What follows belongs to an exercise in optimizing a design on an open flow for small area; a production flow would make more cautious choices.
RTL that was checked went through simulation tests only; none was proved equivalent to the original.
The series may have gaps, and a smaller design here may also do less where the tests do not look.
For runs 1, 3, 4 and 7, only the layout was checked, not whether the RTL still works.
The clock port is modelled as an ideal driver; clocking choices that lean on that would not hold on a real chip.

## flow/design.v in outline (module list and top-level ports)
// module rvdffe_nr: 12 lines
// module rvdffs: 15 lines
// module mul_fa: 4 lines
// module mul_bx: 3 lines
// module mul_bs: 3 lines
// module mul_ha: 4 lines
// module mul33: 4679 lines
// module exu_mul_ctl: 27 lines
// module swerv_mul: 25 lines
module swerv_mul
  (
   input  logic        clk,
   input  logic        rst_l,        
   input  logic        valid,        
   input  logic        rs1_sign,     
   input  logic        rs2_sign,     
   input  logic        low,          
   input  logic [31:0] a,
   input  logic [31:0] b,
   input  logic        freeze,       
   output logic [31:0] out
   );
  // ...
==> flow/run.sh <==
#!/bin/bash
# synth_recipe.tcl (not shown) runs the flow's synth.tcl, then flattens the netlist and writes it again
# the make line also repeats each setting of config.mk as NAME=value (left out here)
make -C /OpenROAD-flow-scripts/flow DESIGN_CONFIG=/design/flow/config.mk WORK_HOME=/design/flow/orfs CLKGATE_MAP_FILE= SYNTH_SCRIPT=/design/flow/synth_recipe.tcl finish
==> flow/config.mk <==
export PLATFORM = sky130hd
export DESIGN_NAME = swerv_mul
export DESIGN_NICKNAME = swerv_mul
export VERILOG_FILES = /design/flow/design.v
export SDC_FILE = /design/flow/constraint.sdc
export NUM_CORES = 4
export LEC_CHECK = 0
export CAP_MARGIN = 20
export CORE_MARGIN = 2
export CORE_UTILIZATION = 40
export SLEW_MARGIN = 20
export SYNTH_HIERARCHICAL = 1
export SYNTH_MINIMUM_KEEP_SIZE = 0
==> flow/constraint.sdc <==
create_clock -name core_clock -period 8.0 [get_ports {clk}]
set_input_delay 1.6000 -clock core_clock [delete_from_list [all_inputs] [get_ports {clk}]]
set_output_delay 1.6000 -clock core_clock [all_outputs]
set_load 0.01 [all_outputs]
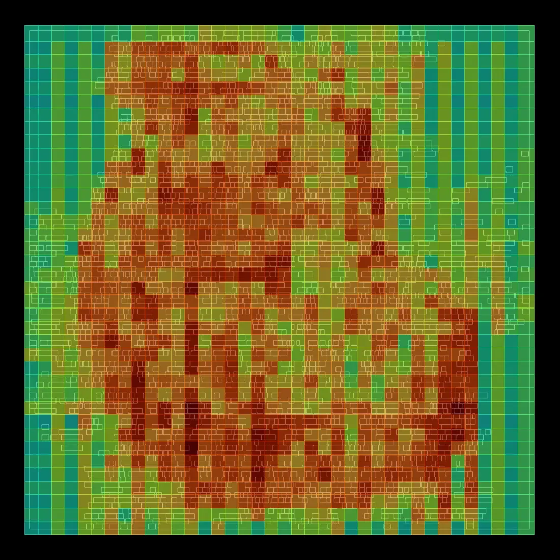
Figure 1: run 1, routing congestion.
Total GRT Usage: 28.4%
met1 usage: 38.6%
M3 GR Usage: 8.36%

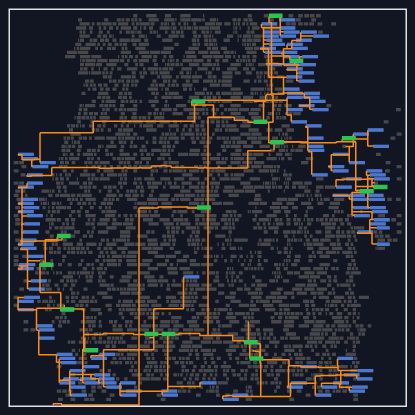
Figure 2: run 1, clock distribution.
Scale: 1.5 px per um.
[clock wires] orange | length: 2860 um
[flip-flops] blue | count: 133
[clock drivers] green | count: 17
flops lie: spread over the die
routed clock nets: 18
Final Skew: 0.0305 ns
worst-skew pair later-pin latency: 0.50 ns

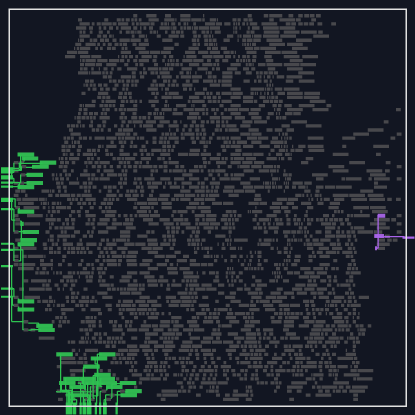
Figure 3: run 1, I/O nets highlighted.
Scale: 1.5 px per um.
| port | colour | direction | edge | end cells | buffers | wire |
|---|---|---|---|---|---|---|
| a | green | input | 17 bottom, 15 left | 33 | 32 | 747 um |
| freeze | purple | input | right | 4 | 1 | 48.4 um |
Port Buf Inserts: 102
Ports: 103

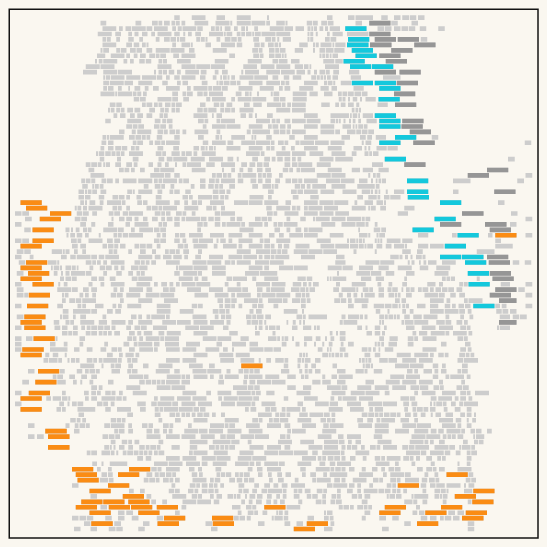
Figure 4: run 1, register map, names as in the netlist.
Scale: 2 px per um.
| signal | colour | flops |
|---|---|---|
| mul_e1.op_e1_ff.dout | orange | 67 |
| mul_e1.res_e2_ff.dout | cyan | 32 |
register area: 3980 um^2
Util after Layout: 46.2%
sequential cell area share: 12.9%

==> run notes, run 1 <==
* Status: complete, no violations
* Tmin final at 7.62 ns
* Top_reg_cell synth: edfxtp_1
* Clock transition at the registers of the reported paths at 0.09 ns
* # clock sinks at 133
* Number of flops mapped to enable cells by yosys at 131
* Worst slew pin tran at 1.10 ns
* Dpl hpwl at 79.1 mm
* Most frequent CP cell: fa_1
* Fillers at 6164
* Distinct cells, synth at 66
* Synth warn at 9
* # placed instances at 3482
* Max reg flops at 67
* Final setup margin at 0.384 ns
* RSZ-0062 raised after global routing: false
* Drt first pass iters at 5
* Layout cells sized above 1 at 8.94%
* GP Congestion at 0.998
* N_diodes at 0
* Via density at 6.28
* Placement Setup Slack at 0.116 ns
* Buf+Inv Stages, Crit Path at 2
* Final Setup Violations at 0
* R2R Setup Slk at 0.38 ns
* CP Cell Sequence: ha_1, nand2b_1, clkinv_1, buf_4, xnor2_1, o22ai_1, fa_1, fa_1, fa_1, fa_1, fa_1, fa_1, ha_1, o21ai_0, o21bai_2, a211oi_2, o311ai_4, o21ai_1, a31oi_2, nor4_1, a311o_1, mux2_4
* Row Count at 95
* Non-Filler Instances at 3523
* Clk root buf: clkbuf_16
* TritonCTS clock tree: built
* Worst path slowest cell: fa_1
* Startpoint types: flop
* CP Capture Type: flop
* Required @ worst endpoint at 8.25 ns
* DR vias at 22100
* Width of the die at 264 um
* Initial core utilization at 40.3%
* Pin count of the biggest net entering global routing at 67
* Mean post-synth cell area at 11.5 um^2
* FMAX at 0.131 GHz
* CTS H-tree lvls at 4
* Initial antenna violation count at 2
* Nets at 3315
* Vias in the first global route at 22900
* Sequential area share after synthesis at 14.8%
* Routed WL at 97.4 mm
* CTS buffer count at 17
* Cell count of the worst hold path at 0
* CP peak stage delay at 0.55 ns
* DIE AREA at 69500 um^2
* Final Hold Fails at 0
* Syn-to-layout area delta at 14.6%
* Synth Instances at 2344
* DIE HEIGHT at 264 um
* First-pass GRT wire length at 147 mm
* Core ar. at 66900 um^2
* Commonest cells after routing, fill and taps aside: xnor2_1, o22ai_1, fa_1
* Period utilization at 95.2%
* Mapped Area at 27000 um^2
* Antenna Violating Nets Remaining at 0
* Commonest non-fill, non-tap cell in the layout: xnor2_1
* Crit path kind: reg2reg
* GRT overflow at 0
* Count of pins over their slew limit at 0
* Initial DRC Count at 2330
* Max Buffers Root-to-Sink at 2
* Crit-path leading delay family: adder cells
* Worst-case reg-to-reg path depth at 22
* Worst Path Max Fanout at 30
* DR WL/cell at 27.7 um
[run 1: final cells by class]
cell class | count | area, um^2 | share of cell area [%]
multi-input combinational | 2188 | 22900 | 74.1
sequential | 133 | 3980 | 12.9
timing repair buffer | 231 | 2080 | 6.75
tap | 873 | 1090 | 3.54
clock buffer | 17 | 425 | 1.38
inverter | 66 | 263 | 0.851
clock inverter | 15 | 141 | 0.458
[run 1: Yosys cell counts (3+ instances only)]
cell      instances  area share [%]
a21o_1            6            0.17
a21oi_1          57             1.1
a311o_1           3            0.11
a31oi_1           7            0.16
and3_1            3           0.070
buf_12            3            0.22
edfxtp_1        131              15
fa_1            489              36
ha_1            118             5.5
inv_1            66            0.92
mux2_4           32             1.8
nand2_1          31            0.43
nand2b_1         17            0.39
nand3_1           4           0.074
nand3b_1          3           0.084
nand4_1           9            0.21
nor2_1           40            0.56
nor2b_1          18            0.42
nor3_1           12            0.22
nor3b_1          14            0.39
o211ai_1          4            0.11
o21a_1            9            0.25
o21ai_0          13            0.24
o21ai_1           6            0.11
o21bai_1          4            0.11
o22ai_1         576              13
xnor2_1         603              20
xor2_1           17            0.55
[run 1: through the flow]
stage,cell area [um^2],hold WS [ns],TNS (ns)
final,30900,0.419,0
after global routing,30900,0.424,0
after CTS,30800,0.421,0
after detailed placement,30200,0.405,0
after global placement,30200,0.402,0
after floorplan,27100,0.400,-1.03
[run 1: worst reg2reg max path: cells and delay by family (launching register included)]
kind	cells	cell delay, ns
xor gates and xnor gates	1	0.29
muxes	1	0.27
and+or+nand+nor	2	0.26
adders and majority gates	8	3.45
buffers and inverters	2	0.66
AOI/OAI and AO/OA	8	2.01
DFF	1	0.48
[run 1: logic make-up (layout without fill, tap and decap cells)]
group | after synthesis | after routing | share of synthesized area, %
DFF | 133 | 133 | 14.8
buffers and inverters | 71 | 329 | 1.20
AOI/OAI and AO/OA | 711 | 711 | 16.9
other | 2 | 50 | 0.0279
muxes | 35 | 35 | 1.90
xor gates and xnor gates | 620 | 620 | 20.1
adders and majority gates | 607 | 607 | 41.8
and+or+nand+nor | 165 | 165 | 3.29
[run 1: per-layer routing]
layer | track usage [%] | up-vias | routed length (um)
met5 | 0 | - | 11
met4 | 10.5 | 2 | 3780
li1 | - | 9304 | -
met1 | 38.6 | 11100 | 38900
met2 | 42.9 | 1516 | 42200
met3 | 8.36 | 224 | 12500
[run 1: timing repair]
item                       in CTS  in global routing
gates resized for setup         0                  7
buffers inserted                0                  9
hold buffers                    0                  0
setup endpoints to repair       0                 16
## Run 2: large edit since run 1, in outline
flow/design.v: 4772 -> 4674 lines; modules unchanged: 7
  mul33: edited, 4679 -> 4575 lines
  mul_hsel: new, 3 lines
  exu_mul_ctl: edited, 27 -> 30 lines
==> module exu_mul_ctl as of run 2 <==
module exu_mul_ctl
  (
   input  logic        clk,
   input  logic        rst_l,
   input  logic [31:0] a,
   input  logic [31:0] b,
   input  logic        freeze,
   input  logic        mp_valid,
   input  logic        mp_rs1_sign,
   input  logic        mp_rs2_sign,
   input  logic        mp_low,
   output logic [31:0] out
   );
   logic               valid_e1, valid_e2;
   logic        [32:0] a_e1, b_e1;
   logic               low_e1;
   logic        [63:0] prod_e1;
   logic        [31:0] half_e1;
   logic        [31:0] res_e2;
   rvdffs    #(1)  valid_e1_ff (.din(mp_valid), .en(~freeze), .clk(clk), .rst_l(rst_l), .dout(valid_e1));
   rvdffs    #(1)  valid_e2_ff (.din(valid_e1), .en(~freeze), .clk(clk), .rst_l(rst_l), .dout(valid_e2));
   rvdffe_nr #(67) op_e1_ff    (.din({mp_low, mp_rs1_sign & a[31], a[31:0], mp_rs2_sign & b[31], b[31:0]}),
                                .en(mp_valid & ~freeze), .clk(clk), .dout({low_e1, a_e1, b_e1}));
   mul33 mul (.A(a_e1), .B(b_e1), .P(prod_e1));
   for (genvar i = 0; i < 32; i++) begin : hsel
      mul_hsel sel (.low(low_e1), .lo(prod_e1[i]), .hi(prod_e1[i+32]), .y(half_e1[i]));
   end
   rvdffe_nr #(32) res_e2_ff   (.din(half_e1), .en(valid_e1 & ~freeze), .clk(clk), .dout(res_e2));
   rvdffe_nr #(32) res_e3_ff   (.din(res_e2), .en(valid_e2 & ~freeze), .clk(clk), .dout(out));
endmodule
==> module mul_hsel as of run 2 <==
module mul_hsel (input logic low, input logic lo, input logic hi, output logic y);
   assign y = low ? lo : hi;
endmodule
==> flow/flow/run.sh (new file) <==
#!/bin/bash
# Standard ORFS layout with three changes: the port buffers are the smallest
# buffer cell, CTS uses clkbuf_8 and no dummy loads, and after CTS the
# resizer's power recovery downsizes cells that have setup slack to spare.
set -euo pipefail
here=$(pwd)
bash standard.sh \
  "BUFFER_PORTS_ARGS=-buffer_cell sky130_fd_sc_hd__buf_1" \
  "CTS_ARGS=-sink_clustering_enable -repair_clock_nets -buf_list sky130_fd_sc_hd__clkbuf_8 -dont_use_dummy_load" \
  "POST_CTS_TCL=$here/flow/post_cts.tcl" \
  finish > standard_flow.log 2>&1
==> flow/flow/post_cts.tcl (new file) <==
# Downsize cells on paths with setup slack to spare, then re-legalize.
estimate_parasitics -placement
repair_timing -recover_power 100 -setup_margin 0.1 -verbose
detailed_placement
check_placement -verbose
==> flow/standard.sh (new file) <==
#!/bin/bash
# synth_recipe.tcl (not shown) runs the flow's synth.tcl, then flattens the netlist and writes it again
# the make line also repeats each setting of config.mk as NAME=value (left out here)
make -C /OpenROAD-flow-scripts/flow DESIGN_CONFIG=/design/flow/config.mk WORK_HOME=/design/flow/orfs CLKGATE_MAP_FILE= SYNTH_SCRIPT=/design/flow/synth_recipe.tcl "${@:-finish}"
--- a/flow/config.mk
+++ b/flow/config.mk
@@ -8,5 +8,7 @@
 export CAP_MARGIN = 20
 export CORE_MARGIN = 2
-export CORE_UTILIZATION = 40
+export CORE_UTILIZATION = 70
+export PLACE_DENSITY = 0.85
+export SETUP_SLACK_MARGIN = 0.05
 export SLEW_MARGIN = 20
 export SYNTH_HIERARCHICAL = 1
removed: flow/run.sh
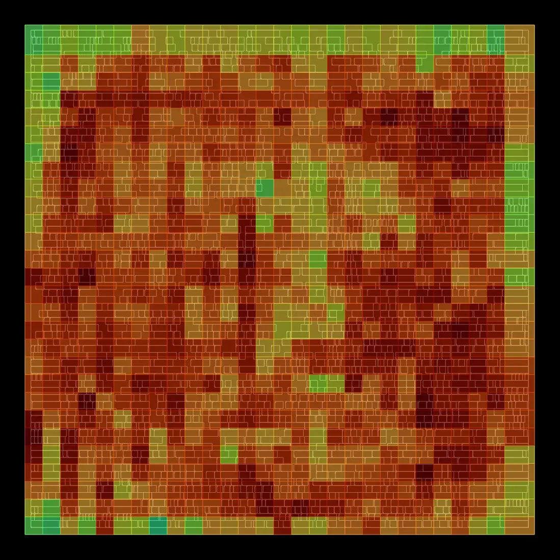
Figure 5: run 2, routing congestion.
DR WL/cell: 32.8 um
M3 GR Usage: 23.4%
Util after Layout: 77.1%
Most Crowded Layer GR: met2

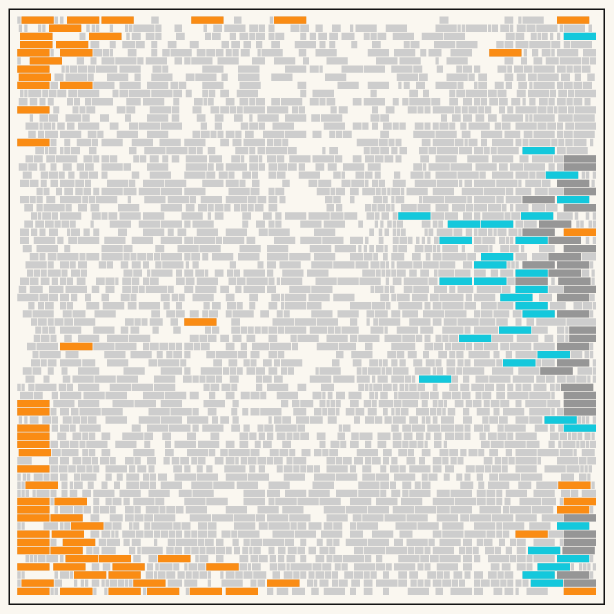
Figure 6: run 2, register map, names as in the netlist.
Scale: 3 px per um.
| signal | colour | flops | where |
|---|---|---|---|
| mul_e1.op_e1_ff.dout | orange | 67 | spread over the die |
| mul_e1.res_e2_ff.dout | cyan | 32 | a column on the right |
not coloured: 34
sequential cell area share: 13.8%

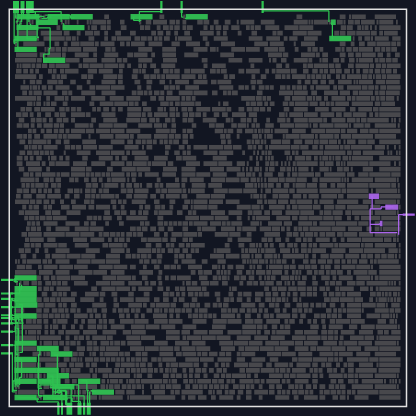
Figure 7: run 2, I/O nets highlighted.
Scale: 2 px per um.
| port | colour | direction | edge | end cells | buffers | wire |
|---|---|---|---|---|---|---|
| a | green | input | 12 top, 10 bottom, 10 left | 33 | 32 | 824 um |
| freeze | purple | input | right | 4 | 1 | 62.8 um |

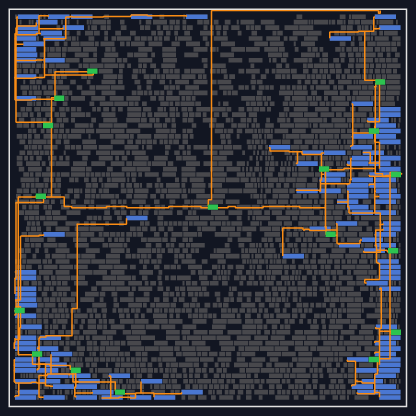
Figure 8: run 2, clock distribution.
Scale: 2 px per um.
[clock wires] orange | length: 2270 um
[clock drivers] green | count: 17
[flip-flops] blue | count: 133
routed clock nets: 18
Final Skew: 0.0448 ns
worst-skew pair later-pin latency: 0.56 ns

==> run notes, run 2 <==
* Worst path slowest cell: fa_1
* Initial core utilization at 70.5%
* Crit path kind: reg2reg
* Port Buf Inserts at 102
* Top post-synthesis cells by area: fa_1, xnor2_1, edfxtp_1, o22ai_1, ha_1
* Distinct cells, synth at 47
* Non-Filler Instances at 3000
* CP peak stage delay at 0.56 ns
* RSZ-0062 raised after global routing: false
* Core ar. at 37300 um^2
* # placed instances at 2973
* Cell count of the worst hold path at 0
* Syn-to-layout area delta at 9.40%
* Final setup margin at 0.238 ns
* Via density at 7.55
* Layout cells sized above 1 at 9.23%
* Clock transition at the registers of the reported paths at 0.11 ns
* Worst-case reg-to-reg path depth at 22
* HP Class: reg2reg
* Commonest cells after routing, fill and taps aside: xnor2_1, o22ai_1, fa_1
* GRT overflow at 0
* Commonest cells post-synth: xnor2_1, o22ai_1, fa_1
* Width of the die at 198 um
* Total GRT Usage at 51.5%
* Dpl hpwl at 77.3 mm
* Ports at 103
* Synth Instances at 2261
* TritonCTS clock tree: built
* Row Count at 71
* DIE HEIGHT at 198 um
* FMAX at 0.129 GHz
* Routed WL at 98.4 mm
* Placement Setup Slack at 0.317 ns
* Required @ worst endpoint at 8.30 ns
* Period utilization at 97.0%
* CP Cell Sequence: ha_1, nand2b_1, inv_1, buf_12, xnor2_1, o22ai_1, fa_1, fa_1, fa_1, fa_1, fa_1, fa_1, ha_1, nand2_1, nor2_1, nand2_1, nor2_1, o211ai_2, nand2b_1, a31oi_1, xnor2_1, mux2_1
* Buf+Inv Stages, Crit Path at 2
* Tmin final at 7.76 ns
* Initial antenna violation count at 6
* Final Hold Fails at 0
* DR vias at 22700
* Worst slew pin tran at 1.21 ns
* Crit path DAT at 8.07 ns
* GP Congestion at 1.13
* DRC Markers at 0
* CP Capture Type: flop
* Most frequent CP cell: fa_1
* Post-synth top area share at 37.3%
* Nets at 3204
* Vias in the first global route at 23200
* Crit-path leading delay family: adder cells
* Sequential area share after synthesis at 15.1%
* Synth warn at 9
* Hold slack final at 0.418 ns
* Rel. slew slack at 19.1%
* Mean post-synth cell area at 11.6 um^2
* Dpl cell area at 28500 um^2
* DIE AREA at 39100 um^2
* R2R Setup Slk at 0.24 ns
* Top_reg_cell synth: edfxtp_1
* Startpoint types: flop
* Worst Path Max Fanout at 34
* Design Area, Final at 28800 um^2
* FFs w/ async S/R, synth at 1.50%
* Drt first pass iters at 6
* # clock sinks at 133
* Final Setup Violations at 0
* #FFs+latches synth at 133
* Levels on crit path at 22
* Number of flops mapped to enable cells by yosys at 131
* Count leader, synth: xnor2_1
* Synth area leader: fa_1
* Pin count of the biggest net entering global routing at 68
* Commonest non-fill, non-tap cell in the layout: xnor2_1
* Max reg flops at 67
* Fillers at 2363
* Antenna Violating Nets Remaining at 0
* First-pass GRT wire length at 144 mm
* Initial DRC Count at 3188
* Max cap viols at 0
* Total negative slack at 0 ns
* Count of pins over their slew limit at 0
* Mapped Area at 26300 um^2
* Status: complete, no violations
-- run 2: cell count changes in the layout (fill, tap and decap cells not counted), moves of 8 or more --
cell	change
a21o_1	+20
a21oi_1	-10
buf_1	+101
clkbuf_16	-17
clkbuf_8	+17
clkdlybuf4s50_1	-102
clkinv_1	-12
conb_1	-35
inv_1	-9
nand2_1	-9
nand4_1	-8
nor2_1	+31
o22ai_1	-49
xnor2_1	-19
-- run 2: metal layers --
metal / global-route usage [%] / part of all wire [%] / routed length (um)
met5: 0 / 0.050 / 49
met1: 63.7 / 34 / 33500
met3: 23.4 / 17 / 16400
met2: 75.0 / 42 / 41500
met4: 29.5 / 7.1 / 6970
-- run 2: worst register-to-register path: stages (launching register included) --
cell,delay (ns)
edfxtp_1,0.53
ha_1,0.25
nand2b_1,0.29
inv_1,0.17
buf_12,0.29
xnor2_1,0.22
o22ai_1,0.17
fa_1,0.53
fa_1,0.52
fa_1,0.44
fa_1,0.43
fa_1,0.51
fa_1,0.56
ha_1,0.40
nand2_1,0.08
nor2_1,0.25
nand2_1,0.16
nor2_1,0.30
o211ai_2,0.16
nand2b_1,0.22
a31oi_1,0.17
xnor2_1,0.40
mux2_1,0.45
-- run 2: layout make-up --
cell class | count | area (um^2) | share of cell area (%)
timing repair buffer | 236 | 1480 | 5.13
antenna | 2 | 5.00 | 0.0174
inverter | 45 | 180 | 0.626
tap | 474 | 593 | 2.06
sequential | 133 | 3980 | 13.8
multi-input combinational | 2093 | 22300 | 77.5
clock buffer | 17 | 234 | 0.813
-- run 2: logic make-up after synthesis --
kind of cell	synth area share (%)
compound gates	15.9
other cells	0.0286
xor+xnor	20.1
simple gates	3.27
fa+ha+maj	42.9
buf+inv	0.685
mux	1.94
flops	15.1
-- run 2: stage by stage --
| step | util [%] |
|---|---|
| floorplan | - |
| global placement | 76.3 |
| detailed placement | 76.3 |
| global route | 77.1 |
| finish | 77.1 |
==> run 3: too many edits to list; what changed since run 2 <==
flow/design.v: 4674 -> 4674 lines; modules unchanged: 9
  mul33: edited, 4575 -> 4575 lines
--- a/flow/config.mk
+++ b/flow/config.mk
@@ -10,5 +10,4 @@
 export CORE_UTILIZATION = 70
 export PLACE_DENSITY = 0.85
-export SETUP_SLACK_MARGIN = 0.05
 export SLEW_MARGIN = 20
 export SYNTH_HIERARCHICAL = 1
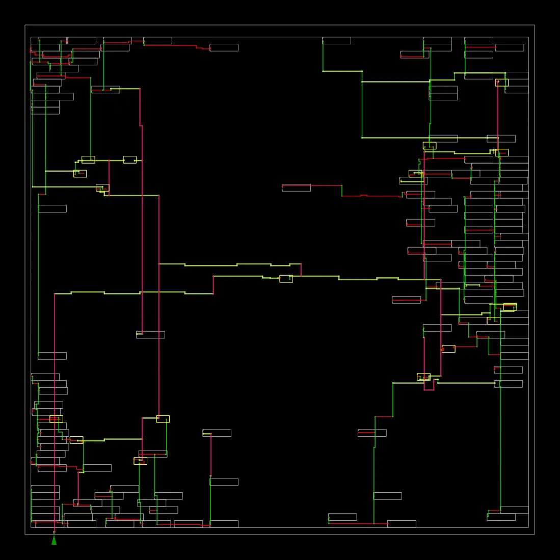
Figure 9: run 3, clock nets.
FF+latch count: 133
Final Skew: 0.0490 ns
# clock sinks: 133
CLK BUF: 17

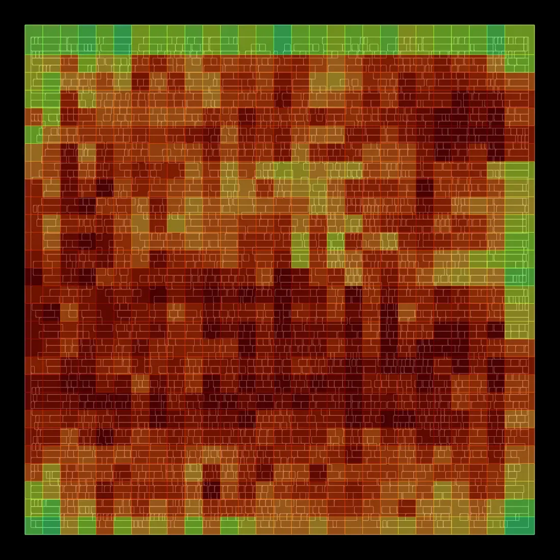
Figure 10: run 3, routing congestion.
met1 usage: 66.1%
Util after Layout: 78.4%
M2 GR Usage: 78.7%
DR WL/cell: 35.9 um

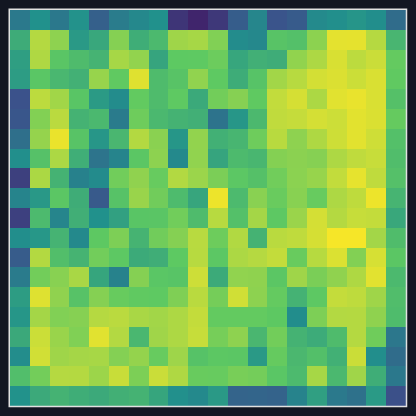
Figure 11: run 3, cell density map.
Scale: 2 px per um. 20 x 20 tiles, from dark purple (low) to yellow (high), 0 to 100% covered.
fullest tile: 99%
tiles over 75% full: 52%
mean over tiles: 72%
Core ar.: 36800 um^2
initial core utilization: 71.5%

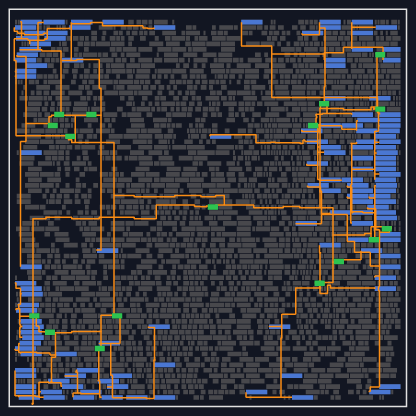
Figure 12: run 3, clock distribution.
Scale: 2 px per um.
[clock drivers] green | count: 17
[clock wires] orange | length: 2630 um
[flip-flops] blue | count: 133
flops lie: spread over the die
routed clock nets: 18

==> run notes, run 3 <==
* Status: complete, no violations
* Initial antenna violation count at 5
* Vias in the first global route at 25300
* Via density at 7.93
* Routed WL at 108 mm
* TritonCTS clock tree: built
* Top post-synthesis cells by area: fa_1, xnor2_1, edfxtp_1, o22ai_1, ha_1
* Total GRT Usage at 58.1%
* Width of the die at 198 um
* DIE AREA at 39100 um^2
* GRT overflow at 0
* Cell count of the worst hold path at 0
* Antenna Violating Nets Remaining at 0
* Synth Instances at 2265
* Count leader, synth: xnor2_1
* Port Buf Inserts at 102
* GP Congestion at 1.15
* FMAX at 0.130 GHz
* DIE HEIGHT at 198 um
* Sequential area share after synthesis at 15.2%
* R2R Setup Slk at 0.30 ns
* Commonest non-fill, non-tap cell in the layout: xnor2_1
* Ports at 103
* Crit path kind: reg2reg
* Row Count at 70
* Mapped Area at 26300 um^2
* Drt first pass iters at 14
* Max reg flops at 67
* Hold slack final at 0.389 ns
* Initial DRC Count at 4119
* Post-synth top area share at 37.3%
* Required @ worst endpoint at 8.24 ns
* Worst-case reg-to-reg path depth at 21
* DR vias at 23900
* Syn-to-layout area delta at 9.70%
* DRC Markers at 0
* Commonest cells after routing, fill and taps aside: xnor2_1, o22ai_1, fa_1
* HP Class: reg2reg
* Dpl hpwl at 80.9 mm
* Pin count of the biggest net entering global routing at 67
* Top_reg_cell synth: edfxtp_1
* Final Setup Violations at 0
* Tmin final at 7.70 ns
* CP Capture Type: flop
* #FFs+latches synth at 133
* Crit path DAT at 7.94 ns
* Number of flops mapped to enable cells by yosys at 131
* Worst-skew pair later-pin latency at 0.56 ns
* Placement Setup Slack at 0.689 ns
* Worst Path Max Fanout at 15
* Period utilization at 96.2%
* Synth area leader: fa_1
run 3: kinds of logic (layout without fill, tap and decap cells):
| kind of cell | count (synthesis) | in the layout | share of synthesized area (%) |
|---|---|---|---|
| multiplexers | 34 | 34 | 1.94 |
| AO/OA/AOI/OAI | 662 | 662 | 16.0 |
| adder cells (fa/ha/maj) | 607 | 607 | 42.9 |
| flip-flops | 133 | 133 | 15.2 |
| buffers and inverters | 46 | 309 | 0.657 |
| XOR/XNOR | 607 | 607 | 20.2 |
| other | 2 | 17 | 0.0286 |
| AND/OR/NAND/NOR | 174 | 174 | 3.08 |
run 3: metal layers:
metal / up-vias / part of all wire (%)
met1: 11300 / 31
met3: 978 / 18
met2: 2689 / 40
met5: - / 0.19
met4: 12 / 11
li1: 8923 / -
run 3: worst max-delay path, stage by stage, from the launching register on:
cell and delay, ns:
edfxtp_1 0.48, buf_4 0.32, nor2b_1 0.10, a21oi_2 0.58, buf_4 0.43, o22ai_1 0.15
fa_1 0.49, fa_1 0.53, fa_1 0.52, fa_1 0.45, fa_1 0.58, fa_1 0.46
ha_1 0.43, nand2_1 0.11, o21ai_1 0.33, o21ai_1 0.17, o21bai_1 0.23, nor2_1 0.08
a21oi_1 0.32, o21a_1 0.18, nor2_1 0.05, mux2_1 0.39
run 3: area by class of cell:
| class | instances | area (um^2) |
|---|---|---|
| Multi-Input combinational cell | 2099 | 22300 |
| Fill cell | 2332 | 7940 |
| Sequential cell | 133 | 3980 |
| Timing Repair Buffer | 249 | 1590 |
| Tap cell | 468 | 586 |
| Clock buffer | 17 | 234 |
| Inverter | 43 | 161 |
| Antenna cell | 2 | 5.00 |
run 3: metrics by stage:
step	cells	area, um^2	util (%)	TNS, ns
floorplan	2278	26500	-	-0.615
global placement	2989	28600	77.8	0
detailed placement	2989	28600	77.8	0
global route	3009	28800	78.4	0
finish	3011	28800	78.4	0
--- run 4: outline of the changes from run 3 ---
flow/design.v: 4674 -> 4673 lines; modules unchanged: 9
  mul_cn2: new, 4 lines
  mul_cp2: new, 4 lines
  mul_cn1: new, 3 lines
  mul_cp1: new, 3 lines
  mul33: edited, 4575 -> 4560 lines
==> module mul_cp1 as of run 4 <==
module mul_cp1 (input logic g1, input logic p1, input logic g0, output logic g);
   assign g = ~(g1 & (p1 | g0));
endmodule
==> module mul_cn1 as of run 4 <==
module mul_cn1 (input logic g1, input logic p1, input logic g0, output logic g);
   assign g = ~(g1 | (p1 & g0));
endmodule
==> module mul_cp2 as of run 4 <==
module mul_cp2 (input logic g1, input logic p1, input logic g0, input logic p0, output logic g, output logic p);
   assign g = ~(g1 & (p1 | g0));
   assign p = ~(p1 | p0);
endmodule
==> module mul_cn2 as of run 4 <==
module mul_cn2 (input logic g1, input logic p1, input logic g0, input logic p0, output logic g, output logic p);
   assign g = ~(g1 | (p1 & g0));
   assign p = ~(p1 & p0);
endmodule
--- a/flow/config.mk
+++ b/flow/config.mk
@@ -10,4 +10,5 @@
 export CORE_UTILIZATION = 70
 export PLACE_DENSITY = 0.85
+export SETUP_SLACK_MARGIN = 0.05
 export SLEW_MARGIN = 20
 export SYNTH_HIERARCHICAL = 1
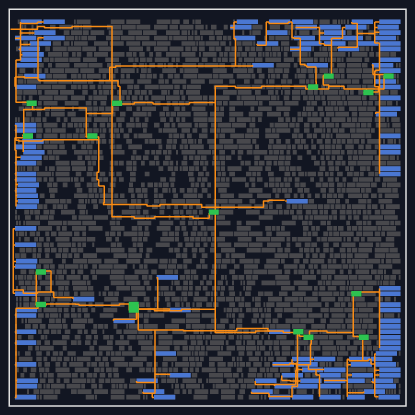
Figure 13: run 4, clock distribution.
Scale: 2 px per um.
Final Skew: 0.0543 ns

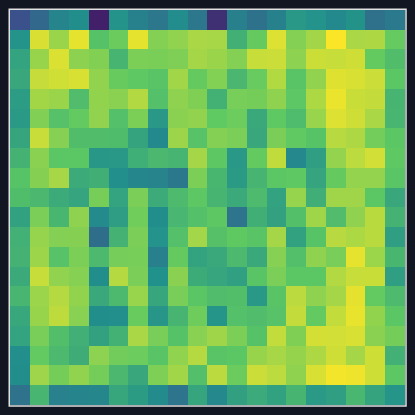
Figure 14: run 4, cell density map.
Scale: 2 px per um. 20 x 20 tiles, from dark purple (low) to yellow (high), 0 to 100% covered.
mean over tiles: 72%
tiles over 75% full: 50%
fullest tile: 100%
initial core utilization: 71.3%
Util after Layout: 78.5%

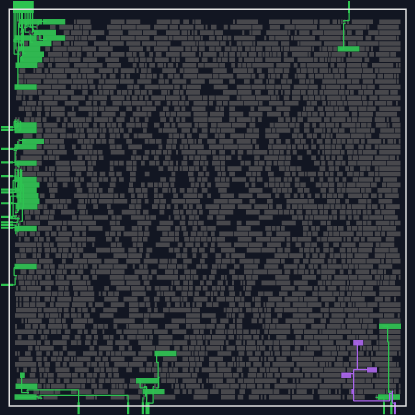
Figure 15: run 4, I/O nets highlighted.
Scale: 2 px per um.

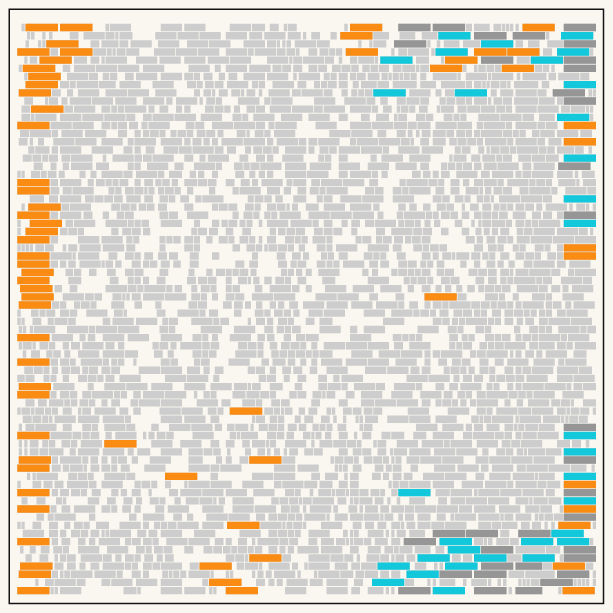
Figure 16: run 4, register map, names as in the netlist.
Scale: 3 px per um.
| signal | colour | flops |
|---|---|---|
| mul_e1.op_e1_ff.dout | orange | 67 |
| mul_e1.res_e2_ff.dout | cyan | 32 |
not coloured: 34
sequential cell area share: 13.8%

==> run notes, run 4 <==
* Count leader, synth: xnor2_1
* Placement Setup Slack at 0.256 ns
* Max cap viols at 0
* M2 GR Usage at 76.5%
* Status: complete, no violations
* Mapped Area at 26200 um^2
* Multi-input logic area at 22300 um^2
* DIE HEIGHT at 198 um
* Mean post-synth cell area at 11.8 um^2
* Commonest cells post-synth: xnor2_1, o22ai_1, fa_1
* Most Crowded Layer GR: met2
* Pin count of the biggest net entering global routing at 50
* Required @ worst endpoint at 8.41 ns
* Crit path DAT at 8.34 ns
* First-pass GRT wire length at 142 mm
* Final Hold Fails at 0
* Vias in the first global route at 23400
* # clock sinks at 133
* Top_reg_cell synth: edfxtp_1
* FMAX at 0.126 GHz
* DRC Markers at 0
* Dpl hpwl at 75.1 mm
* Register area at 3980 um^2
* Area share of fa/ha/maj cells after synthesis at 43.0%
* Total negative slack at 0 ns
* Xor/xnor share of the synthesized area at 20.5%
* RSZ-0062 raised after global routing: false
* Total GRT Usage at 50.8%
* #FFs+latches synth at 133
* Routed WL at 96.5 mm
* Sequential area share after synthesis at 15.2%
* Top post-synthesis cells by area: fa_1, xnor2_1, edfxtp_1, o22ai_1, ha_1
* Initial antenna violation count at 4
* DR WL/cell at 32.5 um
* Max reg flops at 67
* Synth area leader: fa_1
* Ports at 103
* Crit path kind: reg2reg
* M3 GR Usage at 18.9%
* Synth warn at 9
* Clock transition at the registers of the reported paths at 0.10 ns
* Period utilization at 99.1%
* Synth Area in Compound Gates at 16.3%
* Commonest non-fill, non-tap cell in the layout: xnor2_1
* Startpoint types: flop
* Worst slew pin tran at 1.05 ns
* Worst-case reg-to-reg path depth at 21
* DIE AREA at 39000 um^2
* FFs w/ async S/R, synth at 1.50%
* Simple-gate area share of the yosys netlist at 2.28%
* Initial DRC Count at 3019
* Port Buf Inserts at 102
run 4: changes by cell type in the layout (fill, tap and decap cells not counted), moves of 9 or more:
| cell | previous run | this run |
|---|---|---|
| o21ai_2 | 0 | 15 |
| o21ai_0 | 14 | 5 |
| mux2_4 | 17 | 28 |
| a21oi_2 | 19 | 71 |
| o21a_1 | 11 | 0 |
| mux2_1 | 17 | 6 |
| xnor2_1 | 587 | 597 |
| nor3b_1 | 0 | 14 |
| a21o_1 | 25 | 13 |
| nor2_1 | 79 | 61 |
| nor3_1 | 24 | 0 |
| a21oi_1 | 33 | 4 |
run 4: worst max-delay path, stage by stage, from the launching register on:
cell and delay, ns:
edfxtp_1 0.61, ha_1 0.38, inv_1 0.42, buf_4 0.27
o22ai_1 0.11, fa_1 0.47, fa_1 0.48, fa_1 0.44
fa_1 0.55, fa_1 0.58, fa_1 0.42, ha_1 0.37
nand2_1 0.10, nor2_1 0.44, nand2_1 0.17, o21ai_2 0.41
buf_4 0.23, a21oi_2 0.11, o21ai_1 0.36, a21oi_2 0.12
xnor2_2 0.49, mux2_4 0.26
run 4: cell families (layout without fill, tap and decap cells):
kind of cell,count (synthesis),count (layout)
other,2,16
adders and majority gates,608,608
muxes,34,34
DFF,133,133
and+or+nand+nor,130,130
xor gates and xnor gates,615,615
AOI/OAI and AO/OA,653,653
buffers and inverters,53,312
run 4: cell type report:
class,instances,area share [%]
Antenna cell,1,0.00867
Clock buffer,17,0.811
Inverter,50,0.702
Multi-Input combinational cell,2055,77.1
Sequential cell,133,13.8
Tap cell,468,2.03
Timing Repair Buffer,245,5.54
run 4: routing by layer:
metal  share of wire, %  up-vias
met5              0.048        -
met4                8.4        6
met3                 15      603
met2                 43     2035
met1                 33    10900
li1                   -     8743
run 4: through the flow:
step           instances  util (%)  area (um^2)  hold slack (ns)
2_1_floorplan       2241         -        26400            0.400
3_3_place_gp        2942      77.4        28500            0.401
3_5_place_dp        2942      77.4        28500            0.405
5_1_grt             2968      78.4        28900            0.413
6_report            2969      78.5        28900            0.394
--- run 5: outline of the changes from run 4 ---
flow/design.v: 4673 -> 4723 lines; modules unchanged: 13
  mul33: edited, 4560 -> 4610 lines
--- a/flow/config.mk
+++ b/flow/config.mk
@@ -10,5 +10,4 @@
 export CORE_UTILIZATION = 70
 export PLACE_DENSITY = 0.85
-export SETUP_SLACK_MARGIN = 0.05
 export SLEW_MARGIN = 20
 export SYNTH_HIERARCHICAL = 1
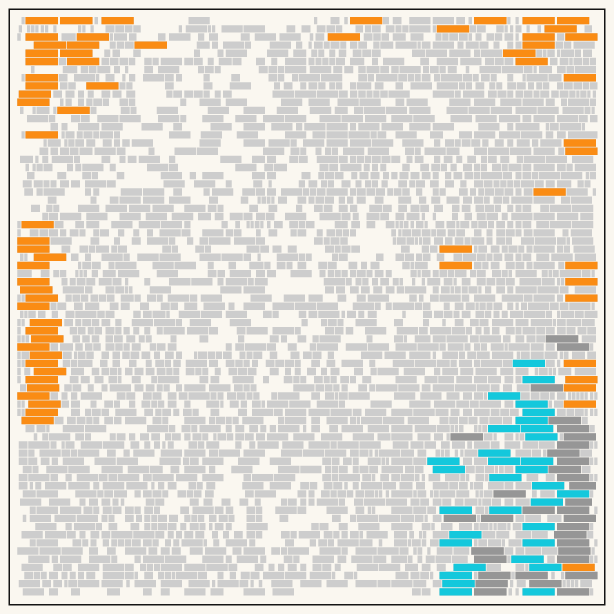
Figure 17: run 5, register map, names as in the netlist.
Scale: 3 px per um.
Util after Layout: 76.7%
sequential cell area share: 13.9%

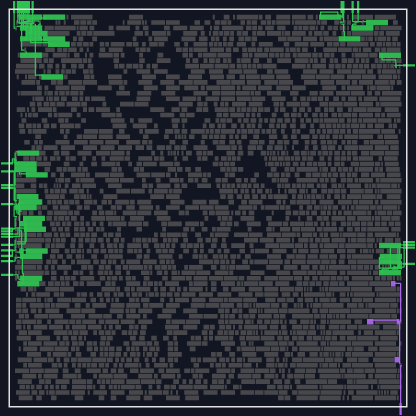
Figure 18: run 5, I/O nets highlighted.
Scale: 2 px per um.

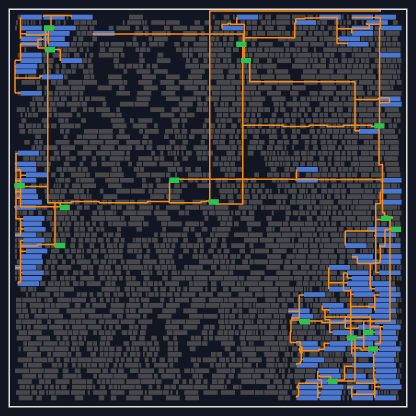
Figure 19: run 5, clock distribution.
Scale: 2 px per um.
[flip-flops] blue | count: 133
[clock wires] orange | length: 2170 um
[clock drivers] green | count: 17
routed clock nets: 18
flops lie: spread over the die
worst-skew pair later-pin latency: 0.55 ns
Final Skew: 0.0314 ns

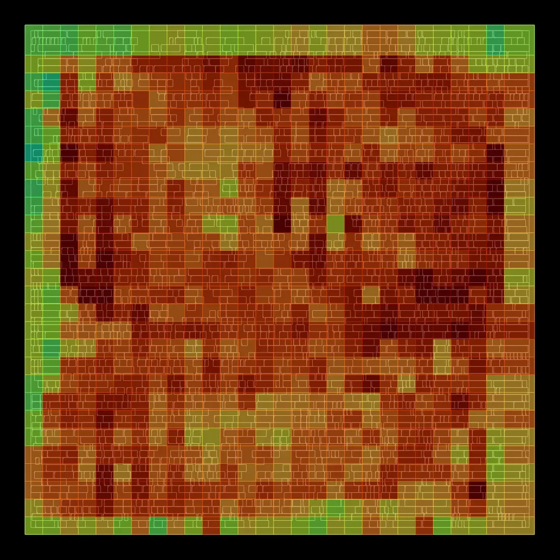
Figure 20: run 5, routing congestion.
Total GRT Usage: 51.8%
M3 GR Usage: 28.4%

==> run notes, run 5 <==
* Clock transition at the registers of the reported paths at 0.09 ns
* Commonest cells after routing, fill and taps aside: xnor2_1, o22ai_1, fa_1
* Worst path slowest cell: edfxtp_1
* First-pass GRT wire length at 144 mm
* Routed WL at 98.4 mm
* Count of pins over their slew limit at 0
* Rel. slew slack at 25.2%
* Number of flops mapped to enable cells by yosys at 131
* CP Capture Type: flop
* RSZ-0062 raised after global routing: false
* Period utilization at 97.1%
* Drt first pass iters at 10
* DR vias at 22400
* Pin count of the biggest net entering global routing at 63
* Synth warn at 9
* Worst Path Max Fanout at 5
* Synth area leader: fa_1
* DRC Markers at 0
* Top_reg_cell synth: edfxtp_1
* Post-synth top area share at 36.7%
* Layout cells sized above 1 at 10.9%
* CP Cell Sequence: xnor2_1, o22ai_1, fa_1, fa_1, fa_1, fa_1, fa_1, fa_1, ha_1, a21oi_2, o21ai_0, a21oi_2, o21ai_2, a21oi_2, inv_1, a21oi_1, inv_1, a21oi_1, o21ai_1, a21oi_2, xnor2_1, mux2_1
* Total negative slack at 0 ns
* Core ar. at 37400 um^2
* Worst-case reg-to-reg path depth at 22
* GRT overflow at 0
* Final setup margin at 0.233 ns
* Syn-to-layout area delta at 8.85%
* Startpoint types: flop
* Width of the die at 198 um
* Count leader, synth: xnor2_1
* Distinct cells, synth at 29
* Top post-synthesis cells by area: fa_1, xnor2_1, edfxtp_1, o22ai_1, ha_1
* HP Class: reg2reg
* Most frequent CP cell: fa_1
* Dpl hpwl at 75.9 mm
* Via density at 7.43
* Initial DRC Count at 3575
* Crit path DAT at 8.05 ns
* Required @ worst endpoint at 8.29 ns
* #FFs+latches synth at 133
* Antenna Violating Nets Remaining at 0
* DR WL/cell at 32.6 um
* FFs w/ async S/R, synth at 1.50%
* Initial antenna violation count at 4
* Port Buf Inserts at 102
* R2R Setup Slk at 0.23 ns
* Buf+Inv Stages, Crit Path at 2
* GP Congestion at 1.05
* Crit-path leading delay family: adder cells
* Placement Setup Slack at 0.488 ns
* Sequential area share after synthesis at 15.1%
* Crit path kind: reg2reg
* Tmin final at 7.77 ns
* Mapped Area at 26400 um^2
* Nets at 3185
* Max cap viols at 0
* # clock sinks at 133
* Hold slack final at 0.413 ns
* Final Hold Fails at 0
* Design Area, Final at 28700 um^2
* # placed instances at 2997
* Levels on crit path at 22
* Non-Filler Instances at 3020
* Vias in the first global route at 23000
* Initial core utilization at 70.5%
* Cell count of the worst hold path at 0
* Status: complete, no violations
* Synth Instances at 2251
* Max reg flops at 67
* CP peak stage delay at 0.72 ns
* Mean post-synth cell area at 11.7 um^2
* Row Count at 71
* FMAX at 0.129 GHz
* DIE AREA at 39200 um^2
* TritonCTS clock tree: built
* DIE HEIGHT at 198 um
* Dpl cell area at 28500 um^2
* Worst slew pin tran at 1.12 ns
* Final Setup Violations at 0
* Ports at 103
* Commonest cells post-synth: xnor2_1, o22ai_1, fa_1
* Commonest non-fill, non-tap cell in the layout: xnor2_1
[run 5: cell types whose count changed after synthesis, sizes merged]
cell	before	now
a21oi	79	86
fa	489	483
ha	119	125
nand2	31	35
o21ai	30	34
xnor2	598	601
xor2	17	20
inv	50	51
nor2	63	64
[run 5: layout make-up]
class,count,area [um^2]
antenna,5,12.5
clock buffer,17,234
fill,2421,8710
inverter,51,195
multi-input combinational,2077,22200
sequential,133,3980
tap,511,639
timing repair buffer,226,1390
[run 5: cells by family (layout without fill, tap and decap cells)]
logic type      Yosys count  count (layout)  synth area share (%)
simple gates            135             135                  2.35
other cells               2              20                0.0285
xor+xnor                621             621                  20.6
buf+inv                  54             294                 0.769
fa+ha+maj               608             608                  42.6
compound gates          664             664                  16.5
flops                   133             133                  15.1
mux                      34              34                  1.94
[run 5: per-layer routing]
layer,global-route usage (%),vias to the layer above,share of wire (%),routed length [um]
met5,2.94,-,0.16,159
met4,28.9,6,7.0,6890
met3,28.4,568,18,17900
met2,71.6,2175,40,39800
met1,63.9,10900,34,33600
li1,-,8792,-,-
==> run 6: changes to the inputs <==
--- a/flow/config.mk
+++ b/flow/config.mk
@@ -9,6 +9,7 @@
 export CORE_MARGIN = 2
 export CORE_UTILIZATION = 70
 export PLACE_DENSITY = 0.85
+export SETUP_SLACK_MARGIN = 0.05
 export SLEW_MARGIN = 20
 export SYNTH_HIERARCHICAL = 1
 export SYNTH_MINIMUM_KEEP_SIZE = 0
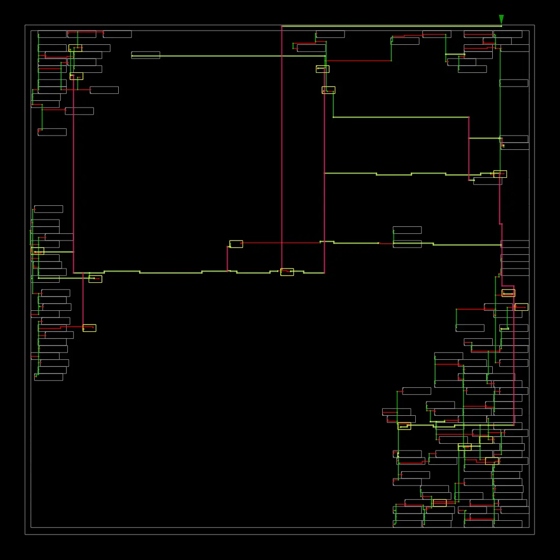
Figure 21: run 6, clock nets.
worst-skew pair later-pin latency: 0.54 ns
Final Skew: 0.0309 ns

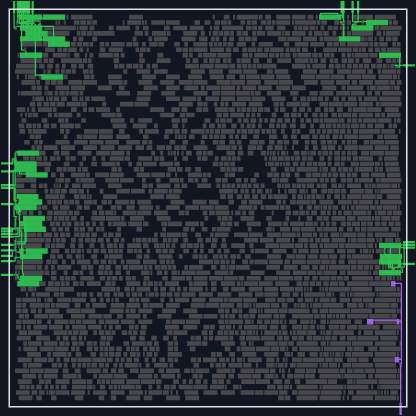
Figure 22: run 6, I/O nets highlighted.
Scale: 2 px per um.
| port | colour | direction | edge | end cells | buffers | wire |
|---|---|---|---|---|---|---|
| freeze | purple | input | bottom | 4 | 1 | 86.6 um |
| a | green | input | 14 left, 13 top, 5 right | 33 | 32 | 638 um |

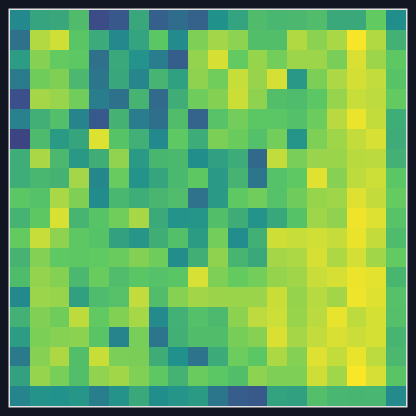
Figure 23: run 6, cell density map.
Scale: 2 px per um. 20 x 20 tiles, from dark purple (low) to yellow (high), 0 to 100% covered.
fullest tile: 99%
mean over tiles: 72%
tiles over 75% full: 48%
Util after Layout: 76.8%
initial core utilization: 70.5%
Core ar.: 37400 um^2

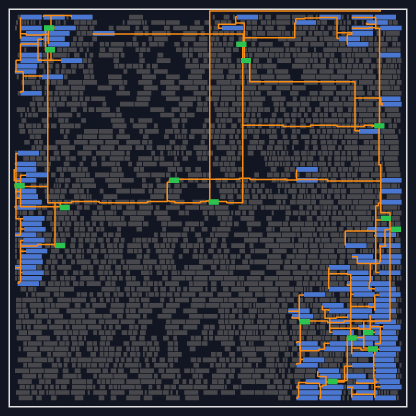
Figure 24: run 6, clock distribution.
Scale: 2 px per um.
[flip-flops] blue | count: 133
[clock wires] orange | length: 2150 um
[clock drivers] green | count: 17
routed clock nets: 18
flops lie: spread over the die

==> run notes, run 6 <==
* Status: complete, no violations
* Width of the die at 198 um
* DIE AREA at 39200 um^2
* Rel. slew slack at 24.6%
* Commonest cells post-synth: xnor2_1, o22ai_1, fa_1
* Initial DRC Count at 3462
* Worst slew pin tran at 1.13 ns
* Syn-to-layout area delta at 8.96%
* Pin count of the biggest net entering global routing at 63
* CP Capture Type: flop
* Top_reg_cell synth: edfxtp_1
* Top post-synthesis cells by area: fa_1, xnor2_1, edfxtp_1, o22ai_1, ha_1
* Cell count of the worst hold path at 0
* RSZ-0062 raised after global routing: false
* Max reg flops at 67
* Port Buf Inserts at 102
* DR vias at 22500
* Crit path kind: reg2reg
* Post-synth top area share at 36.7%
* Final Setup Violations at 0
* Startpoint types: flop
* Crit path DAT at 7.99 ns
* Drt first pass iters at 7
* Ports at 103
* Final Hold Fails at 0
* Vias in the first global route at 23000
* Synth area leader: fa_1
* Non-Filler Instances at 3022
* Number of flops mapped to enable cells by yosys at 131
* Max cap viols at 0
* Tmin final at 7.71 ns
* R2R Setup Slk at 0.29 ns
* # clock sinks at 133
* Worst Path Max Fanout at 16
* Final setup margin at 0.292 ns
* Mapped Area at 26400 um^2
* Via density at 7.44
* Total GRT Usage at 51.8%
* # placed instances at 2997
* First-pass GRT wire length at 144 mm
* Placement Setup Slack at 0.488 ns
[run 6: critical path, cell delays in order, from the launching register on]
cell and delay (ns):
edfxtp_1 0.43, buf_4 0.23, ha_1 0.31, inv_1 0.49, buf_4 0.27, buf_4 0.26
o22ai_1 0.14, fa_1 0.50, fa_1 0.51, fa_1 0.44, fa_1 0.42, fa_1 0.49
fa_1 0.54, ha_1 0.41, nand2_1 0.12, nor2_1 0.24, nand2_1 0.12, o21ai_1 0.39
a21oi_2 0.18, o21ai_1 0.40, a21oi_2 0.12, xnor2_1 0.16, mux2_4 0.27
[run 6: cells by family after synthesis]
| kind of cell | Yosys count | share of synthesized area (%) |
|---|---|---|
| AOI/OAI and AO/OA | 664 | 16.5 |
| buffers and inverters | 54 | 0.769 |
| xor gates and xnor gates | 621 | 20.6 |
| and+or+nand+nor | 135 | 2.35 |
| other | 2 | 0.0285 |
| DFF | 133 | 15.1 |
| adders and majority gates | 608 | 42.6 |
| muxes | 34 | 1.94 |
[run 6: metrics by stage]
stage               utilization [%]  hold slack, ns
floorplan                         -           0.400
global placement               76.1           0.403
detailed placement             76.1           0.407
global route                   76.8           0.412
finish                         76.8           0.412
[run 6: area by class of cell]
cell class              instances  area, um^2
multi-input cells            2077       22200
repair buffers                230        1420
diodes                          3        7.51
flip-flops and latches        133        3980
inverters                      51         195
clock buffers                  17         234
fillers                      2418        8680
well taps                     511         639
[run 6: routing by layer]
layer  wire length, um  vias up  global-route usage, %
li1                  -     8809                      -
met1             33400    11000                   63.9
met2             40000     2144                   71.6
met3             18200      560                   28.4
met4              6860        2                   28.9
met5                65        -                   2.94
## Run 7: large edit since run 6, in outline
flow/design.v: 4723 -> 4732 lines; modules unchanged: 13
  mul33: edited, 4610 -> 4619 lines
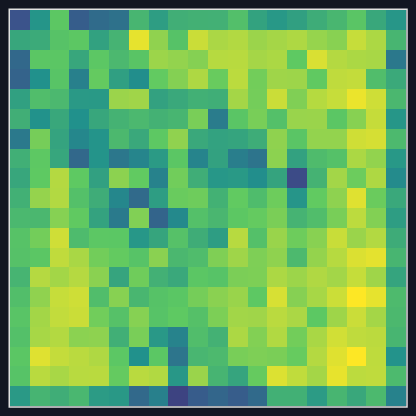
Figure 25: run 7, cell density map.
Scale: 2 px per um. 20 x 20 tiles, from dark purple (low) to yellow (high), 0 to 100% covered.
fullest tile: 100%
tiles over 75% full: 47%
mean over tiles: 72%
initial core utilization: 70.5%
Util after Layout: 77.1%

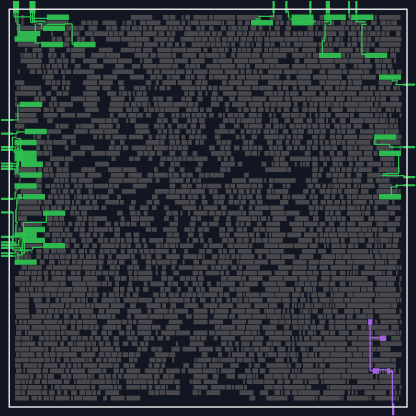
Figure 26: run 7, I/O nets highlighted.
Scale: 2 px per um.
| port | colour | direction | edge | end cells | buffers | wire |
|---|---|---|---|---|---|---|
| a | green | input | 15 left, 13 top, 4 right | 33 | 32 | 603 um |
| freeze | purple | input | bottom | 4 | 1 | 61.0 um |

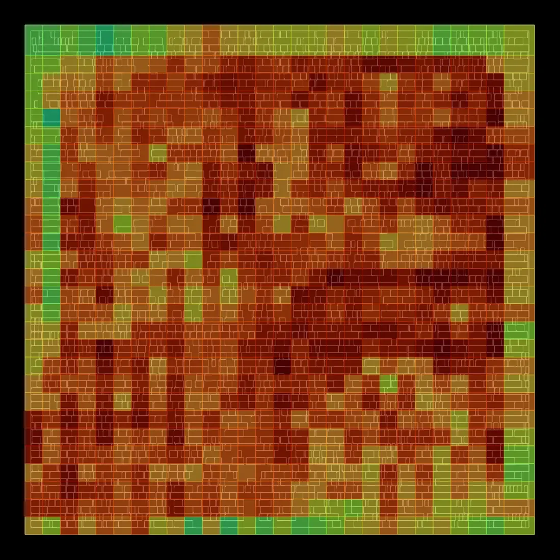
Figure 27: run 7, routing congestion.
met1 usage: 63.8%
M3 GR Usage: 25.0%

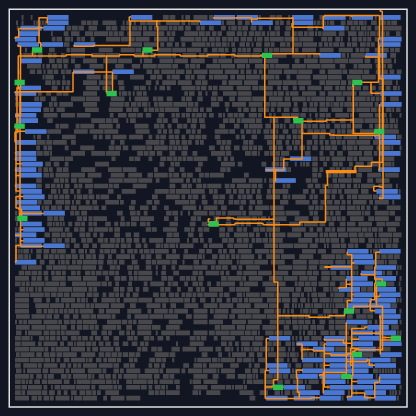
Figure 28: run 7, clock distribution.
Scale: 2 px per um.
[clock wires] orange | length: 2180 um
[flip-flops] blue | count: 133
[clock drivers] green | count: 17
flops lie: spread over the die
routed clock nets: 18
worst-skew pair later-pin latency: 0.56 ns

==> run notes, run 7 <==
* Status: complete, no violations
* Synth area leader: fa_1
* Core ar. at 37400 um^2
* Synth warn at 9
* Antenna Violating Nets Remaining at 0
* Routed WL at 99.7 mm
* Sequential area share after synthesis at 15.1%
* RSZ-0062 raised after global routing: false
* Startpoint types: flop
* Final Skew at 0.0362 ns
* Via density at 7.50
* Top_reg_cell synth: edfxtp_1
* Crit path kind: reg2reg
* Layout cells sized above 1 at 11.6%
* CP Capture Type: flop
* GRT overflow at 0
* Number of flops mapped to enable cells by yosys at 131
* DIE HEIGHT at 198 um
* #FFs+latches synth at 133
* Cell count of the worst hold path at 0
* Crit path DAT at 8.02 ns
* DR vias at 22800
* Distinct cells, synth at 28
* Top post-synthesis cells by area: fa_1, xnor2_1, edfxtp_1, o22ai_1, ha_1
* Max cap viols at 0
* Period utilization at 96.6%
* FFs w/ async S/R, synth at 1.50%
* Port Buf Inserts at 102
* Post-synth top area share at 36.7%
* Required @ worst endpoint at 8.29 ns
* Rel. slew slack at 21.4%
* Max reg flops at 67
* Row Count at 71
* Mean post-synth cell area at 11.7 um^2
* Final Setup Violations at 0
* Count leader, synth: xnor2_1
* Commonest cells post-synth: xnor2_1, o22ai_1, fa_1
* Clock transition at the registers of the reported paths at 0.10 ns
* DRC Markers at 0
* Commonest non-fill, non-tap cell in the layout: xnor2_1
* DR WL/cell at 32.7 um
* Vias in the first global route at 23600
* # clock sinks at 133
* Final Hold Fails at 0
* Worst slew pin tran at 1.18 ns
* DIE AREA at 39300 um^2
* Syn-to-layout area delta at 9.25%
* Count of pins over their slew limit at 0
* Worst-case reg-to-reg path depth at 23
* R2R Setup Slk at 0.27 ns
* Synth Instances at 2256
* HP Class: reg2reg
* Commonest cells after routing, fill and taps aside: xnor2_1, o22ai_1, fa_1
* First-pass GRT wire length at 145 mm
* Initial antenna violation count at 7
* Dpl hpwl at 78.5 mm
* Initial DRC Count at 3395
* Nets at 3211
* Pin count of the biggest net entering global routing at 62
* Width of the die at 198 um
* Drt first pass iters at 10
* Worst Path Max Fanout at 34
* Total GRT Usage at 52.2%
* Ports at 103
* Total negative slack at 0 ns
* FMAX at 0.129 GHz
* Tmin final at 7.73 ns
* GP Congestion at 1.10
* Mapped Area at 26400 um^2
* TritonCTS clock tree: built
## run 7: changes by cell type in the layout (fill, tap and decap cells not counted), moves of 2 or more
cell     before  now
inv_1        50   52
buf_4       118  140
o21ai_0       6    9
o21ai_1      13   11
buf_6         2    0
buf_12        4    1
a21oi_1       5    7
## run 7: metrics by stage
step                      cells  cell area [um^2]  hold WS, ns  worst slack (ns)
after floorplan            2269             26500        0.400            0.0842
after global placement     3023             28600        0.404             0.739
after detailed placement   3023             28600        0.405             0.632
after global routing       3042             28800        0.422            0.0759
final                      3046             28800        0.397             0.272
## run 7: area by class of cell
type | instances | area [um^2]
Antenna cell | 4 | 10.0
Clock buffer | 17 | 234
Fill cell | 2421 | 8580
Inverter | 52 | 195
Multi-Input combinational cell | 2081 | 22300
Sequential cell | 133 | 3980
Tap cell | 511 | 639
Timing Repair Buffer | 248 | 1500
## run 7: critical path: stages (launching register included)
cell,delay [ns]
edfxtp_1,0.54
buf_4,0.57
xnor2_1,0.21
o22ai_1,0.27
fa_1,0.53
fa_1,0.47
fa_1,0.51
fa_1,0.45
fa_1,0.47
fa_1,0.54
ha_1,0.37
nand2_1,0.10
nor2_1,0.21
nand2_1,0.15
o21ai_0,0.24
a21oi_2,0.14
inv_1,0.15
a21oi_2,0.10
o21ai_0,0.46
inv_1,0.09
o21ai_0,0.35
a21oi_2,0.10
xnor2_1,0.13
mux2_1,0.29
## run 7: kinds of logic (layout without fill, tap and decap cells)
kind of cell    count (synthesis)  count (layout)  share of synthesized area (%)
xor+xnor                      622             622                           20.6
mux                            34              34                           1.94
buf+inv                        55             317                          0.783
flops                         133             133                           15.1
compound gates                667             667                           16.6
other cells                     2              19                         0.0285
fa+ha+maj                     607             607                           42.5
simple gates                  136             136                           2.35
## run 7: layer usage
layer | global-route usage, % | wire [um] | vias to the layer above
met5 | 2.43 | 149 | -
met3 | 25.0 | 17200 | 652
met2 | 72.8 | 41100 | 2300
met4 | 35.4 | 8130 | 10
met1 | 63.8 | 33200 | 11000
li1 | - | - | 8838

==> notes/layouts.md <==
Pictures saved along the way, in no particular order.

Clock nets.
panel A
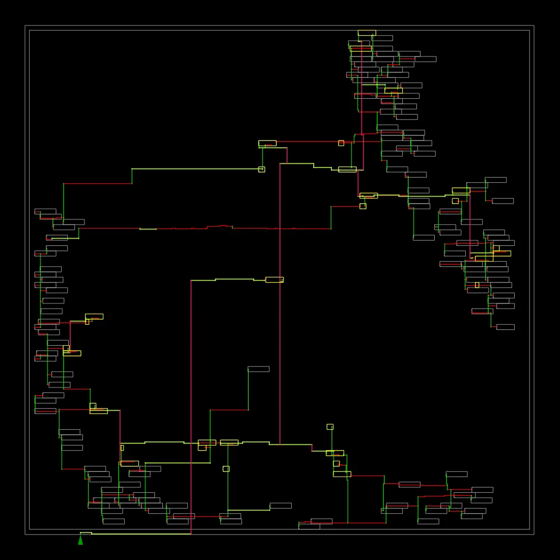
panel B
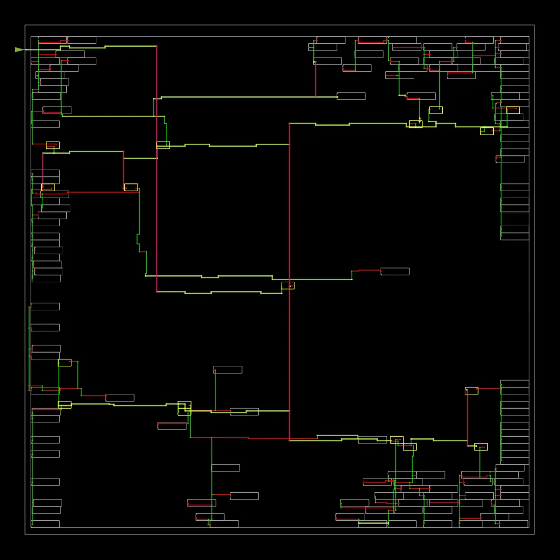
panel C
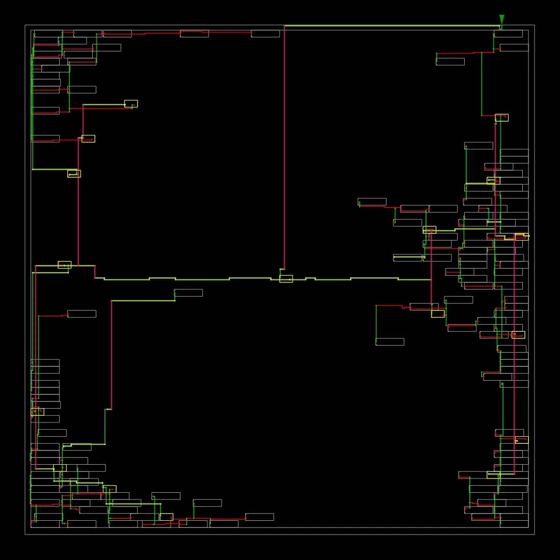
panel D
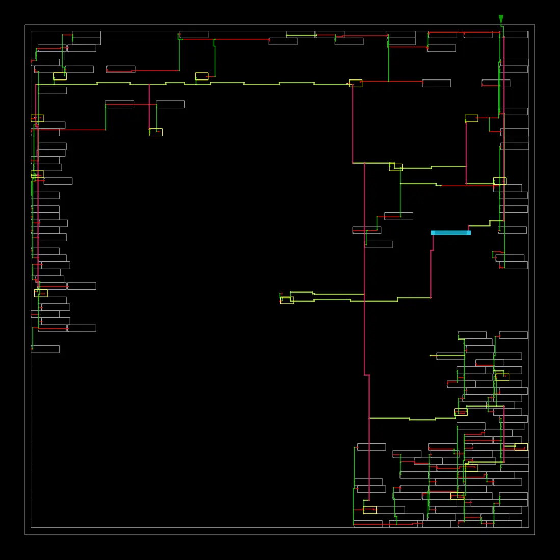
panel E
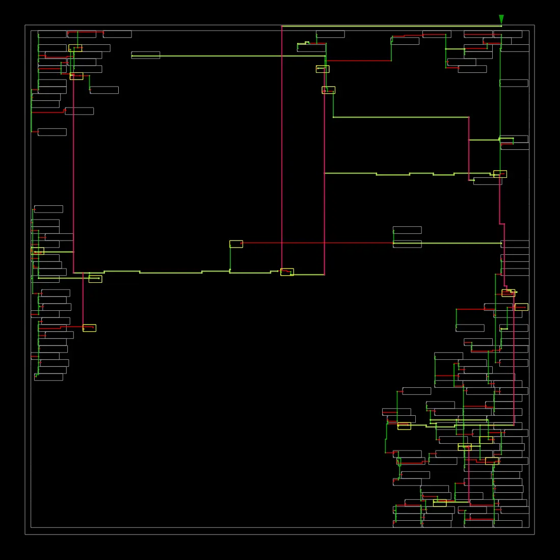
Panel A comes from run 1.
Panel B comes from run 4.
Panel E comes from run 5.
Panel C comes from run 2.
Panel D comes from run 7.


==> gallery <==
Cell density map.
(a)
Scale: 1.5 px per um. 26 x 26 tiles, from dark purple (low) to yellow (high), 0 to 100% covered.
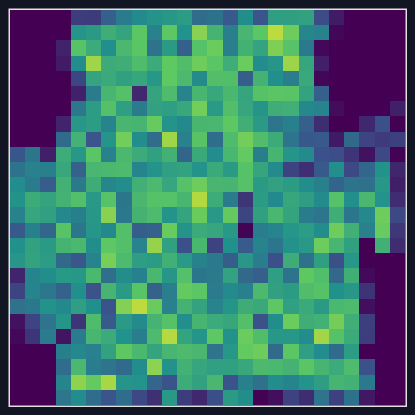
(b)
Scale: 2 px per um. 20 x 20 tiles, from dark purple (low) to yellow (high), 0 to 100% covered.
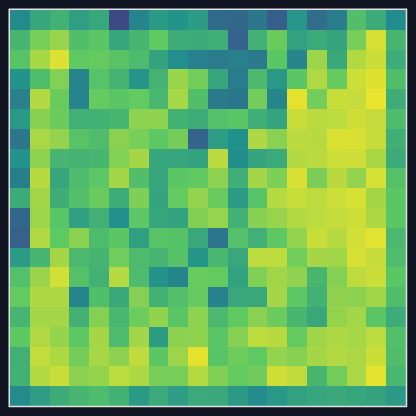
(c)
Scale: 2 px per um. 20 x 20 tiles, from dark purple (low) to yellow (high), 0 to 100% covered.
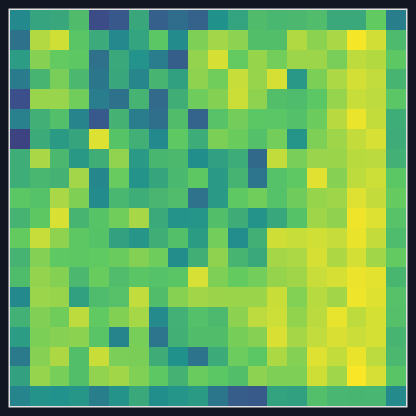
| picture | from |
|---|---|
| (a) | run 1 |
| (c) | run 5 |
| (b) | run 2 |
The one with the lowest utilization is (a).
The one with the largest die is (a).

Key to (b):
tiles over 75% full: 47%
mean over tiles: 72%
emptiest ninth of the die: top middle

[afterwards: timing with drivers on the ports]
How much do the figures lean on ideal ports? The routed layouts below were timed once more, with nothing changed but the port constraints.
Step 1 assumes that a clkbuf_16 drives the clock port and a buf_2 every other input.
Step 2, shift: input delay + t, output delay - t, t = (earliest + latest rising clock arrival at the registers) / 2. This alone moves slack from input paths to output paths.
a / b / c = no drivers / after step 1 / after step 2; a / b = the first two.
run	t (ns)	setup slack, ns	worst register clock-pin slew, ns	worst slew at a driven data input, ns
run 1	0.542	0.384 / 0.384 / 0.384	0.09 / 0.09	0.06
run 2	0.587	0.238 / 0.238 / 0.238	0.11 / 0.11	0.09
run 3	0.591	0.300 / 0.300 / 0.300	0.12 / 0.12	0.05
run 4	0.585	0.069 / 0.069 / 0.069	0.11 / 0.11	0.07
run 5	0.583	0.233 / 0.233 / 0.233	0.09 / 0.09	0.06
run 6	0.581	0.292 / 0.292 / 0.292	0.09 / 0.09	0.06
run 7	0.601	0.272 / 0.272 / 0.272	0.10 / 0.10	0.14
After both steps setup and hold are still met in every run listed.
